Background: an optimization exercise with open tools, aiming at small area. Do not read the settings as production practice.
RTL that was checked went through simulation tests only; none was proved equivalent to the original.
The series may have gaps, and a smaller design here may also do less where the tests do not look.
The RTL of runs 5 to 7 was laid out without a check of its function.

run_1/class_map.png
The bar under the picture is 100 microns long. Fill, decap, tap and diode cells in grey.
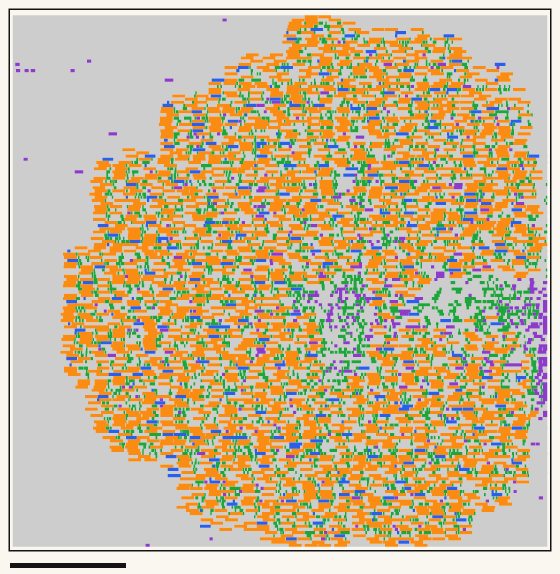
run_1/chip.png
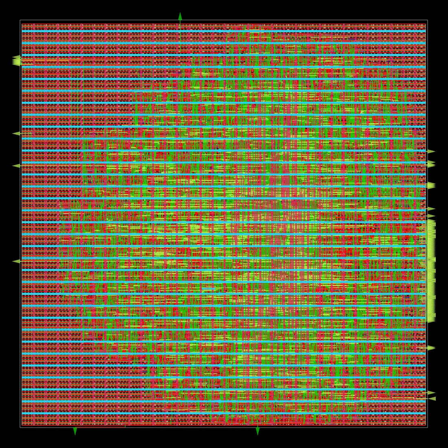
run_1/ff_map.png
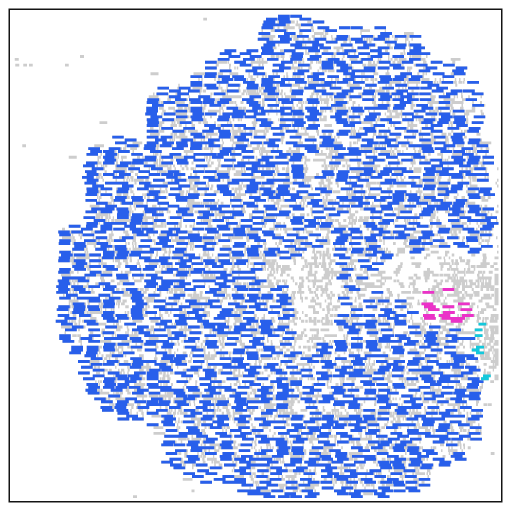
==> flow/design.v <==
`timescale 1ns / 1ps
module pc(
    clock, reset, in_pc, out_pc
    );
    input clock, reset;
    input [7:0] in_pc ;
    output reg [7:0] out_pc;
    always@(posedge clock)
    begin
    if(reset) 
        out_pc<=8'd0;
    else 
        out_pc <= in_pc;
    end
endmodule
`timescale 1ns / 1ps
module Control_Unit (control_opcode, reg_dst, jumpp, branch, mem_read, mem_to_reg, alu_op, mem_write, ALU_src, reg_write);
    input [2:0] control_opcode;
    output reg [1:0] alu_op;
    output reg reg_dst, jumpp, branch, reg_write,  mem_read, mem_to_reg, mem_write, ALU_src;
    parameter  LOAD_WORD_OPCODE = 3'b001,
                STORE_WORD_OPCODE = 3'b010,
                JUMP_OPCODE = 3'b011,
                ADD_OPCODE = 3'b100,
                ADD_IMMEDIATE_OPCODE = 3'b101,
                SUBTRACT_OPCODE = 3'b110;
    always @(*) begin
        reg_dst <= 0;
        reg_write <= 0;
        branch <= 0;
        jumpp <= 0;
        alu_op <= 2'b00;
        mem_read <= 0;
        mem_write <= 0;
        mem_to_reg <= 0;
        ALU_src <= 0;
        case(control_opcode)
            LOAD_WORD_OPCODE:      
                begin
                    reg_dst <= 0;
                    reg_write <= 1;
                    branch <= 0;
                    jumpp <= 0;
                    alu_op <= 2'b00;
                    mem_read <= 1;
                    mem_write <= 0;
                    mem_to_reg <= 1;
                    ALU_src <= 1;
                end
            STORE_WORD_OPCODE:     
                begin
                    reg_dst <= 0;
                    reg_write <= 0;
                    branch <= 0;
                    jumpp <= 0;
                    alu_op <= 2'b00;
                    mem_read <= 0;
                    mem_write <= 1;
                    mem_to_reg <= 0;
                    ALU_src <= 1;                
                end
            JUMP_OPCODE :    
                begin
                    reg_dst <= 0;
                    reg_write <= 0;
                    branch <= 0;
                    jumpp <= 1;
                    alu_op <= 2'b01;
                    mem_read <= 0;
                    mem_write <= 0;
                    mem_to_reg <= 0;
                    ALU_src <= 0;
                end
            ADD_OPCODE:      
                begin
                    reg_dst <= 1;
                    reg_write <= 1;
                    branch <= 0;
                    jumpp <= 0;
                    alu_op <= 2'b10;
                    mem_read <= 0;
                    mem_write <= 0;
                    mem_to_reg <= 0;
                    ALU_src <= 0;
                end
            ADD_IMMEDIATE_OPCODE:     
                begin
                    reg_dst <= 0;
                    reg_write <= 1;
                    branch <= 0;
                    jumpp <= 0;
                    alu_op <= 2'b11;
                    mem_read <= 0;
                    mem_write <= 0;
                    mem_to_reg <= 0;
                    ALU_src <= 1;
                end
            SUBTRACT_OPCODE:      
                begin
                    reg_dst <= 1;
                    reg_write <= 1;
                    branch <= 0;
                    jumpp <= 0;
                    alu_op <= 2'b10;
                    mem_read <= 0;
                    mem_write <= 0;
                    mem_to_reg <= 0;
                    ALU_src <= 0;
                end
            endcase
        end
endmodule
`timescale 1ns / 1ps
module Register_File(clock, reset, read_register1, read_register2, write_enable, write_register, write_data, read_data1, read_data2);
    input clock;
    input reset;
    input read_register1;
    input read_register2;
    input write_enable;
    input write_register;
    input [7:0] write_data;
    output [7:0] read_data1;
    output [7:0] read_data2;
    reg [7:0] register [0:1];
    assign read_data1 = register[read_register1];
    assign read_data2 = register[read_register2];
    always @(posedge clock)
        begin  
        if (reset)
            begin
            register[0]<=8'b00000101;
            register[1]<=8'b00000001;
            end
        else if (write_enable)
                register[write_register] <= write_data;  
        end   
endmodule
`timescale 1ns / 1ps
module ALUControl(function_input, alu_op, alu_control);  
    input [2:0] function_input;
    input [1:0] alu_op;  
    output reg[2:0] alu_control;
    wire [4:0] alu_control_in;  
    assign alu_control_in = {alu_op, function_input};  
    always @(alu_control_in)  
    casex (alu_control_in)  
        5'b00xxx: alu_control = 3'b001;  
        5'b01xxx: alu_control = 3'b010;  
        5'b10000: alu_control = 3'b001;  
        5'b10010: alu_control = 3'b010;
        5'b11xxx: alu_control = 3'b001;  
    default: alu_control = 3'b000;  
  endcase
endmodule
`timescale 1ns / 1ps
module ALU (opperand_1, opperand_2, opcode, alu_out);
    input [7:0] opperand_1, opperand_2;
    input [2:0] opcode;
    output reg [7:0] alu_out;
    always @(*) begin
        case (opcode)
            3'b000 : alu_out = 0;
            3'b001 : alu_out = opperand_1 + opperand_2;
            3'b010 : alu_out = opperand_1 - opperand_2;
            3'b011 : alu_out = opperand_1 & opperand_2;
            3'b100 : alu_out = opperand_1 | opperand_2;
            3'b101 : alu_out = ~ opperand_1;
            3'b110 : alu_out = ~ opperand_2;
            3'b111 : alu_out = 0;
            default : alu_out = 0;
        endcase
    end
endmodule
`timescale 1ns / 1ps
module signextend(
    in_sign, out_sign
    );
    input [2:0] in_sign;
    output reg [7:0] out_sign;
    always@(*)
    begin
    out_sign[7:0] <= {5'b00000,  in_sign[2:0] };
    end
endmodule
`timescale 1ns / 1ps
module mux(input_1, input_2, select_mux, output_mux);
    input [7:0] input_1;
    input [7:0] input_2;
    input select_mux;
    output reg [7:0] output_mux;
    always@(*)
        begin
            if (select_mux==0 )
                output_mux <= input_1;
            else
                output_mux <= input_2;
        end
endmodule
`timescale 1ns / 1ps
module Data_Memory (clock, enable_write, enable_read, ram_addr, write_data, read_data);
    input wire clock;
    input wire enable_write, enable_read;
    input wire [7:0] ram_addr;
    input wire [7:0] write_data;
    output reg [7:0] read_data;
    reg [7:0] ram[255:0];
    always@(posedge clock)
    begin
        if(enable_write)
            ram[ram_addr] <= write_data;
    end
    always@(*)
    begin
        if(enable_read && !enable_write)
            read_data = ram[ram_addr];
        else
            read_data = 8'd0;
    end
endmodule
`timescale 1ns / 1ps
module pc_adder(
    add_pc, pc_add
    ); 
    input [7:0] add_pc;
    output [7:0] pc_add;
    assign pc_add = add_pc + 1;
endmodule
`timescale 1ns / 1ps
module jump(
    jump_addr, jump_j
    );
    input [4:0] jump_addr;
    output reg [7:0] jump_j;
    always@(*)
    begin
       jump_j[7:0] <= {3'b000, jump_addr[4:0]};
    end
endmodule
`timescale 1ns / 1ps
module main(
    clock, reset, instruction, in_pc, out_pc, alu_op, reg_dst, jumpp, branch, reg_write,  mem_read, mem_to_reg, mem_write, ALU_src,
    read_data1, read_data2, alu_control, alu_out, out_sign, out_put_mux, read_data, ram_reg, pc_add, jump_j
    );
    input clock;
    input reset;
    output wire [7:0] in_pc;
    output wire [7:0] out_pc;
    pc pcc(.clock(clock), .reset(reset), .in_pc(in_pc), .out_pc(out_pc));
    input wire [7:0] instruction;
    output wire [1:0] alu_op;
    output wire reg_dst, jumpp, branch, reg_write,  mem_read, mem_to_reg, mem_write, ALU_src;
    Control_Unit control_unit (.control_opcode(instruction[7:5]), .reg_dst(reg_dst), .jumpp(jumpp), .branch(branch), .mem_read(mem_read), .mem_to_reg(mem_to_reg), .alu_op(alu_op), .mem_write(mem_write), .ALU_src(ALU_src), .reg_write(reg_write));
    output wire[7:0] read_data1;
    output wire[7:0] read_data2;
    Register_File register_file(.clock(clock),.reset(reset),.read_register1(instruction[3]), .read_register2(instruction[4]), .write_enable(reg_write), .write_register(instruction[3]), .write_data(ram_reg),.read_data1(read_data1),.read_data2(read_data2));
    output wire [2:0] alu_control;
    ALUControl alucontrol (.function_input(instruction[2:0]), .alu_op(alu_op), .alu_control(alu_control));
    output wire [7:0] alu_out;
    ALU alu (.opperand_1(read_data1), .opperand_2(out_put_mux), .opcode(alu_control),.alu_out(alu_out));
    output wire [7:0] out_sign;
    signextend se1 ( .in_sign(instruction[2:0]), .out_sign(out_sign));
    output wire [7:0] out_put_mux;
    mux mux0 (.input_1(read_data2), .input_2(out_sign), .select_mux(ALU_src), .output_mux(out_put_mux));
    output wire [7:0] read_data;
    Data_Memory ram (.clock(clock), .enable_write(mem_write), .enable_read(mem_read), .ram_addr(alu_out), .write_data(read_data2), .read_data(read_data));
    output wire [7:0] ram_reg;
    mux mux1 (.input_1(alu_out), .input_2(read_data), .select_mux(mem_to_reg), .output_mux(ram_reg));
    output wire [7:0] pc_add;
    pc_adder pcadd (.add_pc(out_pc), .pc_add(pc_add));
    output wire [7:0] jump_j;
    jump jump1 (.jump_addr(instruction[4:0]), .jump_j(jump_j));    
    mux mux2 (.input_1(pc_add), .input_2(jump_j), .select_mux(jumpp), .output_mux(in_pc));
endmodule
==> flow/run.sh <==
#!/bin/bash
# synth_recipe.tcl (not shown) runs the flow's synth.tcl, then flattens the netlist and writes it again
# the make line also repeats each setting of config.mk as NAME=value (left out here)
make -C /OpenROAD-flow-scripts/flow DESIGN_CONFIG=/design/flow/config.mk WORK_HOME=/design/flow/orfs CLKGATE_MAP_FILE= SYNTH_SCRIPT=/design/flow/synth_recipe.tcl finish
==> flow/config.mk <==
export PLATFORM = sky130hd
export DESIGN_NAME = main
export DESIGN_NICKNAME = main
export VERILOG_FILES = /design/flow/design.v
export SDC_FILE = /design/flow/constraint.sdc
export NUM_CORES = 4
export LEC_CHECK = 0
export CAP_MARGIN = 20
export CORE_MARGIN = 2
export CORE_UTILIZATION = 40
export SLEW_MARGIN = 20
==> flow/constraint.sdc <==
create_clock -name core_clock -period 10.5 [get_ports {clock}]
set_input_delay 2.1000 -clock core_clock [delete_from_list [all_inputs] [get_ports {clock}]]
set_output_delay 2.1000 -clock core_clock [all_outputs]
set_load 0.01 [all_outputs]
==> results_dict.tcl, run 1 <==
set metrics [dict create \
    synth_seq_cells 2072 \
    hold-path-cell-count 2 \
    ant_nets 0 \
    synth_xor_area_share_pct 0.182 \
    h-tree-depth 4 \
    clock_latency_ns 0.87 \
    max-clock-path-buffers 3 \
    place_congestion 1.01 \
    cts_tree "built" \
    grt_use_total_pct 25.2 \
    fin_skew_ns 0.0486 \
    dp.cells 9523 \
    path_buf_inv 10 \
    async_reset_ff_share_pct 0 \
    hpwlAfterDp_microns 177000 \
    final_max_slew_viol_count 0 \
    final_common_cell "edfxtp_1" \
    crit_fanout 12 \
    dr.pass1.iters 6 \
    synth-simple-area-share_pct 16.7 \
    critPathSlowestCell "clkdlybuf4s50_1" \
    ys_warn_count 9 \
    path_delay_family "buffers and inverters" \
    finalSetupViolations 0 \
    path_clk_slew_ns 0.06 \
    status "complete, no violations" \
    cp.depth 27 \
    postCtsSetupRepairBufs 3 \
    place_area_sq_mm 0.0906 \
    nets 6951 \
    min_to "pcc.out_pc[6]" \
    period_share_pct 98.4 \
    syn-cell-area_sq_mm 0.0847 \
    slew_headroom_pct 12.3 \
    n_fill_cell 18586 \
    cts-resized-gates 3 \
    worstRegToRegCells 19 \
    layout_common_cells "2064 x edfxtp_1, 2041 x nand2_1, 787 x nand3_1" \
    worstHoldStart "pcc.out_pc[6]" \
    synth_top_family_by_area "simple AND/OR/NAND/NOR gates" \
    synthFlopType "edfxtp_1" \
    end_kind "primary output" \
    port_buffers 100 \
    slowest_delay_ns 0.49 \
    reg2reg_from "register_file.register[0][1]" \
    worstMarginPinSlew_ns 1.31 \
    drcViolationCount 0 \
]
About class_map.png:
| class | colour | cells |
|---|---|---|
| remaining buffers and delay cells | purple | 472 |
| clock drivers and dummy loads | blue | 371 |
| remaining logic cells | green | 4178 |
| sequential cells | orange | 2072 |
Rows: 168
core area: 0.210 sq mm
final instance area: 0.0970 sq mm
sequential fraction of total cell area: 64.1%

About chip.png:
Die X: 464 microns
Layout Utilization: 46.2%
IO Pins: 111

About ff_map.png:
| netlist name | colour | flops |
|---|---|---|
| pcc.out_pc | cyan | 8 |
| ram.ram | blue | 2048 |
| register_file.register | magenta | 16 |
register area: 0.0621 sq mm

## run 1: final cells by class
cell class                      count  area (sq um)  share of cell area, %
Timing Repair Buffer              472          4600                   4.74
Multi-Input combinational cell   4140         20300                   20.9
Tap cell                         2805          3510                   3.62
Inverter                           38           206                  0.213
Clock inverter                    114           930                  0.958
Clock buffer                      257          5330                   5.49
Sequential cell                  2072         62100                   64.1
Antenna cell                        5          12.5                 0.0129
## run 1: how the worst max path moves through the flow
stage                     slack [ns]            to
after detailed placement       -0.41    ram_reg[7]
final                           0.17    ram_reg[7]
after global routing          -0.005  read_data[6]
after floorplan                 0.49    ram_reg[1]
after global placement         -0.48    ram_reg[7]
after CTS                       0.03    ram_reg[7]
## run 1: layer usage
metal / GRT usage (%) / wire (microns) / vias to the layer above
li1: - / - / 24968
met4: 10.7 / 13000 / 2
met3: 6.26 / 32200 / 587
met2: 37.3 / 122000 / 3433
met1: 35.3 / 111000 / 29082
met5: 0 / 12 / -
run_1/m3.png
The bar under the picture is 100 microns long.
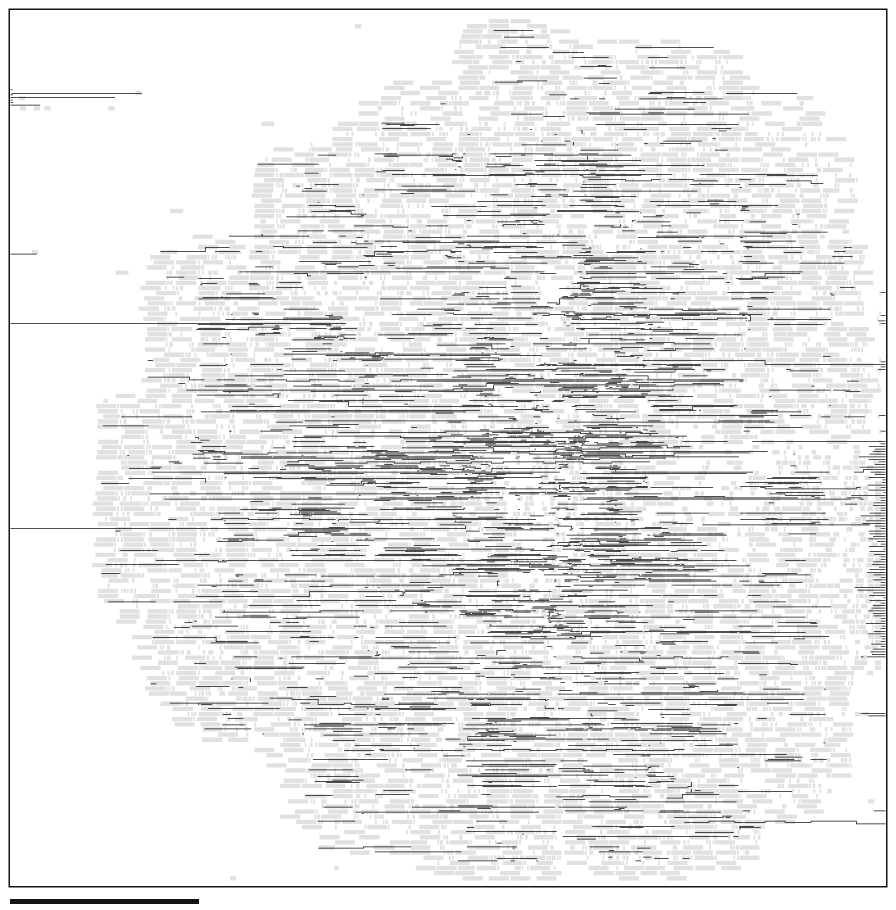

## Run 2: files that changed since run 1, shown whole
==> flow/design.v <==
`timescale 1ns / 1ps
module main(
    clock, reset, instruction, in_pc, out_pc, alu_op, reg_dst, jumpp, branch, reg_write,  mem_read, mem_to_reg, mem_write, ALU_src,
    read_data1, read_data2, alu_control, alu_out, out_sign, out_put_mux, read_data, ram_reg, pc_add, jump_j
    );
    input clock;
    input reset;
    input wire [7:0] instruction;
    output wire [7:0] in_pc;
    output reg  [7:0] out_pc;
    output wire [1:0] alu_op;
    output wire reg_dst, jumpp, branch, reg_write, mem_read, mem_to_reg, mem_write, ALU_src;
    output wire [7:0] read_data1, read_data2;
    output wire [2:0] alu_control;
    output wire [7:0] alu_out, out_sign, out_put_mux, read_data, ram_reg, pc_add, jump_j;
    wire [2:0] op = instruction[7:5];
    wire b4 = instruction[4];
    wire b3 = instruction[3];
    wire [2:0] f = instruction[2:0];
    wire is_lw   = (op == 3'b001);
    wire is_sw   = (op == 3'b010);
    wire is_j    = (op == 3'b011);
    wire is_rr   = (op == 3'b100) | (op == 3'b110);
    wire is_addi = (op == 3'b101);
    assign reg_dst    = is_rr;
    assign reg_write  = is_lw | is_rr | is_addi;
    assign mem_read   = is_lw;
    assign mem_to_reg = is_lw;
    assign mem_write  = is_sw;
    assign ALU_src    = is_lw | is_sw | is_addi;
    assign jumpp      = is_j;
    assign branch     = 1'b0;
    assign alu_op     = {is_rr | is_addi, is_j | is_addi};
    wire f000 = (f == 3'b000);
    wire f010 = (f == 3'b010);
    assign alu_control = is_rr ? {1'b0, f010, f000} : {1'b0, is_j, ~is_j};
    reg [7:0] r0, r1;
    assign read_data1 = b3 ? r1 : r0;
    assign read_data2 = b4 ? r1 : r0;
    assign out_sign    = {5'b0, f};
    assign out_put_mux = ALU_src ? out_sign : read_data2;
    wire [7:0] sum  = read_data1 + out_put_mux;
    wire [7:0] diff = read_data1 - out_put_mux;
    assign alu_out = alu_control[0] ? sum : alu_control[1] ? diff : 8'd0;
    reg [7:0] mem [0:255];
    wire [3:0] ah = alu_out[7:4];
    wire [3:0] al = alu_out[3:0];
    wire [15:0] hr_n, hw_n, lo_n;    
    genvar i, b;
    generate
        for (i = 0; i < 16; i = i + 1) begin : pd
            assign lo_n[i] = ~(al == i);
            assign hr_n[i] = ~(ah == i);
            assign hw_n[i] = ~((ah == i) & mem_write);
        end
    endgenerate
    wire [255:0] sel, we;
    generate
        for (i = 0; i < 256; i = i + 1) begin : g
            cell_nor2 u_sel (.a(hr_n[i/16]), .b(lo_n[i%16]), .y(sel[i]));
            cell_nor2 u_we  (.a(hw_n[i/16]), .b(lo_n[i%16]), .y(we[i]));
            always @(posedge clock)
                if (we[i]) mem[i] <= read_data2;
        end
    endgenerate
    wire [7:0] rd_hi;   
    wire [7:0] rd;
    generate
        for (b = 0; b < 8; b = b + 1) begin : rb
            wire [85:0] l1_n;
            for (i = 0; i < 85; i = i + 1) begin : l1
                cell_aoi222 u (.a0(sel[3*i]), .b0(mem[3*i][b]), .a1(sel[3*i+1]), .b1(mem[3*i+1][b]),
                               .a2(sel[3*i+2]), .b2(mem[3*i+2][b]), .y(l1_n[i]));
            end
            cell_nand2 u_l1_last (.a(sel[255]), .b(mem[255][b]), .y(l1_n[85]));
            wire [21:0] l2;
            for (i = 0; i < 21; i = i + 1) begin : l2g
                cell_nand4 u (.a(l1_n[4*i]), .b(l1_n[4*i+1]), .c(l1_n[4*i+2]), .d(l1_n[4*i+3]), .y(l2[i]));
            end
            cell_nand2 u_l2_last (.a(l1_n[84]), .b(l1_n[85]), .y(l2[21]));
            wire [10:0] l3_n;
            for (i = 0; i < 11; i = i + 1) begin : l3g
                cell_nor2 u (.a(l2[2*i]), .b(l2[2*i+1]), .y(l3_n[i]));
            end
            wire [2:0] l4;
            cell_nand4 u_l4a (.a(l3_n[0]), .b(l3_n[1]), .c(l3_n[2]), .d(l3_n[3]), .y(l4[0]));
            cell_nand4 u_l4b (.a(l3_n[4]), .b(l3_n[5]), .c(l3_n[6]), .d(l3_n[7]), .y(l4[1]));
            cell_nand3 u_l4c (.a(l3_n[8]), .b(l3_n[9]), .c(l3_n[10]), .y(l4[2]));
            cell_o31a u_out (.a1(l4[0]), .a2(l4[1]), .a3(l4[2]), .b1(mem_read), .x(rd[b]));
        end
    endgenerate
    assign read_data = rd;
    assign ram_reg = mem_to_reg ? read_data : alu_out;
    assign pc_add = out_pc + 8'd1;
    assign jump_j = {3'b000, instruction[4:0]};
    assign in_pc  = jumpp ? jump_j : pc_add;
    always @(posedge clock) begin
        if (reset) begin
            out_pc <= 8'd0;
            r0 <= 8'd5;
            r1 <= 8'd1;
        end else begin
            out_pc <= in_pc;
            if (reg_write) begin
                if (b3) r1 <= ram_reg; else r0 <= ram_reg;
            end
        end
    end
endmodule
module cell_nor2 (input a, input b, output y);
    assign y = ~(a | b);
endmodule
module cell_nand2 (input a, input b, output y);
    assign y = ~(a & b);
endmodule
module cell_nand3 (input a, input b, input c, output y);
    assign y = ~(a & b & c);
endmodule
module cell_nand4 (input a, input b, input c, input d, output y);
    assign y = ~(a & b & c & d);
endmodule
module cell_aoi222 (input a0, input b0, input a1, input b1, input a2, input b2, output y);
    assign y = ~((a0 & b0) | (a1 & b1) | (a2 & b2));
endmodule
module cell_o31a (input a1, input a2, input a3, input b1, output x);
    assign x = (a1 | a2 | a3) & b1;
endmodule
==> flow/config.mk <==
export PLATFORM = sky130hd
export DESIGN_NAME = main
export DESIGN_NICKNAME = main
export VERILOG_FILES = /design/flow/design.v
export SDC_FILE = /design/flow/constraint.sdc
export NUM_CORES = 4
export LEC_CHECK = 0
export CAP_MARGIN = 20
export CORE_MARGIN = 2
export CORE_UTILIZATION = 40
export SLEW_MARGIN = 20
export SYNTH_HIERARCHICAL = 1
export SYNTH_MINIMUM_KEEP_SIZE = 0
run_2/m3.png
The bar under the picture is 100 microns long.
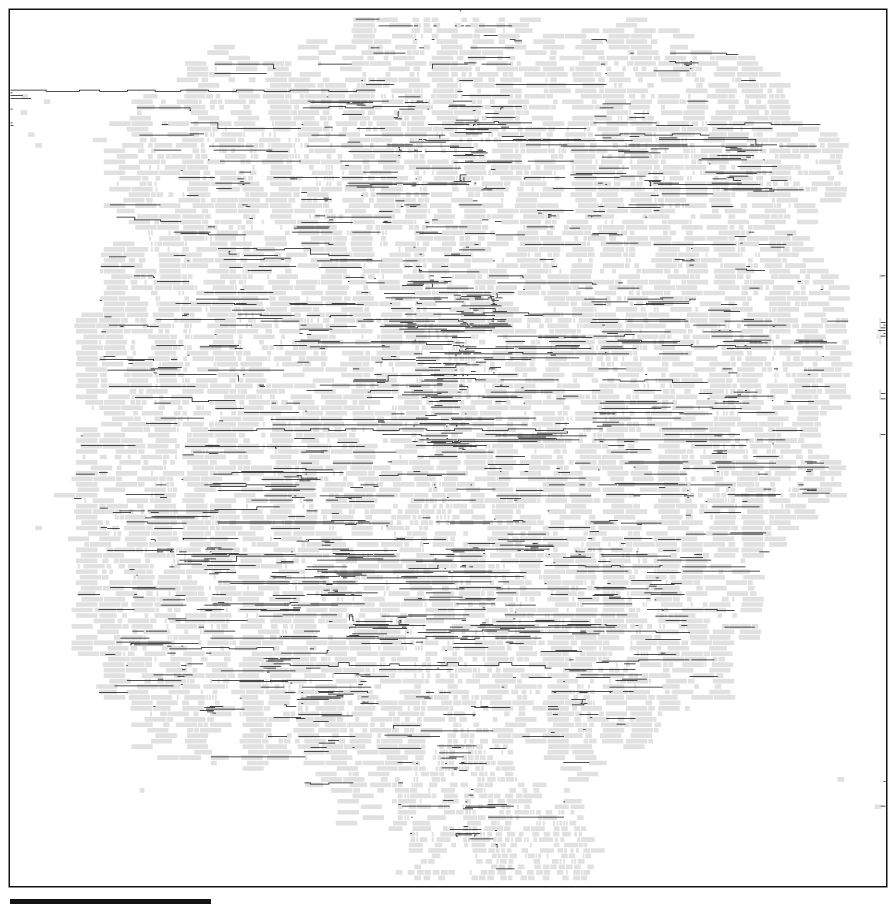
main direction: horizontal
share of all routed wire: 8.6%

run_2/chip.png
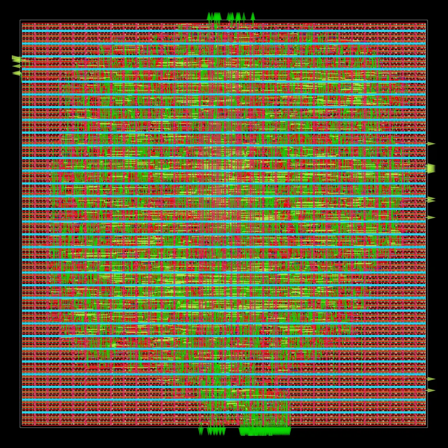
Rows: 158
Non-Filler Instances: 7582
final WL: 213000 microns
Layout Utilization: 49.6%
die height: 436 microns

run_2/ff_map.png
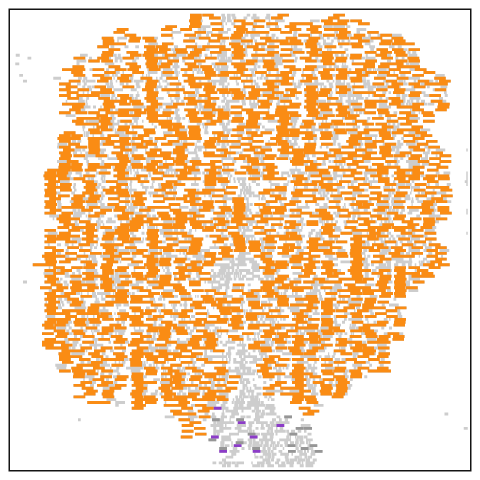
| netlist name | colour | flops | where |
|---|---|---|---|
| mem | orange | 2048 | all over the die |
| r1 | purple | 8 | bottom middle |
not coloured: 16
register area: 0.0620 sq mm
sequential fraction of total cell area: 67.4%

==> run 2 against run 1 <==
  * Now fails the layout checks on negative setup slack
  * Core utilization increased by 3.4 points
  * Setup slack worse by 0.17 ns
  * Hold slack got worse by 0.15 ns
==> results_dict.tcl, run 2 <==
set metrics [dict create \
    status "finished with violations" \
    failed_checks "negative setup slack" \
    multi_input_area_share_pct 13.8 \
    tap-cell-count 2480 \
    multi_input_area_sq_mm 0.0127 \
    crit_fanout 8 \
    cp.required_ns 8.40 \
    synth_most_common_cell "edfxtp_1" \
    finalSetupViolations 1 \
    port_buffers 100 \
    ant_nets 0 \
    synthFlopType "edfxtp_1" \
    ys_warn_count 9 \
    cts_inserted_buffers 203 \
    r2r_setup_slack_ns 4.48 \
    largestClassByArea "flip-flops and latches" \
    syn-cell-area_sq_mm 0.0746 \
    place_congestion 0.929 \
    drcViolationCount 0 \
    reg2reg_from "r1[1]" \
    antennaDiodeCount 4 \
    hpwlAfterDp_microns 135000 \
    period_share_pct 100 \
    multi_input_gates 1784 \
    buf_share_pct 8.01 \
    clock_latency_ns 0.86 \
    fin_skew_ns 0.0331 \
    nets 4955 \
    final_max_slew_viol_count 0 \
    fmax_mhz 95.2 \
    max-clock-path-buffers 3 \
    num_vias 46000 \
    n_fill_cell 15159 \
    dr.pass1.iters 9 \
    grt_pass1_vias 44670 \
    startpoint_type "input port" \
    crit_path_frequent_cell "buf_4" \
    synthToLayoutAreaGrowth_pct 23.1 \
    r2r_end "r0[7]" \
    h-tree-depth 4 \
    fin_crit_ns 10.50 \
    cts_tree "built" \
    seq_cells 2072 \
    n_clock_buffer 236 \
    finalHoldViolations 0 \
    slew_headroom_pct 21.2 \
    rsz0062_at_grt "true" \
    critPathArrivalTime_ns 8.40 \
    slowest_delay_ns 0.54 \
    critPathKind "in2out" \
    worstRegToRegCells 26 \
    cap_violations 0 \
    top_register "mem" \
    path_delay_family "buffers and inverters" \
    cp.depth 27 \
    final_common_cell "edfxtp_1" \
    initial_core_util_pct 40.3 \
    hold_path.class "reg2reg" \
    min_to "r0[1]" \
    n_all_inverters 32 \
    antenna_found_initial 2 \
    buffers 834 \
    drive_above_1_share_pct 22.1 \
    critPathSlowestCell "a222oi_1" \
    crit_path_end "ram_reg[4]" \
    yosysTopAreaCell "edfxtp_1" \
    worstHoldStart "r0[1]" \
    synth_edf_count 2048 \
    clockRootBuffer "clkbuf_16" \
    netlist_instances 3917 \
    avgRoutedWirePerCell_microns 28.1 \
    die_w_microns 436 \
    grt_max_degree 194 \
    core-area_sq_mm 0.185 \
    path_clk_slew_ns 0.07 \
    end_kind "primary output" \
    grt_first_pass_wirelength_microns 306000 \
    path_buf_inv 10 \
    cp-startpoint "instruction[6]" \
    drt_iter0_markers 7546 \
    dp.cells 7195 \
    avgSynthCellArea_sq_um 19.1 \
    worst_slack_ns -0.00239 \
    final-clk-cell-share_pct 7.19 \
    io_pins 111 \
    worstMarginPinSlew_ns 1.18 \
    layout_common_cells "2048 x edfxtp_1, 680 x a222oi_1, 665 x buf_4" \
    grt.overflow.total 0 \
    synth_seq_cells 2072 \
    hold-path-cell-count 2 \
    async_reset_ff_share_pct 0 \
    grt_use_total_pct 21.8 \
]
==> run 2: cell count changes after synthesis, moves of 146 or more <==
cell,previous run,this run
a222oi_1,0,680
a31oi_1,201,0
buf_2,204,5
clkbuf_1,159,13
nand2_1,2049,54
nand3_1,788,37
nand4_1,37,193
nor2_1,308,638
==> run 2: timing repair <==
action                                 CTS  global route
gates cloned                             0             1
setup endpoints to repair               11            15
gates resized for setup                 24            41
buffers inserted                         2             5
pin swaps                               17            33
endpoints found under the hold margin    0             0
==> run 2: metal layers <==
metal	GRT usage, %	routed length [microns]
met5	0	0
met4	10.2	10300
met3	3.64	18300
met2	34.5	100000
met1	29.5	83800
==> run 2: cell families (layout without fill, tap and decap cells) <==
group	after synthesis	after routing	share of synthesized area, %
mux	22	22	0.324
xor+xnor	11	11	0.129
other cells	1	14	0.00502
simple gates	967	967	5.76
buf+inv	70	1242	0.456
fa+ha+maj	18	18	0.322
flops	2072	2072	83.0
compound gates	756	756	9.96
==> run 2: through the flow <==
stage	utilization, %	hold slack (ns)	area [sq um]
after floorplan	-	0.446	74700
after global routing	49.6	0.531	91900
after CTS	49.4	0.499	91700
after global placement	45.8	0.479	84900
after detailed placement	45.8	0.490	85000
final	49.6	0.503	91900
run_2/class_map.png
The bar under the picture is 100 microns long. Fill, decap, tap and diode cells in grey.
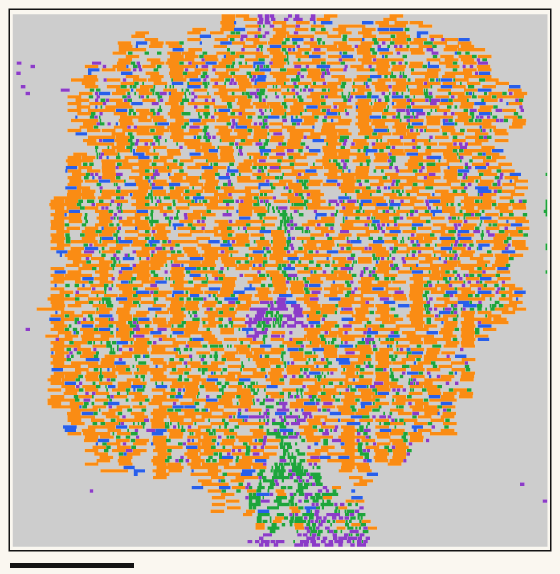

==> run 3: changes to the inputs <==
--- a/flow/design.v
+++ b/flow/design.v
@@ -40,11 +40,12 @@
     assign out_sign    = {5'b0, f};
     assign out_put_mux = ALU_src ? out_sign : read_data2;
-    wire [7:0] sum  = read_data1 + out_put_mux;
-    wire [7:0] diff = read_data1 - out_put_mux;
-    assign alu_out = alu_control[0] ? sum : alu_control[1] ? diff : 8'd0;
+    wire alu_sub = alu_control[1];
+    wire [7:0] alu_sum = read_data1 + (out_put_mux ^ {8{alu_sub}}) + {7'd0, alu_sub};
+    assign alu_out = (alu_control[0] | alu_control[1]) ? alu_sum : 8'd0;
+    wire [7:0] maddr = read_data1 + {5'd0, f};
     reg [7:0] mem [0:255];
-    wire [3:0] ah = alu_out[7:4];
-    wire [3:0] al = alu_out[3:0];
-    wire [15:0] hr_n, hw_n, lo_n;    
+    wire [3:0] ah = maddr[7:4];
+    wire [3:0] al = maddr[3:0];
+    wire [15:0] hr_n, lo_n;    
     genvar i, b;
     generate
@@ -52,17 +53,16 @@
             assign lo_n[i] = ~(al == i);
             assign hr_n[i] = ~(ah == i);
-            assign hw_n[i] = ~((ah == i) & mem_write);
         end
     endgenerate
-    wire [255:0] sel, we;
+    wire [7:0] mem_q;      
+    wire [7:0] wdata = mem_write ? read_data2 : mem_q;
+    wire [255:0] sel;
     generate
         for (i = 0; i < 256; i = i + 1) begin : g
             cell_nor2 u_sel (.a(hr_n[i/16]), .b(lo_n[i%16]), .y(sel[i]));
-            cell_nor2 u_we  (.a(hw_n[i/16]), .b(lo_n[i%16]), .y(we[i]));
             always @(posedge clock)
-                if (we[i]) mem[i] <= read_data2;
+                if (sel[i]) mem[i] <= wdata;
         end
     endgenerate
-    wire [7:0] rd_hi;   
     wire [7:0] rd;
     generate
@@ -87,5 +87,6 @@
             cell_nand4 u_l4b (.a(l3_n[4]), .b(l3_n[5]), .c(l3_n[6]), .d(l3_n[7]), .y(l4[1]));
             cell_nand3 u_l4c (.a(l3_n[8]), .b(l3_n[9]), .c(l3_n[10]), .y(l4[2]));
-            cell_o31a u_out (.a1(l4[0]), .a2(l4[1]), .a3(l4[2]), .b1(mem_read), .x(rd[b]));
+            assign mem_q[b] = l4[0] | l4[1] | l4[2];
+            assign rd[b] = mem_q[b] & mem_read;
         end
     endgenerate
@@ -123,5 +124,2 @@
     assign y = ~((a0 & b0) | (a1 & b1) | (a2 & b2));
 endmodule
-module cell_o31a (input a1, input a2, input a3, input b1, output x);
-    assign x = (a1 | a2 | a3) & b1;
-endmodule
--- a/flow/config.mk
+++ b/flow/config.mk
@@ -8,5 +8,8 @@
 export CAP_MARGIN = 20
 export CORE_MARGIN = 2
-export CORE_UTILIZATION = 40
+export CORE_UTILIZATION = 55
+export CTS_CLUSTER_DIAMETER = 150
+export CTS_CLUSTER_SIZE = 30
+export SETUP_SLACK_MARGIN = 0.2
 export SLEW_MARGIN = 20
 export SYNTH_HIERARCHICAL = 1
run_3/class_map.png
The bar under the picture is 100 microns long. Fill, decap, tap and diode cells in grey.
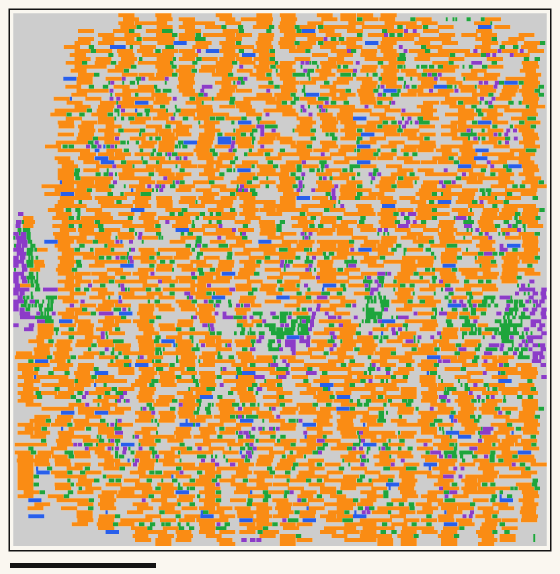
| class | colour | cells |
|---|---|---|
| remaining logic cells | green | 1548 |
| remaining buffers and delay cells | purple | 531 |
| clock drivers and dummy loads | blue | 124 |
| sequential cells | orange | 2072 |
core area: 0.133 sq mm
sequential fraction of total cell area: 75.1%
final instance area: 0.0825 sq mm

run_3/chip.png
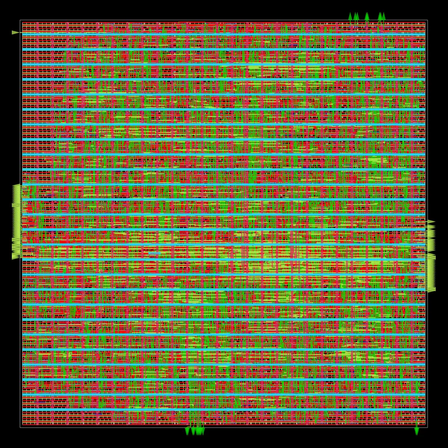
die height: 369 microns
Non-Filler Instances: 6047
Layout Utilization: 62.0%

run_3/ff_map.png
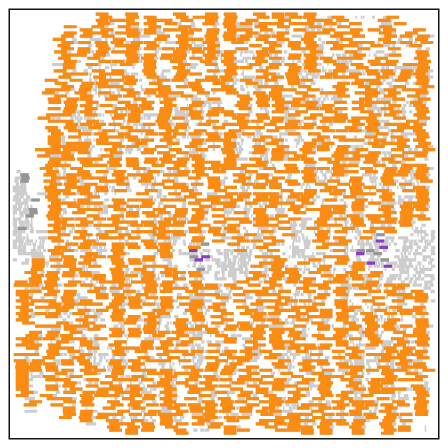
| netlist name | colour | flops | where |
|---|---|---|---|
| r1 | purple | 8 | right middle |
| mem | orange | 2048 | all over the die |
not coloured: 16

==> run 3 against run 2 <==
  * Now clean on timing, DRC and antenna
  * Non-clock buffer count decreased by 303
  * Setup slack improved by 0.24 ns
  * Via count decreased by 11%
  * Global-route usage increased by 4.9 points
  * Maximum frequency increased by 2.3%
  * First-iteration DRC count decreased by 7.6%
  * Clock skew increased by 0.025 ns
  * Synthesized cell count decreased by 7.0%
  * Flip-flop and latch count unchanged
  * Cell count decreased by 20%
==> results_dict.tcl, run 3 <==
set metrics [dict create \
    drcViolationCount 0 \
    drive_above_1_share_pct 13.1 \
    synthFlopType "edfxtp_1" \
    place_ws_ns -0.610 \
    layout_common_cells "2048 x edfxtp_1, 680 x a222oi_1, 407 x buf_4" \
    slew_headroom_pct 24.6 \
    cap_violations 0 \
    fin_skew_ns 0.0580 \
    place_area_sq_mm 0.0800 \
    worst_slack_ns 0.234 \
    avgSynthCellArea_sq_um 20.2 \
    port_buffers 100 \
    critPathSlowestCell "clkdlybuf4s50_1" \
    worstHoldStart "r1[1]" \
    use_met3_pct 5.25 \
    critPathKind "in2out" \
    grtUsageMet1_pct 40.1 \
    yosysTopAreaCell "edfxtp_1" \
    drt_iter0_markers 6971 \
    place_congestion 0.920 \
    postCtsSetupRepairBufs 0 \
    antenna_found_initial 1 \
    grt_first_pass_wirelength_microns 265000 \
    reg2reg_from "r0[0]" \
    fin_crit_ns 10.27 \
    r2r_setup_slack_ns 3.51 \
    clockRootBuffer "clkbuf_16" \
    num_vias 41105 \
    finalHoldViolations 0 \
    clock_latency_ns 0.74 \
    num_rows 134 \
    h-tree-depth 3 \
    dr.pass1.iters 9 \
    n_fill_cell 9278 \
    grt_use_met2_pct 40.8 \
    initial_core_util_pct 55.2 \
    grt_max_degree 199 \
    syn-cell-area_sq_mm 0.0734 \
    worstRegToRegCells 18 \
    rsz0062_at_grt "true" \
    grt.overflow.total 0 \
    fmax_mhz 97.4 \
    grt_use_total_pct 26.7 \
    top_usage_layer "met2" \
    ant_nets 0 \
    final_common_cell "edfxtp_1" \
    nets 4254 \
    die_w_microns 369 \
    hpwlAfterDp_microns 116000 \
    startpoint_type "input port" \
    period_share_pct 97.8 \
    avgRoutedWirePerCell_microns 30.5 \
    final_max_slew_viol_count 0 \
    path_clk_slew_ns 0.12 \
    met2_length_microns 85700 \
    netlist_instances 3642 \
    cp.depth 23 \
    end_kind "primary output" \
    hold_path.class "reg2reg" \
    max-clock-path-buffers 3 \
    cp-startpoint "instruction[3]" \
    path_delay_family "buffers and inverters" \
    path_buf_inv 8 \
    r2r_end "mem[13][1]" \
    crit_fanout 16 \
    worstMarginPinSlew_ns 1.13 \
    grt_pass1_vias 38575 \
    crit_path_frequent_cell "buf_4" \
    critPathArrivalTime_ns 8.17 \
    synth_seq_cells 2072 \
    wl_met1_microns 76600 \
    io_pins 111 \
    crit_path_end "ram_reg[2]" \
    async_reset_ff_share_pct 0 \
    wl_met3_microns 18100 \
    synth_edf_count 2048 \
    synth_most_common_cell "edfxtp_1" \
    top_layer "met5" \
    cp.required_ns 8.40 \
    synthToLayoutAreaGrowth_pct 12.3 \
    dp.cells 5918 \
    finalSetupViolations 0 \
    whs_ns 0.533 \
    status "complete, no violations" \
]
## run 3: worst min-delay path by stage
stage	end	cells past startpoint
floorplan	r0[2]	2
global placement	r0[7]	2
detailed placement	r0[2]	2
CTS	r1[1]	2
global route	r0[1]	2
finish	r1[1]	2
## run 3: repair_timing
action	4_1_cts	5_1_grt
cloned	0	0
setup endpoints to repair	16	12
pin swaps	3	21
hold buffers	0	0
endpoints found under the hold margin	0	0
gates resized for setup	14	20
## run 3: cells by family (layout without fill, tap and decap cells)
group / count (synthesis) / in the layout / share of synthesized area, %
flip-flops: 2072 / 2072 / 84.4
AO/OA/AOI/OAI: 738 / 738 / 9.79
AND/OR/NAND/NOR: 704 / 704 / 4.43
buffers and inverters: 62 / 686 / 0.450
XOR/XNOR: 31 / 31 / 0.389
multiplexers: 22 / 22 / 0.307
adder cells (fa/ha/maj): 12 / 12 / 0.225
other: 1 / 14 / 0.00511
## run 3: cell type report
class	instances	area, sq um	area share (%)
clock inverters	4	56.3	0.0683
multi-input cells	1517	11400	13.8
flip-flops and latches	2072	62000	75.1
repair buffers	531	4520	5.48
diodes	4	10.0	0.0121
inverters	31	129	0.156
clock buffers	120	2220	2.69
well taps	1768	2210	2.68
run_3/m3.png
The bar under the picture is 100 microns long.
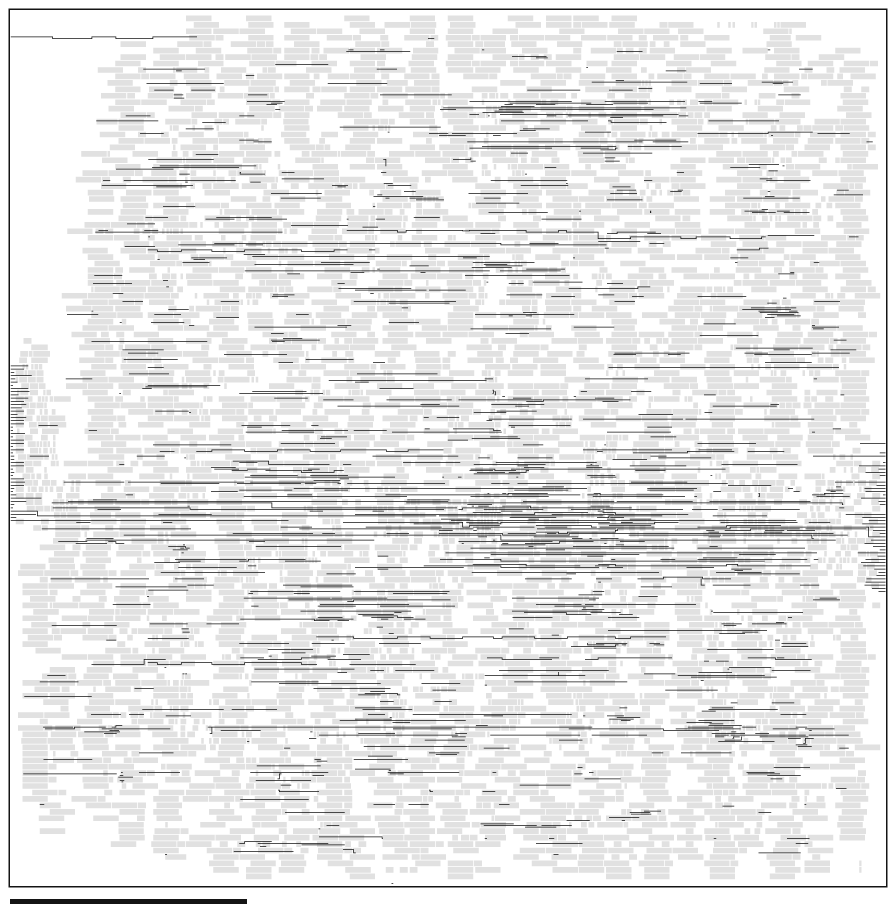

==> run 4: changes to the inputs <==
--- a/flow/config.mk
+++ b/flow/config.mk
@@ -9,6 +9,4 @@
 export CORE_MARGIN = 2
 export CORE_UTILIZATION = 55
-export CTS_CLUSTER_DIAMETER = 150
-export CTS_CLUSTER_SIZE = 30
 export SETUP_SLACK_MARGIN = 0.2
 export SLEW_MARGIN = 20
run_4/m3.png
The bar under the picture is 100 microns long.
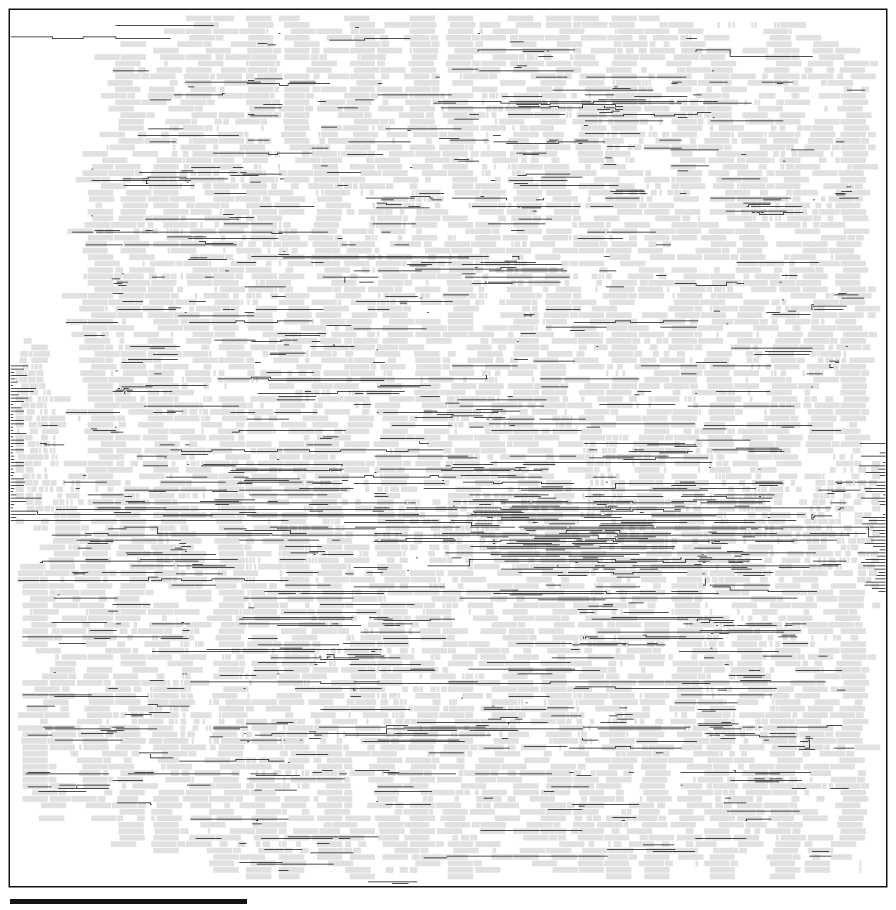
wire length on this layer: 19300 microns
share of all routed wire: 10%
main direction: horizontal
nets with wire on the layer: 677
longest straight run: 169 microns

run_4/class_map.png
The bar under the picture is 100 microns long. Fill, decap, tap and diode cells in grey.
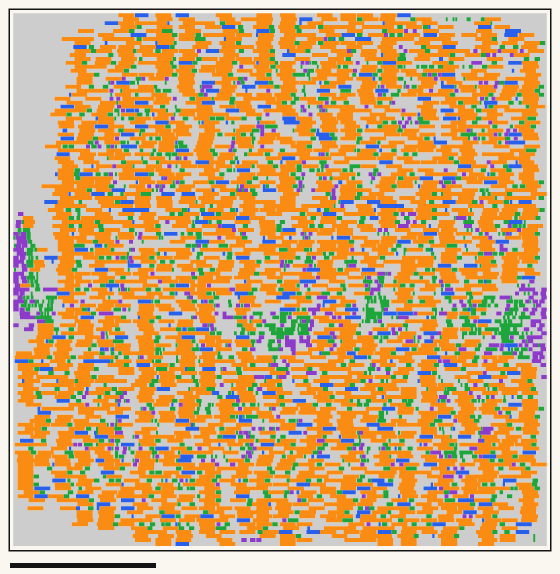
| class | colour | cells |
|---|---|---|
| remaining buffers and delay cells | purple | 531 |
| clock drivers and dummy loads | blue | 373 |
| remaining logic cells | green | 1548 |
| sequential cells | orange | 2072 |

==> run 4 against run 3 <==
  * Global-route usage grew 0.58 points
  * Core utilization is 3.1 points higher
  * Critical path depth decreased by 1
  * Clock-buffer cell count increased by 134
  * Critical endpoint unchanged
  * Register-to-register slack better by 0.10 ns
  * Largest cell class unchanged
==> results_dict.tcl, run 4 <==
set metrics [dict create \
    grt_first_pass_wirelength_microns 270000 \
    cts_inserted_buffers 201 \
    worstRegToRegCells 18 \
    cp.required_ns 8.40 \
    synth_most_common_cell "edfxtp_1" \
    worst_slack_ns 0.234 \
    postCtsSetupRepairBufs 0 \
    drcViolationCount 0 \
    synthFlopType "edfxtp_1" \
    met2_length_microns 87100 \
    fin_util_pct 65.1 \
    dp.cells 5918 \
    num_rows 134 \
    port_buffers 100 \
    period_share_pct 97.8 \
    multi_input_area_share_pct 13.1 \
    yosysTopAreaCell "edfxtp_1" \
    path_clk_slew_ns 0.06 \
    final_common_cell "edfxtp_1" \
    hold-path-cell-count 2 \
    worstMarginPinSlew_ns 1.13 \
    grtUsageMet1_pct 40.2 \
    wl_met3_microns 19300 \
    n_clock_buffer 254 \
    clock_latency_ns 0.82 \
    slowest_delay_ns 0.52 \
    fmax_mhz 97.4 \
    hold_path.class "reg2reg" \
    seq_cells 2072 \
    n_fill_cell 8897 \
    num_vias 42032 \
    finalNonFillerCells 6293 \
    cts_hold_buf 0 \
    min_to "r1[1]" \
    grt_use_met2_pct 41.2 \
    antennaDiodeCount 1 \
    avgSynthCellArea_sq_um 20.2 \
    critPathArrivalTime_ns 8.17 \
    clockRootBuffer "clkbuf_16" \
    top_usage_layer "met2" \
    wl_met1_microns 77100 \
    cap_violations 0 \
    crit_fanout 16 \
    reg2reg_from "r1[0]" \
    synth_edf_count 2048 \
    grt_pass1_vias 39745 \
    critPathKind "in2out" \
    fin_skew_ns 0.0350 \
    r2r_setup_slack_ns 3.61 \
    use_met3_pct 6.51 \
    netlist_instances 3642 \
    initial_core_util_pct 55.2 \
    end_kind "primary output" \
    multi_input_area_sq_mm 0.0114 \
    tap-cell-count 1768 \
    max-clock-path-buffers 3 \
    largestClassByArea "flip-flops and latches" \
    hpwlAfterDp_microns 116000 \
    startpoint_type "input port" \
    top_register "mem" \
    grt_max_degree 199 \
    buffers 531 \
    synth_seq_cells 2072 \
    avgRoutedWirePerCell_microns 29.8 \
    final-clk-cell-share_pct 7.35 \
    ant_nets 0 \
    drive_above_1_share_pct 16.7 \
    whs_ns 0.524 \
    rsz0062_at_grt "true" \
    syn-cell-area_sq_mm 0.0734 \
    buf_share_pct 5.23 \
    status "complete, no violations" \
    slew_headroom_pct 24.6 \
    n_all_inverters 31 \
    critPathSlowestCell "a222oi_1" \
    cp-startpoint "instruction[3]" \
    finalHoldViolations 0 \
    place_congestion 0.920 \
    grt_use_total_pct 27.3 \
    layout_common_cells "2048 x edfxtp_1, 680 x a222oi_1, 405 x buf_4" \
    drt_iter0_markers 7257 \
    viasPerCell 6.68 \
    synthToLayoutAreaGrowth_pct 17.9 \
    h-tree-depth 4 \
    antenna_found_initial 6 \
    top_layer "met5" \
    async_reset_ff_share_pct 0 \
    grt.overflow.total 0 \
    crit_path_end "ram_reg[2]" \
    final_max_slew_viol_count 0 \
    place_area_sq_mm 0.0800 \
    ys_warn_count 9 \
    cts_tree "built" \
    place_ws_ns -0.610 \
    io_pins 111 \
    fin_crit_ns 10.27 \
]
run_4/chip.png
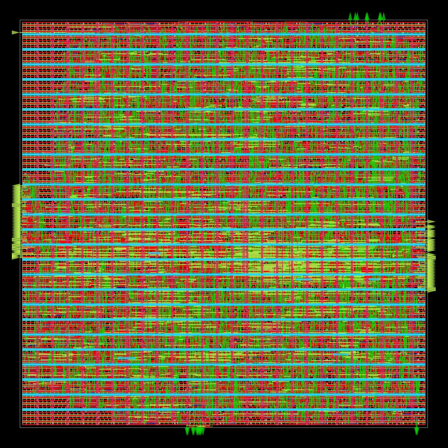
final WL: 188000 microns
Total Die Area: 0.136 sq mm
Die X: 369 microns
final instance area: 0.0866 sq mm

run 4: cell types whose count changed in the layout (fill, tap and decap cells not counted), sizes merged, moves of 3 or more:
cell / before / now
clkbuf: 120 / 254
clkinv: 2 / 97
bufinv: 0 / 15
clkinvlp: 0 / 6
diode: 4 / 1
run 4: Yosys stat by module, one instance, submodules excluded:
module / flip-flops and latches / times used
cell_aoi222: 0 / 680
cell_nor2: 0 / 344
cell_nand2: 0 / 16
cell_nand4: 0 / 184
cell_nand3: 0 / 8
main: 2072 / 1
run 4: worst max-delay path: cells and delay by family:
| kind | cells | cell delay, ns |
|---|---|---|
| xor+xnor | 1 | 0.24 |
| simple gates | 9 | 2.48 |
| fa+ha+maj | 1 | 0.31 |
| mux | 1 | 0.46 |
| compound gates | 4 | 0.93 |
| buf+inv | 6 | 1.56 |
run 4: kinds of logic (layout without fill, tap and decap cells):
kind of cell,after synthesis,in the layout,synth area share [%]
AO/OA/AOI/OAI,738,738,9.79
XOR/XNOR,31,31,0.389
adder cells (fa/ha/maj),12,12,0.225
buffers and inverters,62,935,0.450
flip-flops,2072,2072,84.4
multiplexers,22,22,0.307
other,1,11,0.00511
AND/OR/NAND/NOR,704,704,4.43
run_4/util_map.png
The bar under the picture is 100 microns long. The die is cut into 37 by 37 equal tiles; black is low, pale yellow is high, 0 to 100% covered.
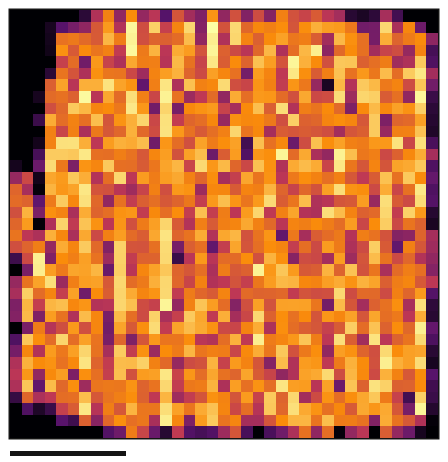

==> run 5: changes to the inputs <==
--- a/flow/design.v
+++ b/flow/design.v
@@ -43,16 +43,20 @@
     wire [7:0] alu_sum = read_data1 + (out_put_mux ^ {8{alu_sub}}) + {7'd0, alu_sub};
     assign alu_out = (alu_control[0] | alu_control[1]) ? alu_sum : 8'd0;
-    wire [7:0] maddr = read_data1 + {5'd0, f};
-    reg [7:0] mem [0:255];
-    wire [3:0] ah = maddr[7:4];
-    wire [3:0] al = maddr[3:0];
-    wire [15:0] hr_n, lo_n;    
+    wire [3:0] rlo = b3 ? r1[3:0] : r0[3:0];
+    wire [4:0] lsum = {1'b0, rlo} + {2'b0, f};
+    wire c4 = lsum[4];
+    wire [15:0] hd0, hd1;
+    wire [15:0] lo_n, hr_n;    
     genvar i, b;
     generate
         for (i = 0; i < 16; i = i + 1) begin : pd
-            assign lo_n[i] = ~(al == i);
-            assign hr_n[i] = ~(ah == i);
+            assign hd0[i] = (r0[7:4] == i);
+            assign hd1[i] = (r1[7:4] == i);
+            assign lo_n[i] = ~(lsum[3:0] == i);
+            assign hr_n[i] = ~(c4 ? (b3 ? hd1[(i + 15) % 16] : hd0[(i + 15) % 16])
+                                  : (b3 ? hd1[i] : hd0[i]));
         end
     endgenerate
+    reg [7:0] mem [0:255];
     wire [7:0] mem_q;      
     wire [7:0] wdata = mem_write ? read_data2 : mem_q;
--- a/flow/config.mk
+++ b/flow/config.mk
@@ -9,5 +9,7 @@
 export CORE_MARGIN = 2
 export CORE_UTILIZATION = 55
-export SETUP_SLACK_MARGIN = 0.2
+export CTS_CLUSTER_DIAMETER = 150
+export CTS_CLUSTER_SIZE = 24
+export SETUP_SLACK_MARGIN = 0.1
 export SLEW_MARGIN = 20
 export SYNTH_HIERARCHICAL = 1
run_5/util_map.png
The bar under the picture is 100 microns long. The die is cut into 37 by 37 equal tiles; black is low, pale yellow is high, 0 to 100% covered.
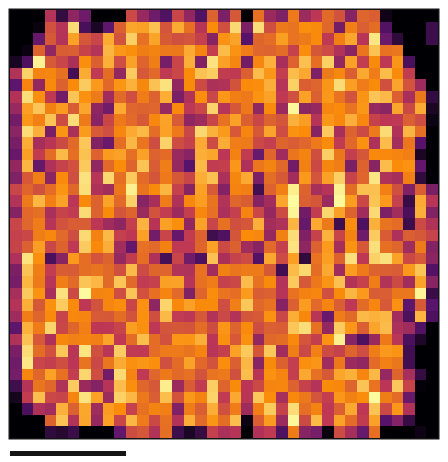
fullest tile: 99%
nearly empty tiles: 4.7%
mean over tiles: 59%
Layout Utilization: 62.1%
Starting Density: 55.3%

run_5/ff_map.png
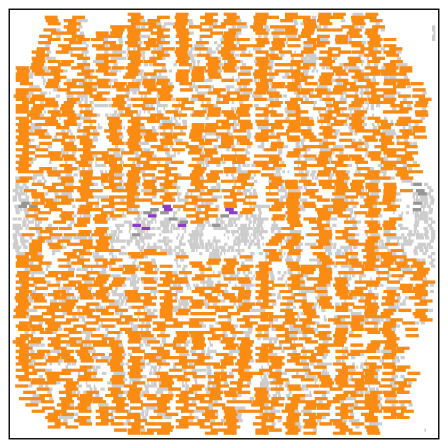
| netlist name | colour | flops |
|---|---|---|
| mem | orange | 2048 |
| r1 | purple | 8 |
not coloured: 16

run_5/class_map.png
The bar under the picture is 100 microns long. Fill, decap, tap and diode cells in grey.
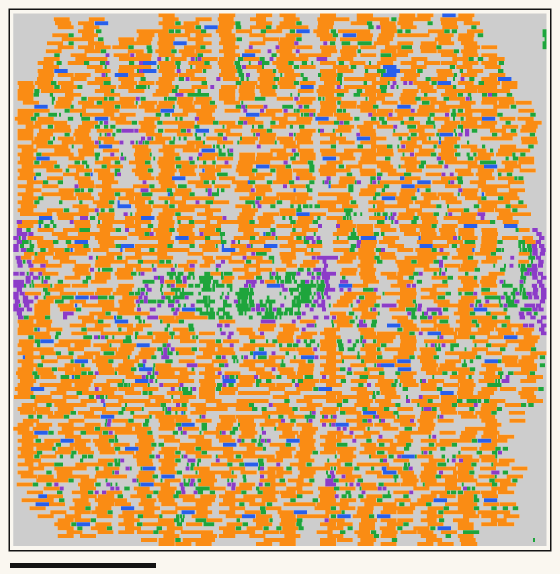
| class | colour | cells |
|---|---|---|
| clock drivers and dummy loads | blue | 134 |
| sequential cells | orange | 2072 |
| remaining logic cells | green | 1562 |
| remaining buffers and delay cells | purple | 512 |

==> run 5 against run 4 <==
  * Core utilization down 3.0 points
  * Synthesized cell count up 0.49%
  * Routed wire length is 0.25% lower
  * Global-route usage decreased by 0.24 points
  * Clock-buffer cell count shrank 123
  * Setup slack worse by 0.038 ns
  * Still clean
  * Flip-flop and latch count is the same
  * Clock skew grew 0.0045 ns
  * Die area hardly changed
  * Design area is 4.6% lower
==> results_dict.tcl, run 5 <==
set metrics [dict create \
    final-clk-cell-share_pct 3.24 \
    multi_input_area_sq_mm 0.0113 \
    r2r_end "mem[246][1]" \
    critPathSlowestCell "a222oi_1" \
    place_ws_ns -0.149 \
    drive_above_1_share_pct 13.0 \
    worstHoldStart "r1[1]" \
    hold-path-cell-count 2 \
    period_share_pct 98.1 \
    startpoint_type "input port" \
    r2r_setup_slack_ns 3.92 \
    worst_slack_ns 0.196 \
    syn-cell-area_sq_mm 0.0735 \
    async_reset_ff_share_pct 0 \
    n_all_inverters 31 \
    place_congestion 0.913 \
    clockRootBuffer "clkbuf_16" \
    buffers 512 \
    top_register "mem" \
    fin_skew_ns 0.0395 \
    avgRoutedWirePerCell_microns 30.9 \
    place_area_sq_mm 0.0798 \
    finalNonFillerCells 6049 \
    slowest_delay_ns 0.59 \
    cts_inserted_buffers 96 \
    synth_seq_cells 2072 \
    port_buffers 100 \
    synth-simple-area-share_pct 4.51 \
    synthToLayoutAreaGrowth_pct 12.4 \
    worstMarginPinSlew_ns 1.18 \
    dieArea_sq_mm 0.137 \
    tap-cell-count 1768 \
    grt_use_total_pct 27.0 \
    path_clk_slew_ns 0.09 \
    ant_nets 0 \
    die_height_microns 370 \
    cp.required_ns 8.40 \
    n_clock_buffer 131 \
    fin_crit_ns 10.30 \
    final_cell_area_sq_mm 0.0826 \
    cp-startpoint "instruction[3]" \
    netlist_instances 3660 \
    slew_headroom_pct 20.8 \
    grt.overflow.total 0 \
    grt_first_pass_wirelength_microns 268000 \
    status "complete, no violations" \
    ff_latch_area_sq_mm 0.0620 \
    finalHoldViolations 0 \
    critPathArrivalTime_ns 8.20 \
    max-clock-path-buffers 3 \
    num_vias 41324 \
    finalSetupViolations 0 \
    drcViolationCount 0 \
    die_w_microns 370 \
]
run 5: changes by cell type in the layout (fill, tap and decap cells not counted), moves of 12 or more:
| cell | previous run | this run |
|---|---|---|
| clkinv_2 | 43 | 0 |
| nand3_1 | 31 | 18 |
| clkinv_1 | 46 | 0 |
| bufinv_16 | 15 | 0 |
| clkbuf_1 | 45 | 30 |
| nand2_1 | 44 | 56 |
| clkbuf_16 | 206 | 101 |
run 5: metal layers:
metal,part of all wire (%),up-vias,GRT usage [%]
li1,-,17523,-
met1,42,21514,40.7
met2,45,2090,40.4
met3,11,195,6.38
met4,1.9,2,6.00
met5,0.10,-,0.997
run 5: worst max-delay path: cells and delay by family:
kind                       cells  cell delay, ns
AOI/OAI and AO/OA              2            0.78
adders and majority gates      2            0.68
buffers and inverters          7            1.98
muxes                          2            0.72
and+or+nand+nor               10            1.89
run_5/chip.png
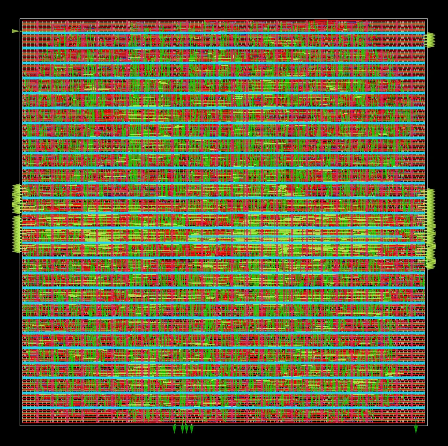

==> run 6: changes to the inputs <==
--- a/flow/config.mk
+++ b/flow/config.mk
@@ -11,4 +11,5 @@
 export CTS_CLUSTER_DIAMETER = 150
 export CTS_CLUSTER_SIZE = 24
+export GPL_TIMING_DRIVEN = 0
 export SETUP_SLACK_MARGIN = 0.1
 export SLEW_MARGIN = 20
run_6/chip.png
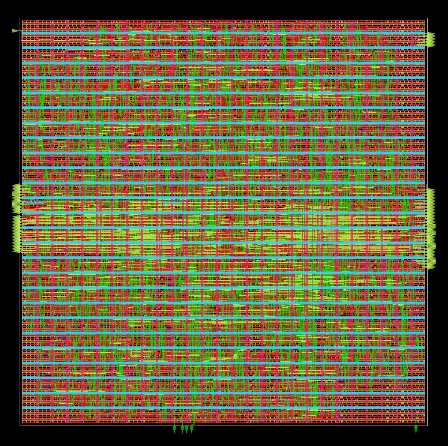
Total Die Area: 0.137 sq mm
final WL: 179000 microns
Die X: 370 microns

run_6/util_map.png
The bar under the picture is 100 microns long. The die is cut into 37 by 37 equal tiles; black is low, pale yellow is high, 0 to 100% covered.
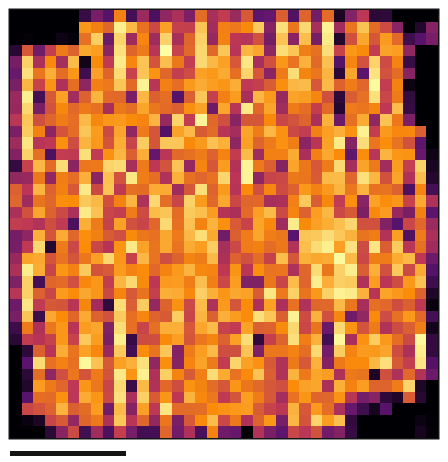
mean over tiles: 61%
fullest tile: 100%
nearly empty tiles: 4.9%
tiles over 75% full: 33%
Layout Utilization: 63.9%

==> run 6 against run 5 <==
  * Flip-flop and latch count unchanged
  * Non-clock buffer count is 228 lower
  * Via count down 2.2%
  * Maximum frequency down 0.77%
  * Synthesized area is the same
  * Core utilization rose by 1.7 points
  * Design area up 2.8%
==> results_dict.tcl, run 6 <==
set metrics [dict create \
    clockRootBuffer "clkbuf_16" \
    largestClassByArea "flip-flops and latches" \
    hpwlAfterDp_microns 117000 \
    grt_use_total_pct 25.7 \
    path_clk_slew_ns 0.10 \
    grt_max_degree 34 \
    worst_slack_ns 0.116 \
    cap_violations 0 \
    final_cell_area_sq_mm 0.0849 \
    rsz0062_at_grt "true" \
    synth_most_common_cell "edfxtp_1" \
    period_share_pct 98.9 \
    place_area_sq_mm 0.0794 \
    antenna_found_initial 4 \
    top_register "mem" \
    synth_seq_cells 2072 \
    n_fill_cell 8812 \
    drt_iter0_markers 6623 \
    worstMarginPinSlew_ns 1.25 \
    fmax_mhz 96.3 \
    grt_pass1_vias 38206 \
    synth_common_cells "2048 x edfxtp_1, 680 x a222oi_1, 404 x nor2_1" \
    seq_cells 2072 \
    cts_inserted_buffers 96 \
    slowest_delay_ns 0.66 \
    dr.pass1.iters 9 \
    cts_hold_buf 0 \
    cts-resized-gates 501 \
    finalHoldViolations 0 \
    grt.overflow.total 0 \
    cts_tree "built" \
    drive_above_1_share_pct 15.3 \
    async_reset_ff_share_pct 0 \
    n_clock_buffer 140 \
    avgRoutedWirePerCell_microns 30.6 \
    ff_latch_area_sq_mm 0.0620 \
    final_common_cell "edfxtp_1" \
    met2_length_microns 81400 \
    fin_crit_ns 10.38 \
    max-clock-path-buffers 3 \
    fin_skew_ns 0.0354 \
    netlist_instances 3660 \
    nets 4038 \
    viasPerCell 6.93 \
    ys_warn_count 9 \
    sh_seq_area_pct 73.0 \
    multi_input_area_share_pct 16.1 \
    whs_ns 0.539 \
    syn-cell-area_sq_mm 0.0735 \
    buffers 284 \
    hold_path.class "reg2reg" \
    path_buf_inv 6 \
    synthToLayoutAreaGrowth_pct 15.6 \
    wl_met3_microns 19200 \
    place_ws_ns -1.35 \
    layout_common_cells "2048 x edfxtp_1, 680 x a222oi_1, 243 x nor2_4" \
    avgSynthCellArea_sq_um 20.1 \
    dp.cells 5629 \
    multi_input_gates 1531 \
    cp.required_ns 8.40 \
    antennaDiodeCount 2 \
    core-area_sq_mm 0.133 \
    cts_num_sinks 2072 \
    status "complete, no violations" \
    final-clk-cell-share_pct 3.21 \
    top_layer "met5" \
    critPathArrivalTime_ns 8.28 \
    grt_first_pass_wirelength_microns 257000 \
    multi_input_area_sq_mm 0.0137 \
    crit_fanout 10 \
    port_buffers 96 \
    finalSetupViolations 0 \
    synthFlopType "edfxtp_1" \
    n_all_inverters 31 \
    final_max_slew_viol_count 0 \
    place_congestion 0.867 \
    num_rows 134 \
    num_vias 40421 \
    startpoint_type "input port" \
    critPathSlowestCell "o21ai_1" \
    path_delay_family "simple AND/OR/NAND/NOR gates" \
    finalNonFillerCells 5830 \
    h-tree-depth 3 \
    initial_core_util_pct 55.3 \
    drcViolationCount 0 \
    slew_headroom_pct 16.0 \
    yosysTopAreaCell "edfxtp_1" \
    postCtsSetupRepairBufs 24 \
    wl_met1_microns 73900 \
    ant_nets 0 \
    end_kind "primary output" \
    critPathKind "in2out" \
]
run_6/m3.png
The bar under the picture is 100 microns long.
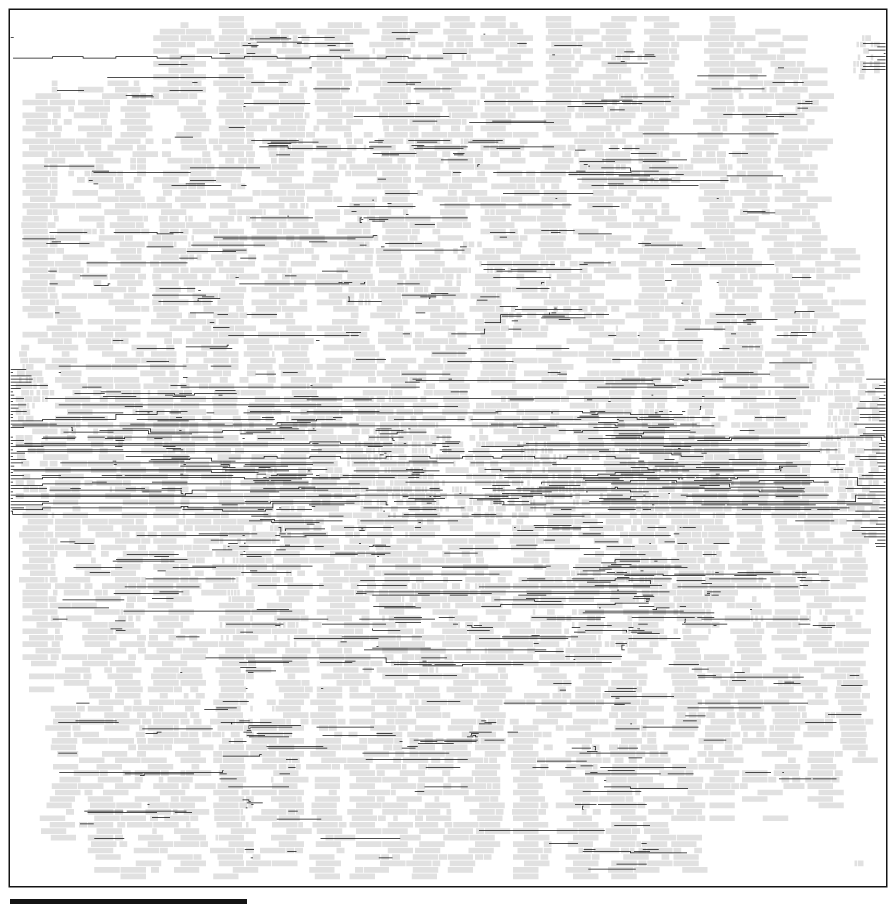
share of all routed wire: 11%
longest straight run: 317 microns
main direction: horizontal
wire length on this layer: 19200 microns
nets with wire on the layer: 697

[run 6: changes by cell type in the layout (fill, tap and decap cells not counted), moves of 18 or more]
cell and change:
buf_4 -335, nor2_1 -259, nor2_4 +242, buf_16 +69, nand2_1 -21, nand2_8 +18
[run 6: logic make-up after synthesis]
kind of cell	synth area share, %
DFF	84.3
buffers and inverters	0.473
AOI/OAI and AO/OA	9.85
other	0.00510
and+or+nand+nor	4.51
muxes	0.295
adders and majority gates	0.225
xor gates and xnor gates	0.298
[run 6: metal layers]
layer  GRT usage (%)  vias to the layer above
li1                -                    17181
met1            38.6                    21080
met2            38.3                     1951
met3            6.03                      205
met4            6.41                        4
met5               0                        -
[run 6: final timing paths]
path / startpoint / end / slack (ns) / depth (start not counted)
min reg2reg: r1[2] / r1[2] / 0.54 / 2
max reg2reg: r0[2] / mem[198][6] / 4.09 / 19
min: r1[2] / r1[2] / 0.54 / 2
max: instruction[3] / ram_reg[4] / 0.12 / 20
run_6/ff_map.png
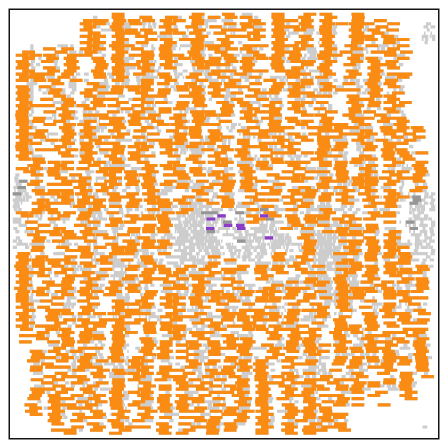

==> run 7: changes to the inputs <==
--- a/flow/config.mk
+++ b/flow/config.mk
@@ -6,12 +6,11 @@
 export NUM_CORES = 4
 export LEC_CHECK = 0
-export CAP_MARGIN = 20
+export CAP_MARGIN = 0
 export CORE_MARGIN = 2
 export CORE_UTILIZATION = 55
 export CTS_CLUSTER_DIAMETER = 150
 export CTS_CLUSTER_SIZE = 24
-export GPL_TIMING_DRIVEN = 0
 export SETUP_SLACK_MARGIN = 0.1
-export SLEW_MARGIN = 20
+export SLEW_MARGIN = 0
 export SYNTH_HIERARCHICAL = 1
 export SYNTH_MINIMUM_KEEP_SIZE = 0
run_7/ff_map.png
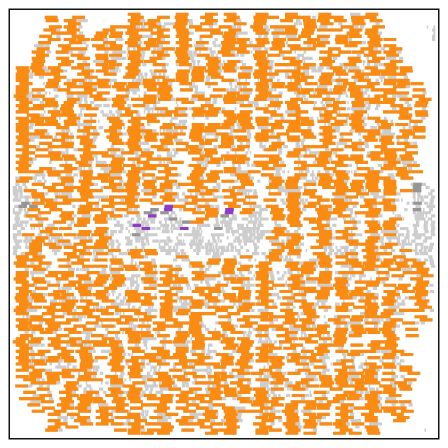
| netlist name | colour | flops |
|---|---|---|
| r1 | purple | 8 |
| mem | orange | 2048 |
not coloured: 16
Layout Utilization: 62.1%
sequential fraction of total cell area: 75.1%

run_7/m3.png
The bar under the picture is 100 microns long.
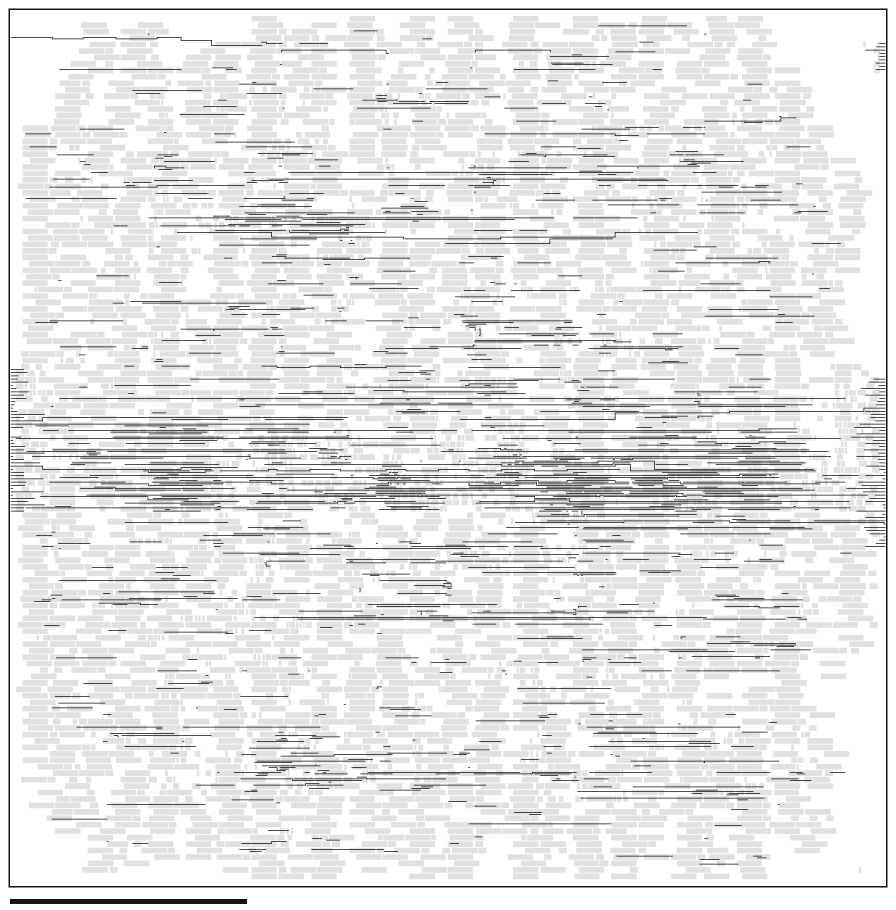
longest straight run: 331 microns
wire length on this layer: 20.7 mm
share of all routed wire: 11%

run_7/chip.png
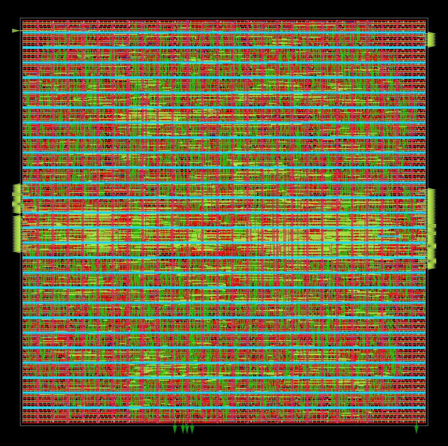
die height: 370 microns
Non-Filler Instances: 6046
final instance area: 0.0825 sq mm
Rows: 134
final WL: 187000 microns

==> run 7 against run 6 <==
  * Still clean on timing, DRC and antenna
  * Design area shrank 2.8%
  * Critical path depth grew 1
  * Maximum frequency grew 0.93%
  * Register-to-register slack lost 0.18 ns
  * Global-route usage grew 1.3 points
  * Hold slack lost 0.011 ns
  * Cell count grew 3.7%
  * Via count grew 1.8%
  * Synthesized cell count is the same
==> results_dict.tcl, run 7 <==
set metrics [dict create \
    end_kind "primary output" \
    wl_met1_microns 77200 \
    drcViolationCount 0 \
    cap_violations 0 \
    antennaDiodeCount 3 \
    antenna_found_initial 4 \
    top_register "mem" \
    path_clk_slew_ns 0.09 \
    place_area_sq_mm 0.0798 \
    synthFlopType "edfxtp_1" \
    crit_path_end "ram_reg[3]" \
    slowest_delay_ns 0.69 \
    multi_input_area_sq_mm 0.0113 \
    synth_common_cells "2048 x edfxtp_1, 680 x a222oi_1, 404 x nor2_1" \
    core-area_sq_mm 0.133 \
    cts_num_sinks 2072 \
    dr.pass1.iters 10 \
    hold_path.class "reg2reg" \
    die_w_microns 370 \
    synthToLayoutAreaGrowth_pct 12.3 \
    drt_iter0_markers 7308 \
    worstRegToRegCells 19 \
    finalHoldViolations 0 \
    io_pins 111 \
    cts_inserted_buffers 96 \
    grt_first_pass_wirelength_microns 268000 \
    cts_tree "built" \
    tap-cell-count 1768 \
    clock_latency_ns 0.75 \
    critPathSlowestCell "clkdlybuf4s50_1" \
    critPathKind "in2out" \
    synth_seq_cells 2072 \
    netlist_instances 3660 \
    wl_met3_microns 20700 \
    fin_skew_ns 0.0389 \
    buffers 511 \
    final_common_cell "edfxtp_1" \
    hpwlAfterDp_microns 118000 \
    n_fill_cell 9334 \
    ant_nets 0 \
    grt_pass1_vias 39107 \
    nets 4265 \
    cp-startpoint "instruction[0]" \
    min_to "r0[1]" \
    avgRoutedWirePerCell_microns 30.9 \
    num_vias 41157 \
    crit_fanout 16 \
    ff_latch_area_sq_mm 0.0620 \
    layout_common_cells "2048 x edfxtp_1, 680 x a222oi_1, 399 x buf_4" \
    status "complete, no violations" \
    critPathArrivalTime_ns 8.19 \
    buf_share_pct 5.13 \
    max-clock-path-buffers 3 \
    fin_crit_ns 10.29 \
    cp.required_ns 8.40 \
]
==> run 7: what timing repair did <==
action,CTS,global route
pin swaps,3,1
setup buffers,1,0
gates resized for setup,9,9
hold endpoints to repair,0,0
endpoints found under the setup margin,9,8
gates cloned,0,0
==> run 7: critical path: cells and delay by family <==
family / cells / cell delay, ns
muxes: 1 / 0.23
buffers and inverters: 6 / 2.07
adders and majority gates: 2 / 0.84
AOI/OAI and AO/OA: 2 / 0.78
and+or+nand+nor: 10 / 2.11
==> run 7: kinds of logic after synthesis <==
| logic type | Yosys count | share of synthesized area [%] |
|---|---|---|
| buffers and inverters | 66 | 0.473 |
| other | 1 | 0.00510 |
| XOR/XNOR | 25 | 0.298 |
| multiplexers | 21 | 0.295 |
| AO/OA/AOI/OAI | 745 | 9.85 |
| flip-flops | 2072 | 84.3 |
| adder cells (fa/ha/maj) | 12 | 0.225 |
| AND/OR/NAND/NOR | 718 | 4.51 |
==> run 7: metal layers <==
metal  GRT usage (%)  vias up
met5               0        -
met4            7.07        2
met3            7.37      226
met2            40.2     2084
met1            39.9    21318
li1                -    17527
run_7/class_map.png
The bar under the picture is 100 microns long. Fill, decap, tap and diode cells in grey.
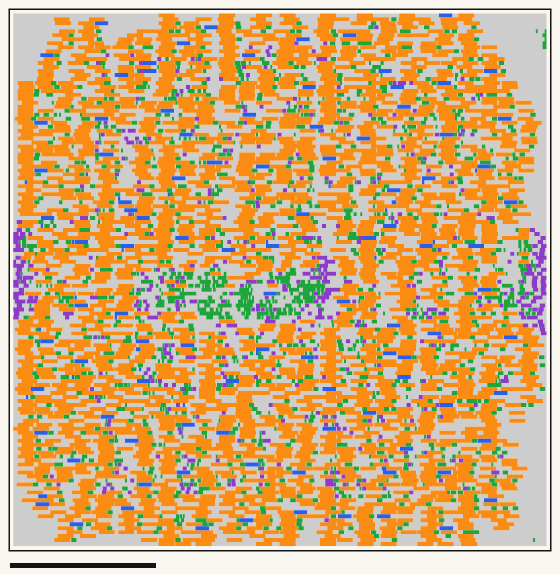

==> run 8: changes to the inputs <==
--- a/flow/design.v
+++ b/flow/design.v
@@ -61,10 +61,11 @@
     wire [7:0] mem_q;      
     wire [7:0] wdata = mem_write ? read_data2 : mem_q;
-    wire [255:0] sel;
+    wire [255:0] sel, sel_w;    
     generate
         for (i = 0; i < 256; i = i + 1) begin : g
             cell_nor2 u_sel (.a(hr_n[i/16]), .b(lo_n[i%16]), .y(sel[i]));
+            cell_nor2 u_selw (.a(hr_n[i/16]), .b(lo_n[i%16]), .y(sel_w[i]));
             always @(posedge clock)
-                if (sel[i]) mem[i] <= wdata;
+                if (sel_w[i]) mem[i] <= wdata;
         end
     endgenerate
--- a/flow/config.mk
+++ b/flow/config.mk
@@ -6,5 +6,5 @@
 export NUM_CORES = 4
 export LEC_CHECK = 0
-export CAP_MARGIN = 0
+export CAP_MARGIN = 20
 export CORE_MARGIN = 2
 export CORE_UTILIZATION = 55
@@ -12,5 +12,5 @@
 export CTS_CLUSTER_SIZE = 24
 export SETUP_SLACK_MARGIN = 0.1
-export SLEW_MARGIN = 0
+export SLEW_MARGIN = 20
 export SYNTH_HIERARCHICAL = 1
 export SYNTH_MINIMUM_KEEP_SIZE = 0
run_8/class_map.png
The bar under the picture is 100 microns long. Fill, decap, tap and diode cells in grey.
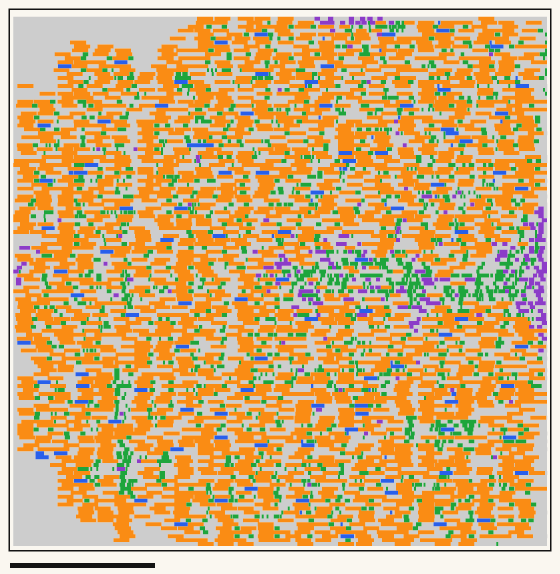
| class | colour | cells |
|---|---|---|
| remaining buffers and delay cells | purple | 224 |
| remaining logic cells | green | 1818 |
| sequential cells | orange | 2072 |
| clock drivers and dummy loads | blue | 131 |

run_8/ff_map.png
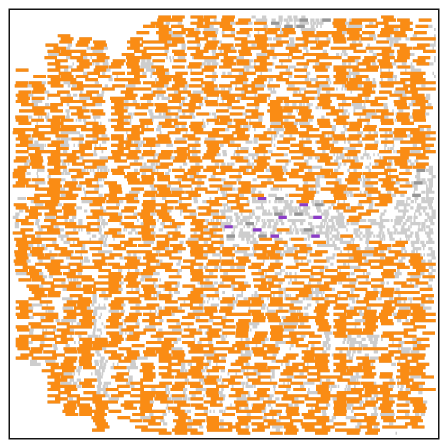
| netlist name | colour | flops |
|---|---|---|
| r1 | purple | 8 |
| mem | orange | 2048 |
not coloured: 16

==> run 8 against run 7 <==
  * Still clean
  * Critical path depth unchanged
  * Core utilization down 1.1 points
  * Non-clock buffer count down 287
  * First-iteration DRC count up 5.1%
  * Sequential share of layout area up 0.84 points
  * Die area up 1.3%
  * Critical path type unchanged
  * Largest cell class unchanged
  * Highest routed layer unchanged
==> results_dict.tcl, run 8 <==
set metrics [dict create \
    status "complete, no violations" \
    fin_skew_ns 0.0379 \
    multi_input_gates 1787 \
    wl_met3_microns 20300 \
    multi_input_area_share_pct 15.2 \
    sh_seq_area_pct 76.0 \
    async_reset_ff_share_pct 0 \
    critPathKind "in2out" \
    wl_met1_microns 82600 \
    worstMarginPinSlew_ns 1.11 \
    num_vias 42129 \
    worstHoldStart "r0[2]" \
    die_w_microns 372 \
    synth_seq_cells 2072 \
    viasPerCell 7.01 \
    rsz0062_at_grt "true" \
    num_rows 134 \
    cap_violations 0 \
    seq_cells 2072 \
    clockRootBuffer "clkbuf_16" \
    crit_path_end "ram_reg[3]" \
    crit_path_frequent_cell "nor2_1" \
    slowest_delay_ns 0.63 \
    dr.pass1.iters 10 \
    cts_num_sinks 2072 \
    final_common_cell "edfxtp_1" \
    synth_most_common_cell "edfxtp_1" \
    whs_ns 0.520 \
    cts_inserted_buffers 96 \
    synthToLayoutAreaGrowth_pct 9.62 \
    hold-path-cell-count 2 \
    clock_latency_ns 0.74 \
    dp.cells 5882 \
    largest_register_ffs 2048 \
    hold_path.class "reg2reg" \
    grt.overflow.total 0 \
    top_usage_layer "met1" \
    finalHoldViolations 0 \
    grt_max_degree 182 \
    antenna_found_initial 2 \
    max-clock-path-buffers 3 \
    postCtsSetupRepairBufs 0 \
    synthFlopType "edfxtp_1" \
    drt_iter0_markers 7681 \
    worstRegToRegCells 18 \
    path_delay_family "simple AND/OR/NAND/NOR gates" \
    io_pins 111 \
    drcViolationCount 0 \
    dieArea_sq_mm 0.138 \
    die_height_microns 372 \
    finalWirelength_microns 195000 \
    nets 4234 \
    grt_pass1_vias 39560 \
    synth_common_cells "2048 x edfxtp_1, 680 x a222oi_1, 660 x nor2_1" \
    r2r_end "mem[197][3]" \
    crit_fanout 25 \
    ff_latch_area_sq_mm 0.0620 \
    top_register "mem" \
    ys_warn_count 9 \
    met2_length_microns 88700 \
    hpwlAfterDp_microns 123000 \
    synth_edf_count 2048 \
    grt_use_total_pct 27.9 \
    n_fill_cell 9728 \
    top_layer "met5" \
    path_buf_inv 5 \
    final-clk-cell-share_pct 3.22 \
    ant_nets 0 \
    cts_tree "built" \
    place_congestion 0.898 \
    n_all_inverters 31 \
    finalNonFillerCells 6014 \
    grt_use_met2_pct 41.9 \
    fin_crit_ns 10.29 \
    avgRoutedWirePerCell_microns 32.5 \
    cp.required_ns 8.40 \
    fmax_mhz 97.2 \
    critPathSlowestCell "a222oi_1" \
    finalSetupViolations 0 \
    slew_headroom_pct 26.2 \
    netlist_instances 3916 \
    path_clk_slew_ns 0.11 \
    h-tree-depth 3 \
    buffers 224 \
    syn-cell-area_sq_mm 0.0744 \
    multi_input_area_sq_mm 0.0124 \
    min_to "r0[2]" \
    end_kind "primary output" \
    period_share_pct 98.0 \
    yosysTopAreaCell "edfxtp_1" \
    r2r_setup_slack_ns 3.95 \
]
run_8/util_map.png
The bar under the picture is 100 microns long. The die is cut into 37 by 37 equal tiles; black is low, pale yellow is high, 0 to 100% covered.
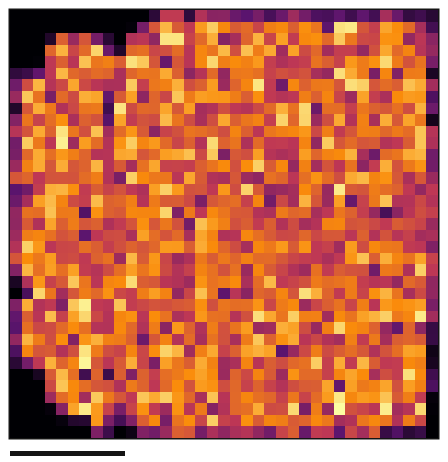
nearly empty tiles: 4.5%
fullest tile: 100%
tiles over 75% full: 19%
mean over tiles: 57%
core area: 0.134 sq mm
Layout Utilization: 60.9%
Starting Density: 55.6%

-- run 8: timing repair --
action	4_1_cts	5_1_grt
gates cloned	0	0
endpoints found under the setup margin	6	10
gates resized for setup	10	19
hold buffers	0	0
pin swaps	1	9
-- run 8: cells by family (layout without fill, tap and decap cells) --
kind of cell             Yosys count  after routing  share of synthesized area, %
AND/OR/NAND/NOR                  974            974                          5.74
AO/OA/AOI/OAI                    745            745                          9.72
other                              1             11                       0.00504
flip-flops                      2072           2072                          83.3
adder cells (fa/ha/maj)           12             12                         0.222
multiplexers                      21             21                         0.291
buffers and inverters             66            386                         0.467
XOR/XNOR                          25             25                         0.294
-- run 8: through the flow --
| stage | instance area [sq um] | setup WS [ns] |
|---|---|---|
| 2_1_floorplan | 74500 | -3.49 |
| 3_3_place_gp | 78900 | -0.0990 |
| 3_5_place_dp | 78900 | -0.145 |
| 4_1_cts | 81500 | 0.113 |
| 5_1_grt | 81600 | 0.0729 |
| 6_report | 81600 | 0.207 |
run_8/chip.png
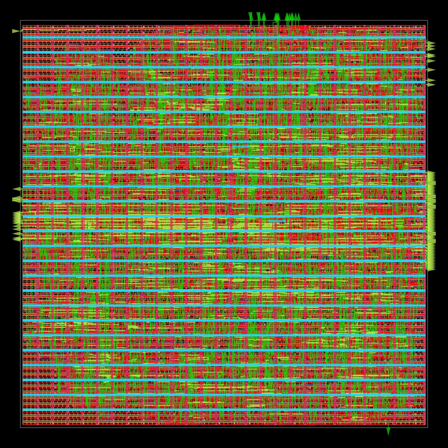

==> run 9: changes to the inputs <==
--- a/flow/design.v
+++ b/flow/design.v
@@ -48,5 +48,5 @@
     wire [15:0] hd0, hd1;
     wire [15:0] lo_n, hr_n;    
-    genvar i, b;
+    genvar i, j, b;
     generate
         for (i = 0; i < 16; i = i + 1) begin : pd
@@ -61,36 +61,34 @@
     wire [7:0] mem_q;      
     wire [7:0] wdata = mem_write ? read_data2 : mem_q;
-    wire [255:0] sel, sel_w;    
+    wire [255:0] we;
     generate
         for (i = 0; i < 256; i = i + 1) begin : g
-            cell_nor2 u_sel (.a(hr_n[i/16]), .b(lo_n[i%16]), .y(sel[i]));
-            cell_nor2 u_selw (.a(hr_n[i/16]), .b(lo_n[i%16]), .y(sel_w[i]));
+            cell_nor2 u_we (.a(hr_n[i/16]), .b(lo_n[i%16]), .y(we[i]));
             always @(posedge clock)
-                if (sel_w[i]) mem[i] <= wdata;
+                if (we[i]) mem[i] <= wdata;
         end
     endgenerate
+    wire [15:0] lo = ~lo_n;
     wire [7:0] rd;
     generate
         for (b = 0; b < 8; b = b + 1) begin : rb
-            wire [85:0] l1_n;
-            for (i = 0; i < 85; i = i + 1) begin : l1
-                cell_aoi222 u (.a0(sel[3*i]), .b0(mem[3*i][b]), .a1(sel[3*i+1]), .b1(mem[3*i+1][b]),
-                               .a2(sel[3*i+2]), .b2(mem[3*i+2][b]), .y(l1_n[i]));
+            wire [15:0] grp_n;
+            for (j = 0; j < 16; j = j + 1) begin : gr
+                wire [5:0] l1_n;
+                for (i = 0; i < 5; i = i + 1) begin : l1
+                    cell_aoi222 u (.a0(lo[3*i]), .b0(mem[16*j+3*i][b]), .a1(lo[3*i+1]), .b1(mem[16*j+3*i+1][b]),
+                                   .a2(lo[3*i+2]), .b2(mem[16*j+3*i+2][b]), .y(l1_n[i]));
+                end
+                cell_nand2 u_l1_last (.a(lo[15]), .b(mem[16*j+15][b]), .y(l1_n[5]));
+                wire x, y;
+                cell_nand3 u_x (.a(l1_n[0]), .b(l1_n[1]), .c(l1_n[2]), .y(x));
+                cell_nand3 u_y (.a(l1_n[3]), .b(l1_n[4]), .c(l1_n[5]), .y(y));
+                cell_o21ai u_g (.a1(x), .a2(y), .b1(~hr_n[j]), .y(grp_n[j]));
             end
-            cell_nand2 u_l1_last (.a(sel[255]), .b(mem[255][b]), .y(l1_n[85]));
-            wire [21:0] l2;
-            for (i = 0; i < 21; i = i + 1) begin : l2g
-                cell_nand4 u (.a(l1_n[4*i]), .b(l1_n[4*i+1]), .c(l1_n[4*i+2]), .d(l1_n[4*i+3]), .y(l2[i]));
+            wire [3:0] l3;
+            for (i = 0; i < 4; i = i + 1) begin : l3g
+                cell_nand4 u (.a(grp_n[4*i]), .b(grp_n[4*i+1]), .c(grp_n[4*i+2]), .d(grp_n[4*i+3]), .y(l3[i]));
             end
-            cell_nand2 u_l2_last (.a(l1_n[84]), .b(l1_n[85]), .y(l2[21]));
-            wire [10:0] l3_n;
-            for (i = 0; i < 11; i = i + 1) begin : l3g
-                cell_nor2 u (.a(l2[2*i]), .b(l2[2*i+1]), .y(l3_n[i]));
-            end
-            wire [2:0] l4;
-            cell_nand4 u_l4a (.a(l3_n[0]), .b(l3_n[1]), .c(l3_n[2]), .d(l3_n[3]), .y(l4[0]));
-            cell_nand4 u_l4b (.a(l3_n[4]), .b(l3_n[5]), .c(l3_n[6]), .d(l3_n[7]), .y(l4[1]));
-            cell_nand3 u_l4c (.a(l3_n[8]), .b(l3_n[9]), .c(l3_n[10]), .y(l4[2]));
-            assign mem_q[b] = l4[0] | l4[1] | l4[2];
+            assign mem_q[b] = |l3;
             assign rd[b] = mem_q[b] & mem_read;
         end
@@ -129,2 +127,5 @@
     assign y = ~((a0 & b0) | (a1 & b1) | (a2 & b2));
 endmodule
+module cell_o21ai (input a1, input a2, input b1, output y);
+    assign y = ~((a1 | a2) & b1);
+endmodule
run_9/chip.png
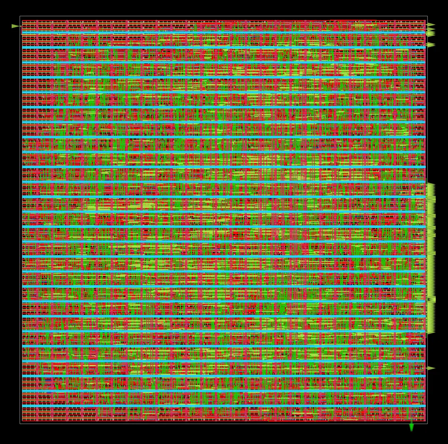
Non-Filler Instances: 5998
die height: 371 microns
final WL: 205000 microns

run_9/ff_map.png
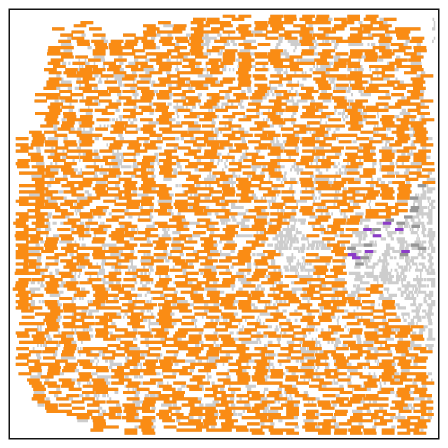
| netlist name | colour | flops | where |
|---|---|---|---|
| mem | orange | 2048 | all over the die |
| r1 | purple | 8 | right middle |
not coloured: 16
sequential fraction of total cell area: 76.0%
Layout Utilization: 61.0%

==> run 9 against run 8 <==
  * Maximum frequency up 2.0%
  * Still clean
  * Largest cell class unchanged
  * Flip-flop and latch count is the same
  * Cell count is 0.27% lower
  * Sequential share of layout area up 0.092 points
  * Design area down 0.12%
  * Clock skew grew 0.0089 ns
  * Synthesized cell count down 0.49%
  * Clock-buffer cell count is 13 lower
  * Critical path type unchanged
  * Global-route usage rose by 1.5 points
==> results_dict.tcl, run 9 <==
set metrics [dict create \
    status "complete, no violations" \
    synth_common_cells "2048 x edfxtp_1, 640 x a222oi_1, 331 x nor2_1" \
    cap_violations 0 \
    die_w_microns 371 \
    n_clock_buffer 114 \
    place_ws_ns -0.380 \
    final_max_slew_viol_count 0 \
    wl_met1_microns 81100 \
    rsz0062_at_grt "false" \
    crit_fanout 54 \
    multi_input_gates 1750 \
    ys_warn_count 9 \
    critPathSlowestCell "fa_1" \
    synth_seq_cells 2072 \
    cts_hold_buf 0 \
    cts_inserted_buffers 96 \
    max-clock-path-buffers 3 \
    grt_use_total_pct 29.4 \
    muxShareOfSynthArea_pct 0.309 \
    startpoint_type "input port" \
    grt.overflow.total 0 \
    worst_slack_ns 0.413 \
    n_fill_cell 9675 \
    top_usage_layer "met2" \
    tap-cell-count 1768 \
    cts-resized-gates 5 \
    io_pins 111 \
    grt_first_pass_wirelength_microns 289000 \
    met2_length_microns 95600 \
    ff_latch_area_sq_mm 0.0620 \
    core-area_sq_mm 0.134 \
    fmax_mhz 99.1 \
    synth_edf_count 2048 \
    synthFlopType "edfxtp_1" \
    drive_above_1_share_pct 7.02 \
    buffers 234 \
    synthToLayoutAreaGrowth_pct 9.84 \
    netlist_instances 3897 \
    avgRoutedWirePerCell_microns 34.1 \
    yosys.area_share.adder_pct 0.223 \
    synth_xor_area_share_pct 0.295 \
    nets 4229 \
    antennaDiodeCount 0 \
    whs_ns 0.528 \
    drt_iter0_markers 7335 \
    initial_core_util_pct 55.5 \
    final_cell_area_sq_mm 0.0815 \
    hold_path.class "reg2reg" \
    syn-cell-area_sq_mm 0.0742 \
    seq_cells 2072 \
    path_delay_family "simple AND/OR/NAND/NOR gates" \
    fin_skew_ns 0.0468 \
    synth_top_family_by_area "compound AO/OA/AOI/OAI gates" \
    critPathKind "in2out" \
    avgSynthCellArea_sq_um 19.0 \
    synth.distinct_cells 51 \
    multi_input_area_share_pct 14.8 \
    slew_headroom_pct 16.5 \
    dieArea_sq_mm 0.138 \
    final-clk-cell-share_pct 3.18 \
    slowest_delay_ns 0.72 \
    end_kind "primary output" \
    antenna_found_initial 3 \
    top_layer "met4" \
    cts_num_sinks 2072 \
    n_all_inverters 53 \
    top_register "mem" \
    num_rows 134 \
    yosysTopAreaCell "edfxtp_1" \
    largestClassByArea "flip-flops and latches" \
    drcViolationCount 0 \
    multi_input_area_sq_mm 0.0120 \
    finalHoldViolations 0 \
    use_met3_pct 4.91 \
    critPathArrivalTime_ns 7.99 \
    grt_pass1_vias 40049 \
    cp.required_ns 8.40 \
    layout_common_cells "2048 x edfxtp_1, 640 x a222oi_1, 331 x nor2_1" \
    cts_tree "built" \
    grt_use_met2_pct 45.9 \
    num_vias 42626 \
    grtUsageMet1_pct 43.1 \
    synth-simple-area-share_pct 5.06 \
    path_clk_slew_ns 0.10 \
    synth_compound_area_share_pct 10.0 \
    fin_crit_ns 10.09 \
    clock_latency_ns 0.77 \
    place_congestion 0.886 \
    worstMarginPinSlew_ns 1.25 \
    postCtsSetupRepairBufs 0 \
    dr.pass1.iters 10 \
    port_buffers 100 \
    final_common_cell "edfxtp_1" \
    synth_most_common_cell "edfxtp_1" \
    period_share_pct 96.1 \
    place_area_sq_mm 0.0788 \
    dp.cells 5876 \
    async_reset_ff_share_pct 0 \
    h-tree-depth 3 \
    largest_register_ffs 2048 \
    hpwlAfterDp_microns 120000 \
    grt_max_degree 216 \
    path_buf_inv 6 \
    buf_share_pct 2.99 \
    viasPerCell 7.11 \
]
run_9/class_map.png
The bar under the picture is 100 microns long. Fill, decap, tap and diode cells in grey.
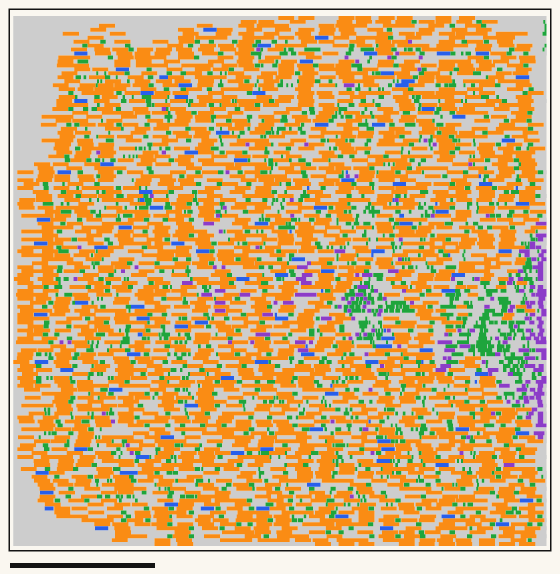
| class | colour | cells |
|---|---|---|
| sequential cells | orange | 2072 |
| remaining buffers and delay cells | purple | 234 |
| remaining logic cells | green | 1803 |
| clock drivers and dummy loads | blue | 121 |

-- run 9: changes by cell type in the layout (fill, tap and decap cells not counted), sizes merged, moves of 8 or more --
cell | previous run | this run
nor2 | 660 | 331
nand3 | 18 | 264
nand4 | 184 | 32
o21ai | 8 | 138
nand2 | 60 | 175
a222oi | 680 | 640
inv | 34 | 56
clkbuf | 127 | 114
buf | 124 | 134
nor4 | 2 | 10
-- run 9: modules after synthesis (local to each module, per instance) --
module	cells inside	cell area (sq um)
cell_aoi222	1	10.0
cell_nand3	1	5.00
main	2457	64200
cell_nor2	1	3.75
cell_o21ai	1	5.00
cell_nand2	1	3.75
cell_nand4	1	6.26
-- run 9: final timing paths --
kind                                      from          end  slack, ns  cells past startpoint
worst min register to register           r0[1]        r0[1]       0.53                      2
worst min-delay path                     r0[1]        r0[1]       0.53                      2
worst max-delay path            instruction[3]   ram_reg[0]       0.41                     18
worst max register to register           r1[0]  mem[229][7]       4.03                     15
run_9/util_map.png
The bar under the picture is 100 microns long. The die is cut into 37 by 37 equal tiles; black is low, pale yellow is high, 0 to 100% covered.
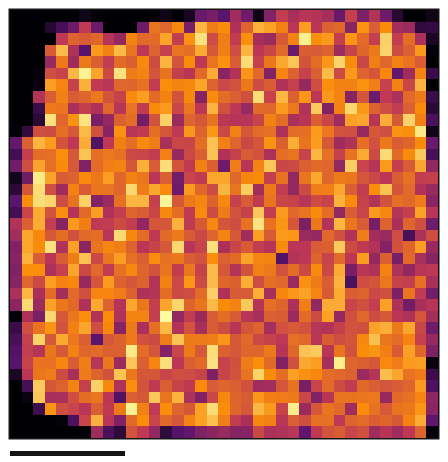

==> run 10: changes to the inputs <==
--- a/flow/config.mk
+++ b/flow/config.mk
@@ -8,7 +8,7 @@
 export CAP_MARGIN = 20
 export CORE_MARGIN = 2
-export CORE_UTILIZATION = 55
-export CTS_CLUSTER_DIAMETER = 150
-export CTS_CLUSTER_SIZE = 24
+export CORE_UTILIZATION = 62
+export CTS_CLUSTER_DIAMETER = 80
+export CTS_CLUSTER_SIZE = 30
 export SETUP_SLACK_MARGIN = 0.1
 export SLEW_MARGIN = 20
run_10/util_map.png
The bar under the picture is 100 microns long. The die is cut into 35 by 35 equal tiles; black is low, pale yellow is high, 0 to 100% covered.
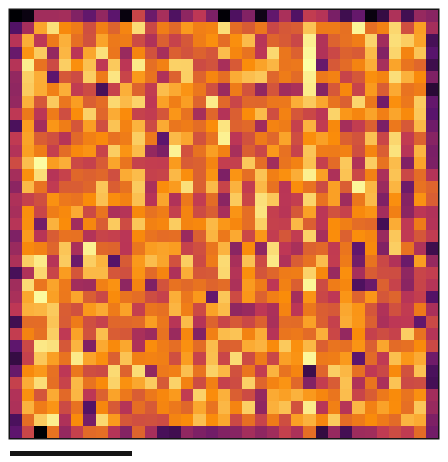
fullest tile: 100%
mean over tiles: 64%
nearly empty tiles: 0.20%
tiles over 75% full: 30%

run_10/class_map.png
The bar under the picture is 100 microns long. Fill, decap, tap and diode cells in grey.
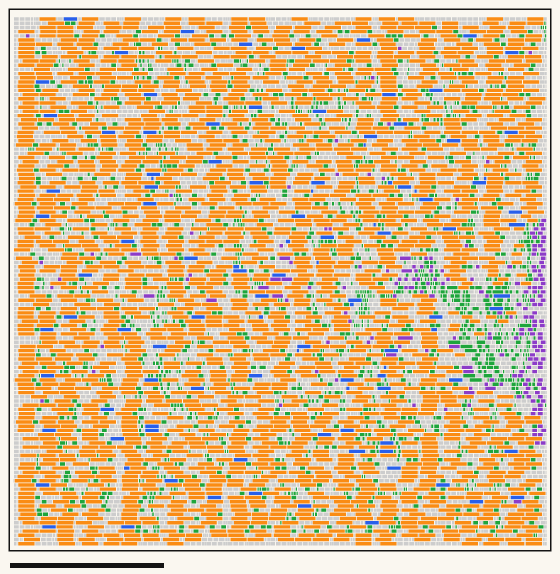
| class | colour | cells |
|---|---|---|
| sequential cells | orange | 2072 |
| remaining logic cells | green | 1803 |
| clock drivers and dummy loads | blue | 105 |
| remaining buffers and delay cells | purple | 198 |
Layout Utilization: 68.0%
core area: 0.118 sq mm
Rows: 126

==> run 10 against run 9 <==
  * Still clean
  * Register-to-register slack worse by 0.20 ns
  * Maximum frequency up 1.5%
  * Flip-flop and latch count unchanged
  * Critical path depth increased by 2
  * Die area down 11%
  * Core utilization rose by 7.0 points
  * Routed wire length fell by 2.9%
  * Cell count down 3.6%
  * Synthesized cell count is the same
  * Critical path type unchanged
  * Largest cell class unchanged
==> results_dict.tcl, run 10 <==
set metrics [dict create \
    ant_nets 0 \
    cp.required_ns 8.40 \
    dr.pass1.iters 11 \
    top_register "mem" \
    layout_common_cells "2048 x edfxtp_1, 640 x a222oi_1, 331 x nor2_1" \
    fin_skew_ns 0.0321 \
    clockRootBuffer "clkbuf_16" \
    synth_edf_count 2048 \
    whs_ns 0.531 \
    nets 4178 \
    grt_max_degree 239 \
    die_height_microns 350 \
    end_kind "primary output" \
    buf_share_pct 2.45 \
    slew_headroom_pct 23.1 \
    path_buf_inv 6 \
    cp.depth 20 \
    buffers 198 \
    grt_use_total_pct 32.2 \
    final_max_slew_viol_count 0 \
    finalWirelength_microns 199000 \
    multi_input_area_share_pct 14.9 \
    finalHoldViolations 0 \
    place_area_sq_mm 0.0781 \
    cts_inserted_buffers 81 \
    critPathKind "in2out" \
    status "complete, no violations" \
    path_clk_slew_ns 0.09 \
    hold-path-cell-count 2 \
    avgSynthCellArea_sq_um 19.0 \
    place_ws_ns 0.101 \
    num_vias 42560 \
    multi_input_area_sq_mm 0.0120 \
    dieArea_sq_mm 0.122 \
    drcViolationCount 0 \
    synth_common_cells "2048 x edfxtp_1, 640 x a222oi_1, 331 x nor2_1" \
    die_w_microns 350 \
    grt_first_pass_wirelength_microns 282000 \
    finalSetupViolations 0 \
    fin_crit_ns 9.94 \
    final_cell_area_sq_mm 0.0805 \
    synthFlopType "edfxtp_1" \
    grt_pass1_vias 39834 \
    viasPerCell 7.36 \
    dp.cells 5671 \
    cts_tree "built" \
    tap-cell-count 1600 \
    hold_path.class "reg2reg" \
    sh_seq_area_pct 77.0 \
    cts_hold_buf 0 \
    fmax_mhz 101 \
    async_reset_ff_share_pct 0 \
    n_fill_cell 7708 \
    largestClassByArea "flip-flops and latches" \
    h-tree-depth 3 \
    n_all_inverters 53 \
    synth_seq_cells 2072 \
]
run_10/ff_map.png
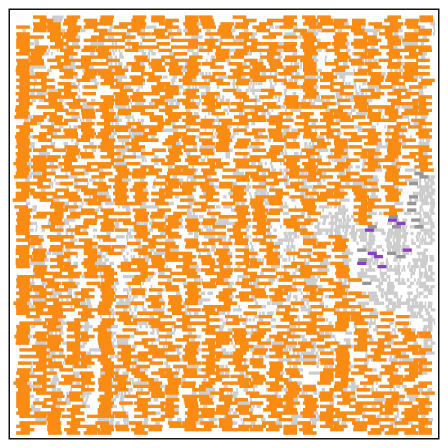
| netlist name | colour | flops | where |
|---|---|---|---|
| mem | orange | 2048 | all over the die |
| r1 | purple | 8 | right middle |
not coloured: 16

-- run 10: path summary, 6_finish.rpt --
path,slack [ns],startpoint,end
setup / recovery,0.56,instruction[3],ram_reg[7]
hold / removal,0.53,r0[1],r0[1]
setup reg to reg,3.83,r1[1],mem[245][2]
hold reg to reg,0.53,r0[1],r0[1]
-- run 10: cells by family (layout without fill, tap and decap cells) --
group           count (synthesis)  after routing  synth area share [%]
fa+ha+maj                      12             12                 0.223
flops                        2072           2072                  83.5
xor+xnor                       25             25                 0.295
buf+inv                        84            356                 0.555
simple gates                  853            853                  5.06
other cells                     1             17               0.00505
compound gates                828            828                  10.0
mux                            22             22                 0.309
-- run 10: routing by layer --
layer / up-vias / wire (microns) / global-route usage [%]
met2: 2909 / 92800 / 50.2
met3: 294 / 24600 / 6.29
met4: 8 / 5800 / 9.33
li1: 17471 / - / -
met5: - / 59 / 0
met1: 21878 / 75300 / 47.3
-- run 10: timing repair --
item,4_1_cts,5_1_grt
pin swaps,2,3
endpoints found under the setup margin,1,7
resized for setup,1,11
run_10/chip.png
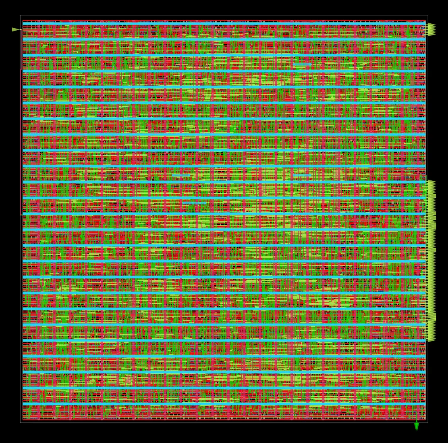

==> run 11: changes to the inputs <==
==> flow/flow/run.sh (new file) <==
#!/bin/bash
# The standard layout (standard.sh, standard synthesis included), with three changes:
#  - the port buffers are the smallest buffer cell instead of clkdlybuf4s50_1;
#  - clock-tree sinks are clustered 24 to a leaf buffer, within 150 um;
#  - the clock tree gets no dummy loads.
# Each tool's full output goes to the ORFS logs under orfs/logs/; make's output to standard.log.
set -euo pipefail
cd "$(dirname "$0")/.."
export BUFFER_PORTS_ARGS="-buffer_cell sky130_fd_sc_hd__buf_1"
export CTS_ARGS="-sink_clustering_enable -repair_clock_nets -sink_clustering_size 24 -sink_clustering_max_diameter 150 -dont_use_dummy_load"
bash standard.sh > standard.log 2>&1
==> flow/standard.sh (new file) <==
#!/bin/bash
# synth_recipe.tcl (not shown) runs the flow's synth.tcl, then flattens the netlist and writes it again
# the make line also repeats each setting of config.mk as NAME=value (left out here)
make -C /OpenROAD-flow-scripts/flow DESIGN_CONFIG=/design/flow/config.mk WORK_HOME=/design/flow/orfs CLKGATE_MAP_FILE= SYNTH_SCRIPT=/design/flow/synth_recipe.tcl "${@:-finish}"
--- a/flow/config.mk
+++ b/flow/config.mk
@@ -8,7 +8,5 @@
 export CAP_MARGIN = 20
 export CORE_MARGIN = 2
-export CORE_UTILIZATION = 62
-export CTS_CLUSTER_DIAMETER = 80
-export CTS_CLUSTER_SIZE = 30
+export CORE_UTILIZATION = 55
 export SETUP_SLACK_MARGIN = 0.1
 export SLEW_MARGIN = 20
removed: flow/run.sh
run_11/chip.png
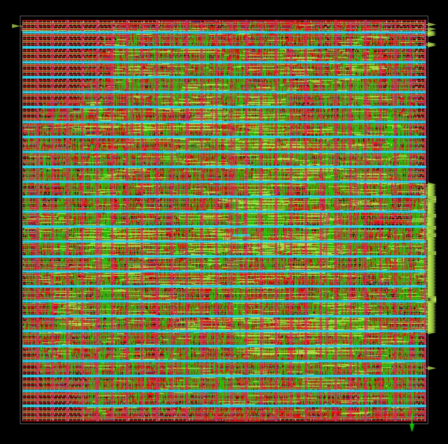
final instance area: 0.0806 sq mm
Total Die Area: 0.138 sq mm
Rows: 134
final WL: 205000 microns
Non-Filler Instances: 5970

run_11/m3.png
The bar under the picture is 100 microns long.
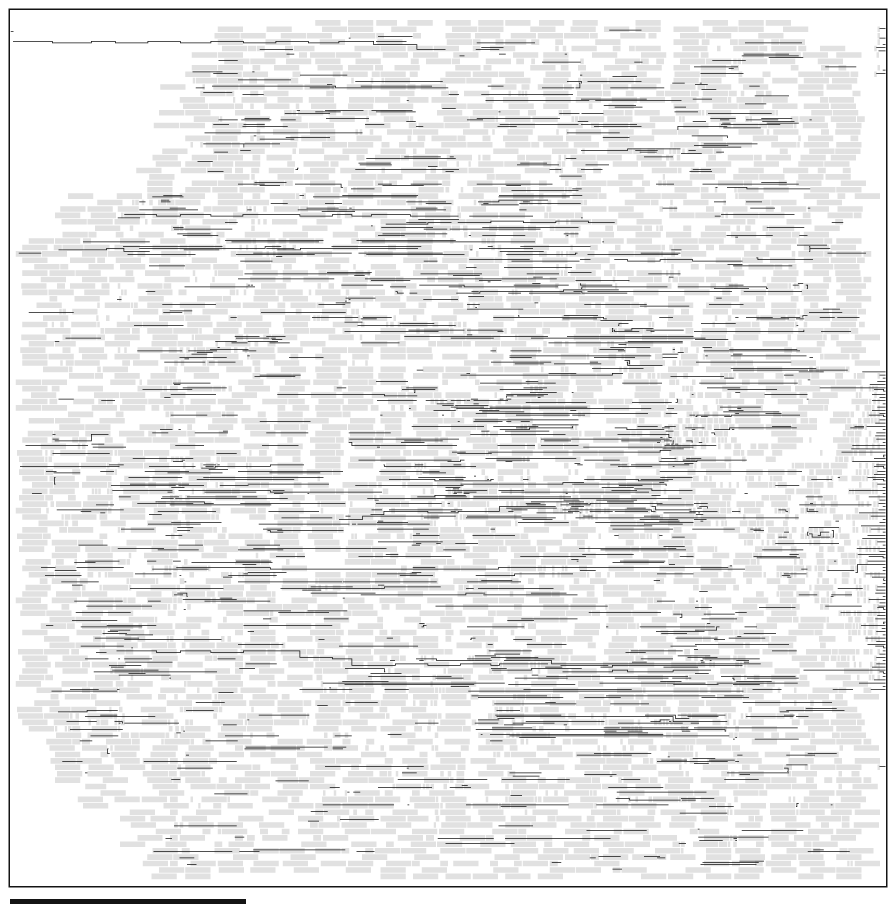
longest straight run: 133 microns
nets with wire on the layer: 702
main direction: horizontal
wire length on this layer: 20.1 mm
share of all routed wire: 9.8%
grt met3 use: 4.29%
via count: 42502

run_11/util_map.png
The bar under the picture is 100 microns long. The die is cut into 37 by 37 equal tiles; black is low, pale yellow is high, 0 to 100% covered.
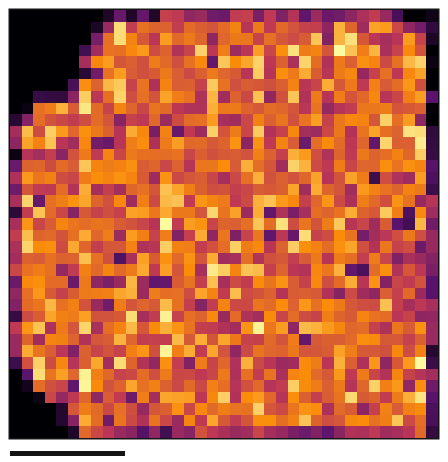
emptiest ninth of the die: top left
fullest tile: 99%
tiles over 75% full: 17%

==> run 11 against run 10 <==
  * Synthesized area did not move
  * Flip-flop and latch count did not move
  * Clock-buffer cell count rose by 4
  * Still clean on timing, DRC and antenna
  * Hold slack got worse by 0.0065 ns
  * Synthesized cell count did not move
  * First-iteration DRC count fell by 7.6%
  * Cell count rose by 3.2%
  * Routed wire length rose by 3.3%
  * Die area rose by 13%
==> results_dict.tcl, run 11 <==
set metrics [dict create \
    initial_core_util_pct 55.5 \
    worstMarginPinSlew_ns 1.04 \
    nets 4220 \
    postCtsSetupRepairBufs 0 \
    synth_seq_cells 2072 \
    yosysTopAreaCell "edfxtp_1" \
    worst_slack_ns 0.457 \
    place_congestion 0.915 \
    fin_crit_ns 10.04 \
    synth_edf_count 2048 \
    muxShareOfSynthArea_pct 0.309 \
    antenna_found_initial 6 \
    fmax_mhz 99.6 \
    wl_met3_microns 20100 \
    yosys.area_share.adder_pct 0.223 \
    grtUsageMet1_pct 43.9 \
    end_kind "primary output" \
    synth.distinct_cells 51 \
    ant_nets 0 \
    synthFlopType "edfxtp_1" \
    buffers 225 \
    avgSynthCellArea_sq_um 19.0 \
    grt_use_met2_pct 45.8 \
    hold_path.class "reg2reg" \
    wl_met1_microns 83300 \
    synth_top_family_by_area "compound AO/OA/AOI/OAI gates" \
    multi_input_gates 1750 \
    hpwlAfterDp_microns 122000 \
    largestClassByArea "flip-flops and latches" \
    slew_headroom_pct 29.4 \
    status "complete, no violations" \
    rsz0062_at_grt "false" \
    n_all_inverters 53 \
    ff_latch_area_sq_mm 0.0620 \
    drive_above_1_share_pct 6.63 \
    place_area_sq_mm 0.0781 \
    critPathKind "in2out" \
    period_share_pct 95.7 \
    final_max_slew_viol_count 0 \
    startpoint_type "input port" \
    port_buffers 100 \
    path_clk_slew_ns 0.10 \
    clock_latency_ns 0.74 \
    dp.cells 5866 \
    multi_input_area_share_pct 14.9 \
    synth-simple-area-share_pct 5.06 \
    synthToLayoutAreaGrowth_pct 8.65 \
    cts_inserted_buffers 96 \
    dr.pass1.iters 14 \
    clockRootBuffer "clkbuf_16" \
    die_w_microns 371 \
    final-clk-cell-share_pct 2.98 \
    sh_seq_area_pct 76.9 \
    grt_pass1_vias 39670 \
    n_fill_cell 9732 \
    antennaDiodeCount 6 \
    critPathArrivalTime_ns 7.94 \
    async_reset_ff_share_pct 0 \
    ys_warn_count 9 \
    syn-cell-area_sq_mm 0.0742 \
    n_clock_buffer 96 \
]
[run 11: timing repair]
action                     4_1_cts  5_1_grt
setup endpoints to repair        0        2
hold buffers                     0        0
resized for setup                0        3
[run 11: worst paths after layout]
check / start / slack, ns / depth (start not counted) / to
hold / removal: r1[1] / 0.52 / 2 / r1[1]
setup reg to reg: r1[1] / 4.22 / 18 / mem[158][2]
setup / recovery: instruction[3] / 0.46 / 18 / ram_reg[3]
hold reg to reg: r1[1] / 0.52 / 2 / r1[1]
[run 11: worst max-delay path, cell delays in order]
cell	delay, ns
clkbuf_2	0.32
mux2_2	0.43
ha_1	0.22
fa_1	0.71
nor2b_1	0.19
nand2_2	0.15
inv_4	0.12
buf_12	0.20
a222oi_1	0.61
nand3_1	0.20
o21ai_1	0.44
nand4_1	0.39
nor4_2	0.71
buf_4	0.25
nor2_1	0.06
a21oi_1	0.26
inv_1	0.14
buf_1	0.15
run_11/class_map.png
The bar under the picture is 100 microns long. Fill, decap, tap and diode cells in grey.
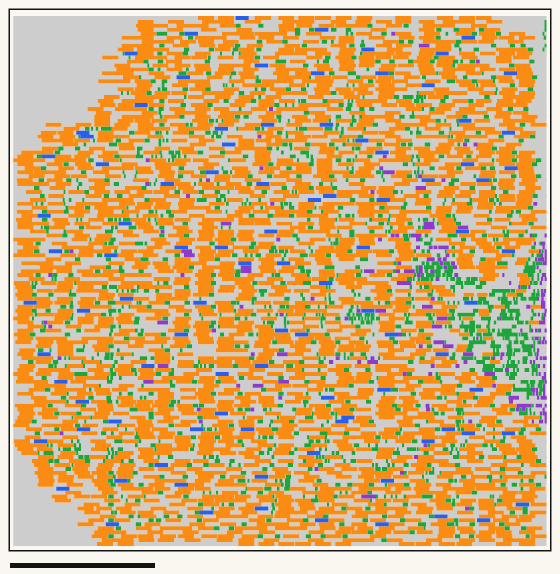

==> run 12: changes to the inputs <==
==> flow/flow/run.sh (replaced) <==
#!/bin/bash
# The standard layout (standard.sh, standard synthesis included), with these changes:
#  - the port buffers are the smallest buffer cell instead of clkdlybuf4s50_1;
#  - clock-tree sinks are clustered 30 to a leaf buffer, within 80 um, with no dummy loads;
#  - after global routing, gates off the critical paths are downsized (RECOVER_POWER).
# Each tool's full output goes to the ORFS logs under orfs/logs/; make's output to standard.log.
set -euo pipefail
cd "$(dirname "$0")/.."
export BUFFER_PORTS_ARGS="-buffer_cell sky130_fd_sc_hd__buf_1"
export CTS_ARGS="-sink_clustering_enable -repair_clock_nets -sink_clustering_size 30 -sink_clustering_max_diameter 80 -dont_use_dummy_load"
export RECOVER_POWER=100
bash standard.sh > standard.log 2>&1
--- a/flow/config.mk
+++ b/flow/config.mk
@@ -8,5 +8,5 @@
 export CAP_MARGIN = 20
 export CORE_MARGIN = 2
-export CORE_UTILIZATION = 55
+export CORE_UTILIZATION = 62
 export SETUP_SLACK_MARGIN = 0.1
 export SLEW_MARGIN = 20
run_12/class_map.png
The bar under the picture is 100 microns long. Fill, decap, tap and diode cells in grey.
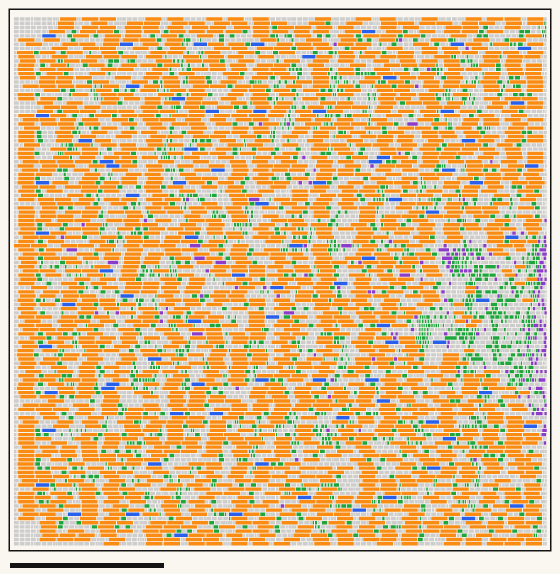
| class | colour | cells |
|---|---|---|
| sequential cells | orange | 2072 |
| remaining logic cells | green | 1803 |
| clock-net drivers | blue | 83 |
| remaining buffers and delay cells | purple | 202 |

run_12/chip.png
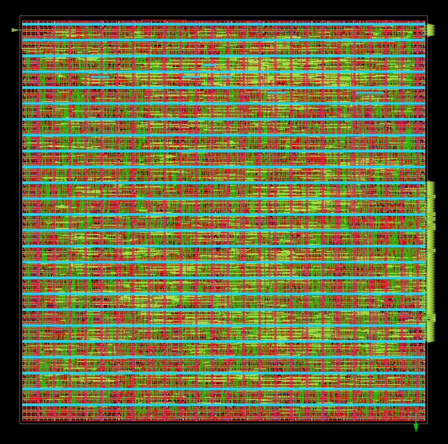
final WL: 199000 microns
Die X: 350 microns
Layout Utilization: 67.1%
die height: 350 microns
Total Die Area: 0.122 sq mm

run_12/util_map.png
The bar under the picture is 100 microns long. The die is cut into 35 by 35 equal tiles; black is low, pale yellow is high, 0 to 100% covered.
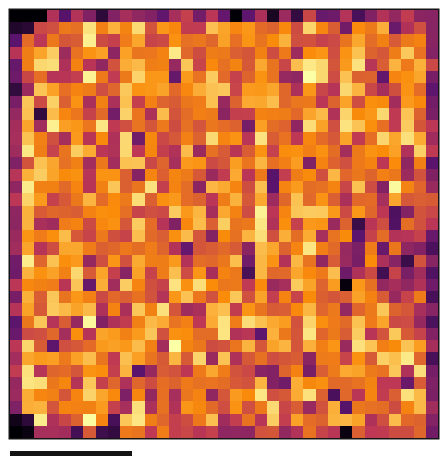
mean over tiles: 63%
fullest tile: 100%
nearly empty tiles: 0.50%
tiles over 75% full: 28%

==> run 12 against run 11 <==
  * Now fails the layout checks on max-capacitance violations, max-slew violations
  * Flip-flop and latch count unchanged
  * Die area shrank 11%
  * Maximum frequency fell by 2.8%
  * Global-route usage increased by 2.8 points
  * First-iteration DRC count up 9.1%
  * Clock skew increased by 0.032 ns
  * Core utilization is 6.7 points higher
==> results_dict.tcl, run 12 <==
set metrics [dict create \
    wl_met1_microns 76000 \
    top_layer "met5" \
    initial_core_util_pct 62.7 \
    synthFlopType "edfxtp_1" \
    clock_latency_ns 0.72 \
    place_congestion 0.921 \
    num_rows 126 \
    hpwlAfterDp_microns 119000 \
    h-tree-depth 3 \
    hold-path-cell-count 2 \
    cts_inserted_buffers 83 \
    yosys.area_share.adder_pct 0.223 \
    drcViolationCount 0 \
    synth.distinct_cells 51 \
    reg2reg_from "r1[1]" \
    cp.required_ns 8.40 \
    drive_above_1_share_pct 4.93 \
    critPathSlowestCell "nor4_1" \
    synth_top_family_by_area "compound AO/OA/AOI/OAI gates" \
    use_met3_pct 6.35 \
    synth_compound_area_share_pct 10.0 \
    synth_seq_cells 2072 \
    multi_input_area_sq_mm 0.0119 \
    num_vias 42814 \
    cts_num_sinks 2072 \
    path_cells "clkbuf_1 -> mux2_1 -> ha_1 -> a21o_1 -> a21oi_1 -> xnor2_1 -> nor2_1 -> nand2_1 -> inv_4 -> buf_12 -> buf_12 -> buf_4 -> a222oi_1 -> nand3_1 -> o21ai_0 -> nand4_1 -> nor4_1 -> buf_4 -> nor2_1 -> a21oi_1 -> inv_1 -> buf_1" \
    clockRootBuffer "clkbuf_16" \
    failed_checks "max-capacitance violations, max-slew violations" \
    largest_register_ffs 2048 \
    n_fill_cell 7791 \
    met2_length_microns 90700 \
    dr.pass1.iters 8 \
    antenna_found_initial 3 \
    final_max_slew_viol_count 1400 \
    grt_use_met2_pct 49.0 \
    status "finished with violations" \
    drt_iter0_markers 8605 \
    hold_path.class "reg2reg" \
    min_to "r1[1]" \
    synth_common_cells "2048 x edfxtp_1, 640 x a222oi_1, 331 x nor2_1" \
    max-clock-path-buffers 3 \
    path_delay_family "buffers and inverters" \
    ant_nets 0 \
    avgRoutedWirePerCell_microns 34.6 \
    critPathKind "in2out" \
    period_share_pct 98.4 \
    cap_violations 17 \
    avgSynthCellArea_sq_um 19.0 \
    slowest_delay_ns 0.64 \
    finalHoldViolations 0 \
    grt_max_degree 180 \
    crit_fanout 54 \
    synth_most_common_cell "edfxtp_1" \
    top_usage_layer "met2" \
    r2r_end "mem[130][7]" \
    startpoint_type "input port" \
    synthToLayoutAreaGrowth_pct 7.03 \
    ff_latch_area_sq_mm 0.0620 \
    final_cell_area_sq_mm 0.0794 \
    finalSetupViolations 0 \
    fin_crit_ns 10.34 \
    wl_met3_microns 25300 \
    grt_use_total_pct 32.2 \
    syn-cell-area_sq_mm 0.0742 \
    cp-startpoint "instruction[3]" \
    core-area_sq_mm 0.118 \
    grt_first_pass_wirelength_microns 282000 \
    yosysTopAreaCell "edfxtp_1" \
    grt_pass1_vias 40076 \
    grt.overflow.total 0 \
    grtUsageMet1_pct 48.1 \
]
run 12: changes by cell type in the layout (fill, tap and decap cells not counted), sizes merged:
cell / change
diode: -3
clkinvlp: +1
buf: -56
clkbuf: +20
clkinv: -1
run 12: per-stage QoR:
stage / instances / worst slack [ns]
floorplan: 3906 / -1.17
global placement: 5675 / 0.514
detailed placement: 5675 / 0.511
CTS: 5758 / 0.495
global route: 5760 / 0.0999
finish: 5763 / 0.163
run 12: final cells by class:
class | instances | area share (%)
antenna | 3 | 0.00945
clock buffer | 83 | 2.62
inverter | 53 | 0.302
multi-input combinational | 1750 | 14.9
sequential | 2072 | 78.0
tap | 1600 | 2.52
timing repair buffer | 202 | 1.56
run 12: repair_timing:
action | 4_1_cts | 5_1_grt
hold buffers | 0 | 0
gates resized for setup | 0 | 1
endpoints found under the setup margin | 0 | 1
run 12: Yosys stat by module (local to each module, per instance):
module       flip-flops and latches  times used  cells inside  cell area [sq um]
cell_aoi222                       0         640             1               10.0
cell_nand2                        0         128             1               3.75
cell_nand4                        0          32             1               6.26
main                           2072           1          2457              64200
cell_nand3                        0         256             1               5.00
cell_o21ai                        0         128             1               5.00
cell_nor2                         0         256             1               3.75

[static timing again, ports no longer ideal]
The flow's constraints put no driver on any port. The routed layouts listed below were extracted and timed again, unchanged, in two steps.
Step 1 assumes that a clkbuf_16 drives the clock port and a buf_2 every other input.
Step 2 adds t to the input delays and takes it off the output delays; t is the mean of the earliest and latest rising clock arrival at the registers after step 1. Input paths then give back, and output paths get back, about the clock's delay inside the block.
a / b / c = ideal / step 1 / step 2; a / b = the first two.
| run | t (ns) | slack for setup (ns) | worst hold slack (ns) | worst setup path at the end | cell pins on the clock port's net |
|---|---|---|---|---|---|
| run 1 | 0.946 | 0.166 / 0.134 / 0.134 | 0.648 / 0.648 / 0.648 | input to output | 1 |
| run 2 | 0.927 | -0.002 / -0.029 / -0.029 | 0.503 / 0.503 / 0.503 | input to output | 1 |
| run 3 | 0.796 | 0.234 / 0.209 / 0.209 | 0.533 / 0.533 / 0.533 | input to output | 1 |
| run 4 | 0.887 | 0.234 / 0.209 / 0.209 | 0.524 / 0.524 / 0.524 | input to output | 1 |
| run 5 | 0.810 | 0.196 / 0.169 / 0.169 | 0.528 / 0.528 / 0.528 | input to output | 1 |
| run 6 | 0.818 | 0.116 / -0.008 / -0.008 | 0.539 / 0.539 / 0.539 | input to output | 1 |
| run 7 | 0.810 | 0.212 / 0.187 / 0.187 | 0.528 / 0.528 / 0.528 | input to output | 1 |
| run 8 | 0.807 | 0.207 / 0.183 / 0.183 | 0.520 / 0.520 / 0.520 | input to output | 1 |
| run 9 | 0.824 | 0.413 / 0.389 / 0.389 | 0.528 / 0.528 / 0.528 | input to output | 1 |
| run 10 | 0.762 | 0.564 / 0.539 / 0.539 | 0.531 / 0.531 / 0.531 | input to output | 1 |
| run 11 | 0.796 | 0.457 / 0.429 / 0.429 | 0.525 / 0.525 / 0.525 | input to output | 1 |
| run 12 | 0.757 | 0.163 / 0.141 / -0.198 | 0.521 / 0.521 / 0.521 | input to register | 1 |
For run 12, which loses most, drivers alone change the setup slack by -0.022 ns; drivers and shift together by -0.361 ns.
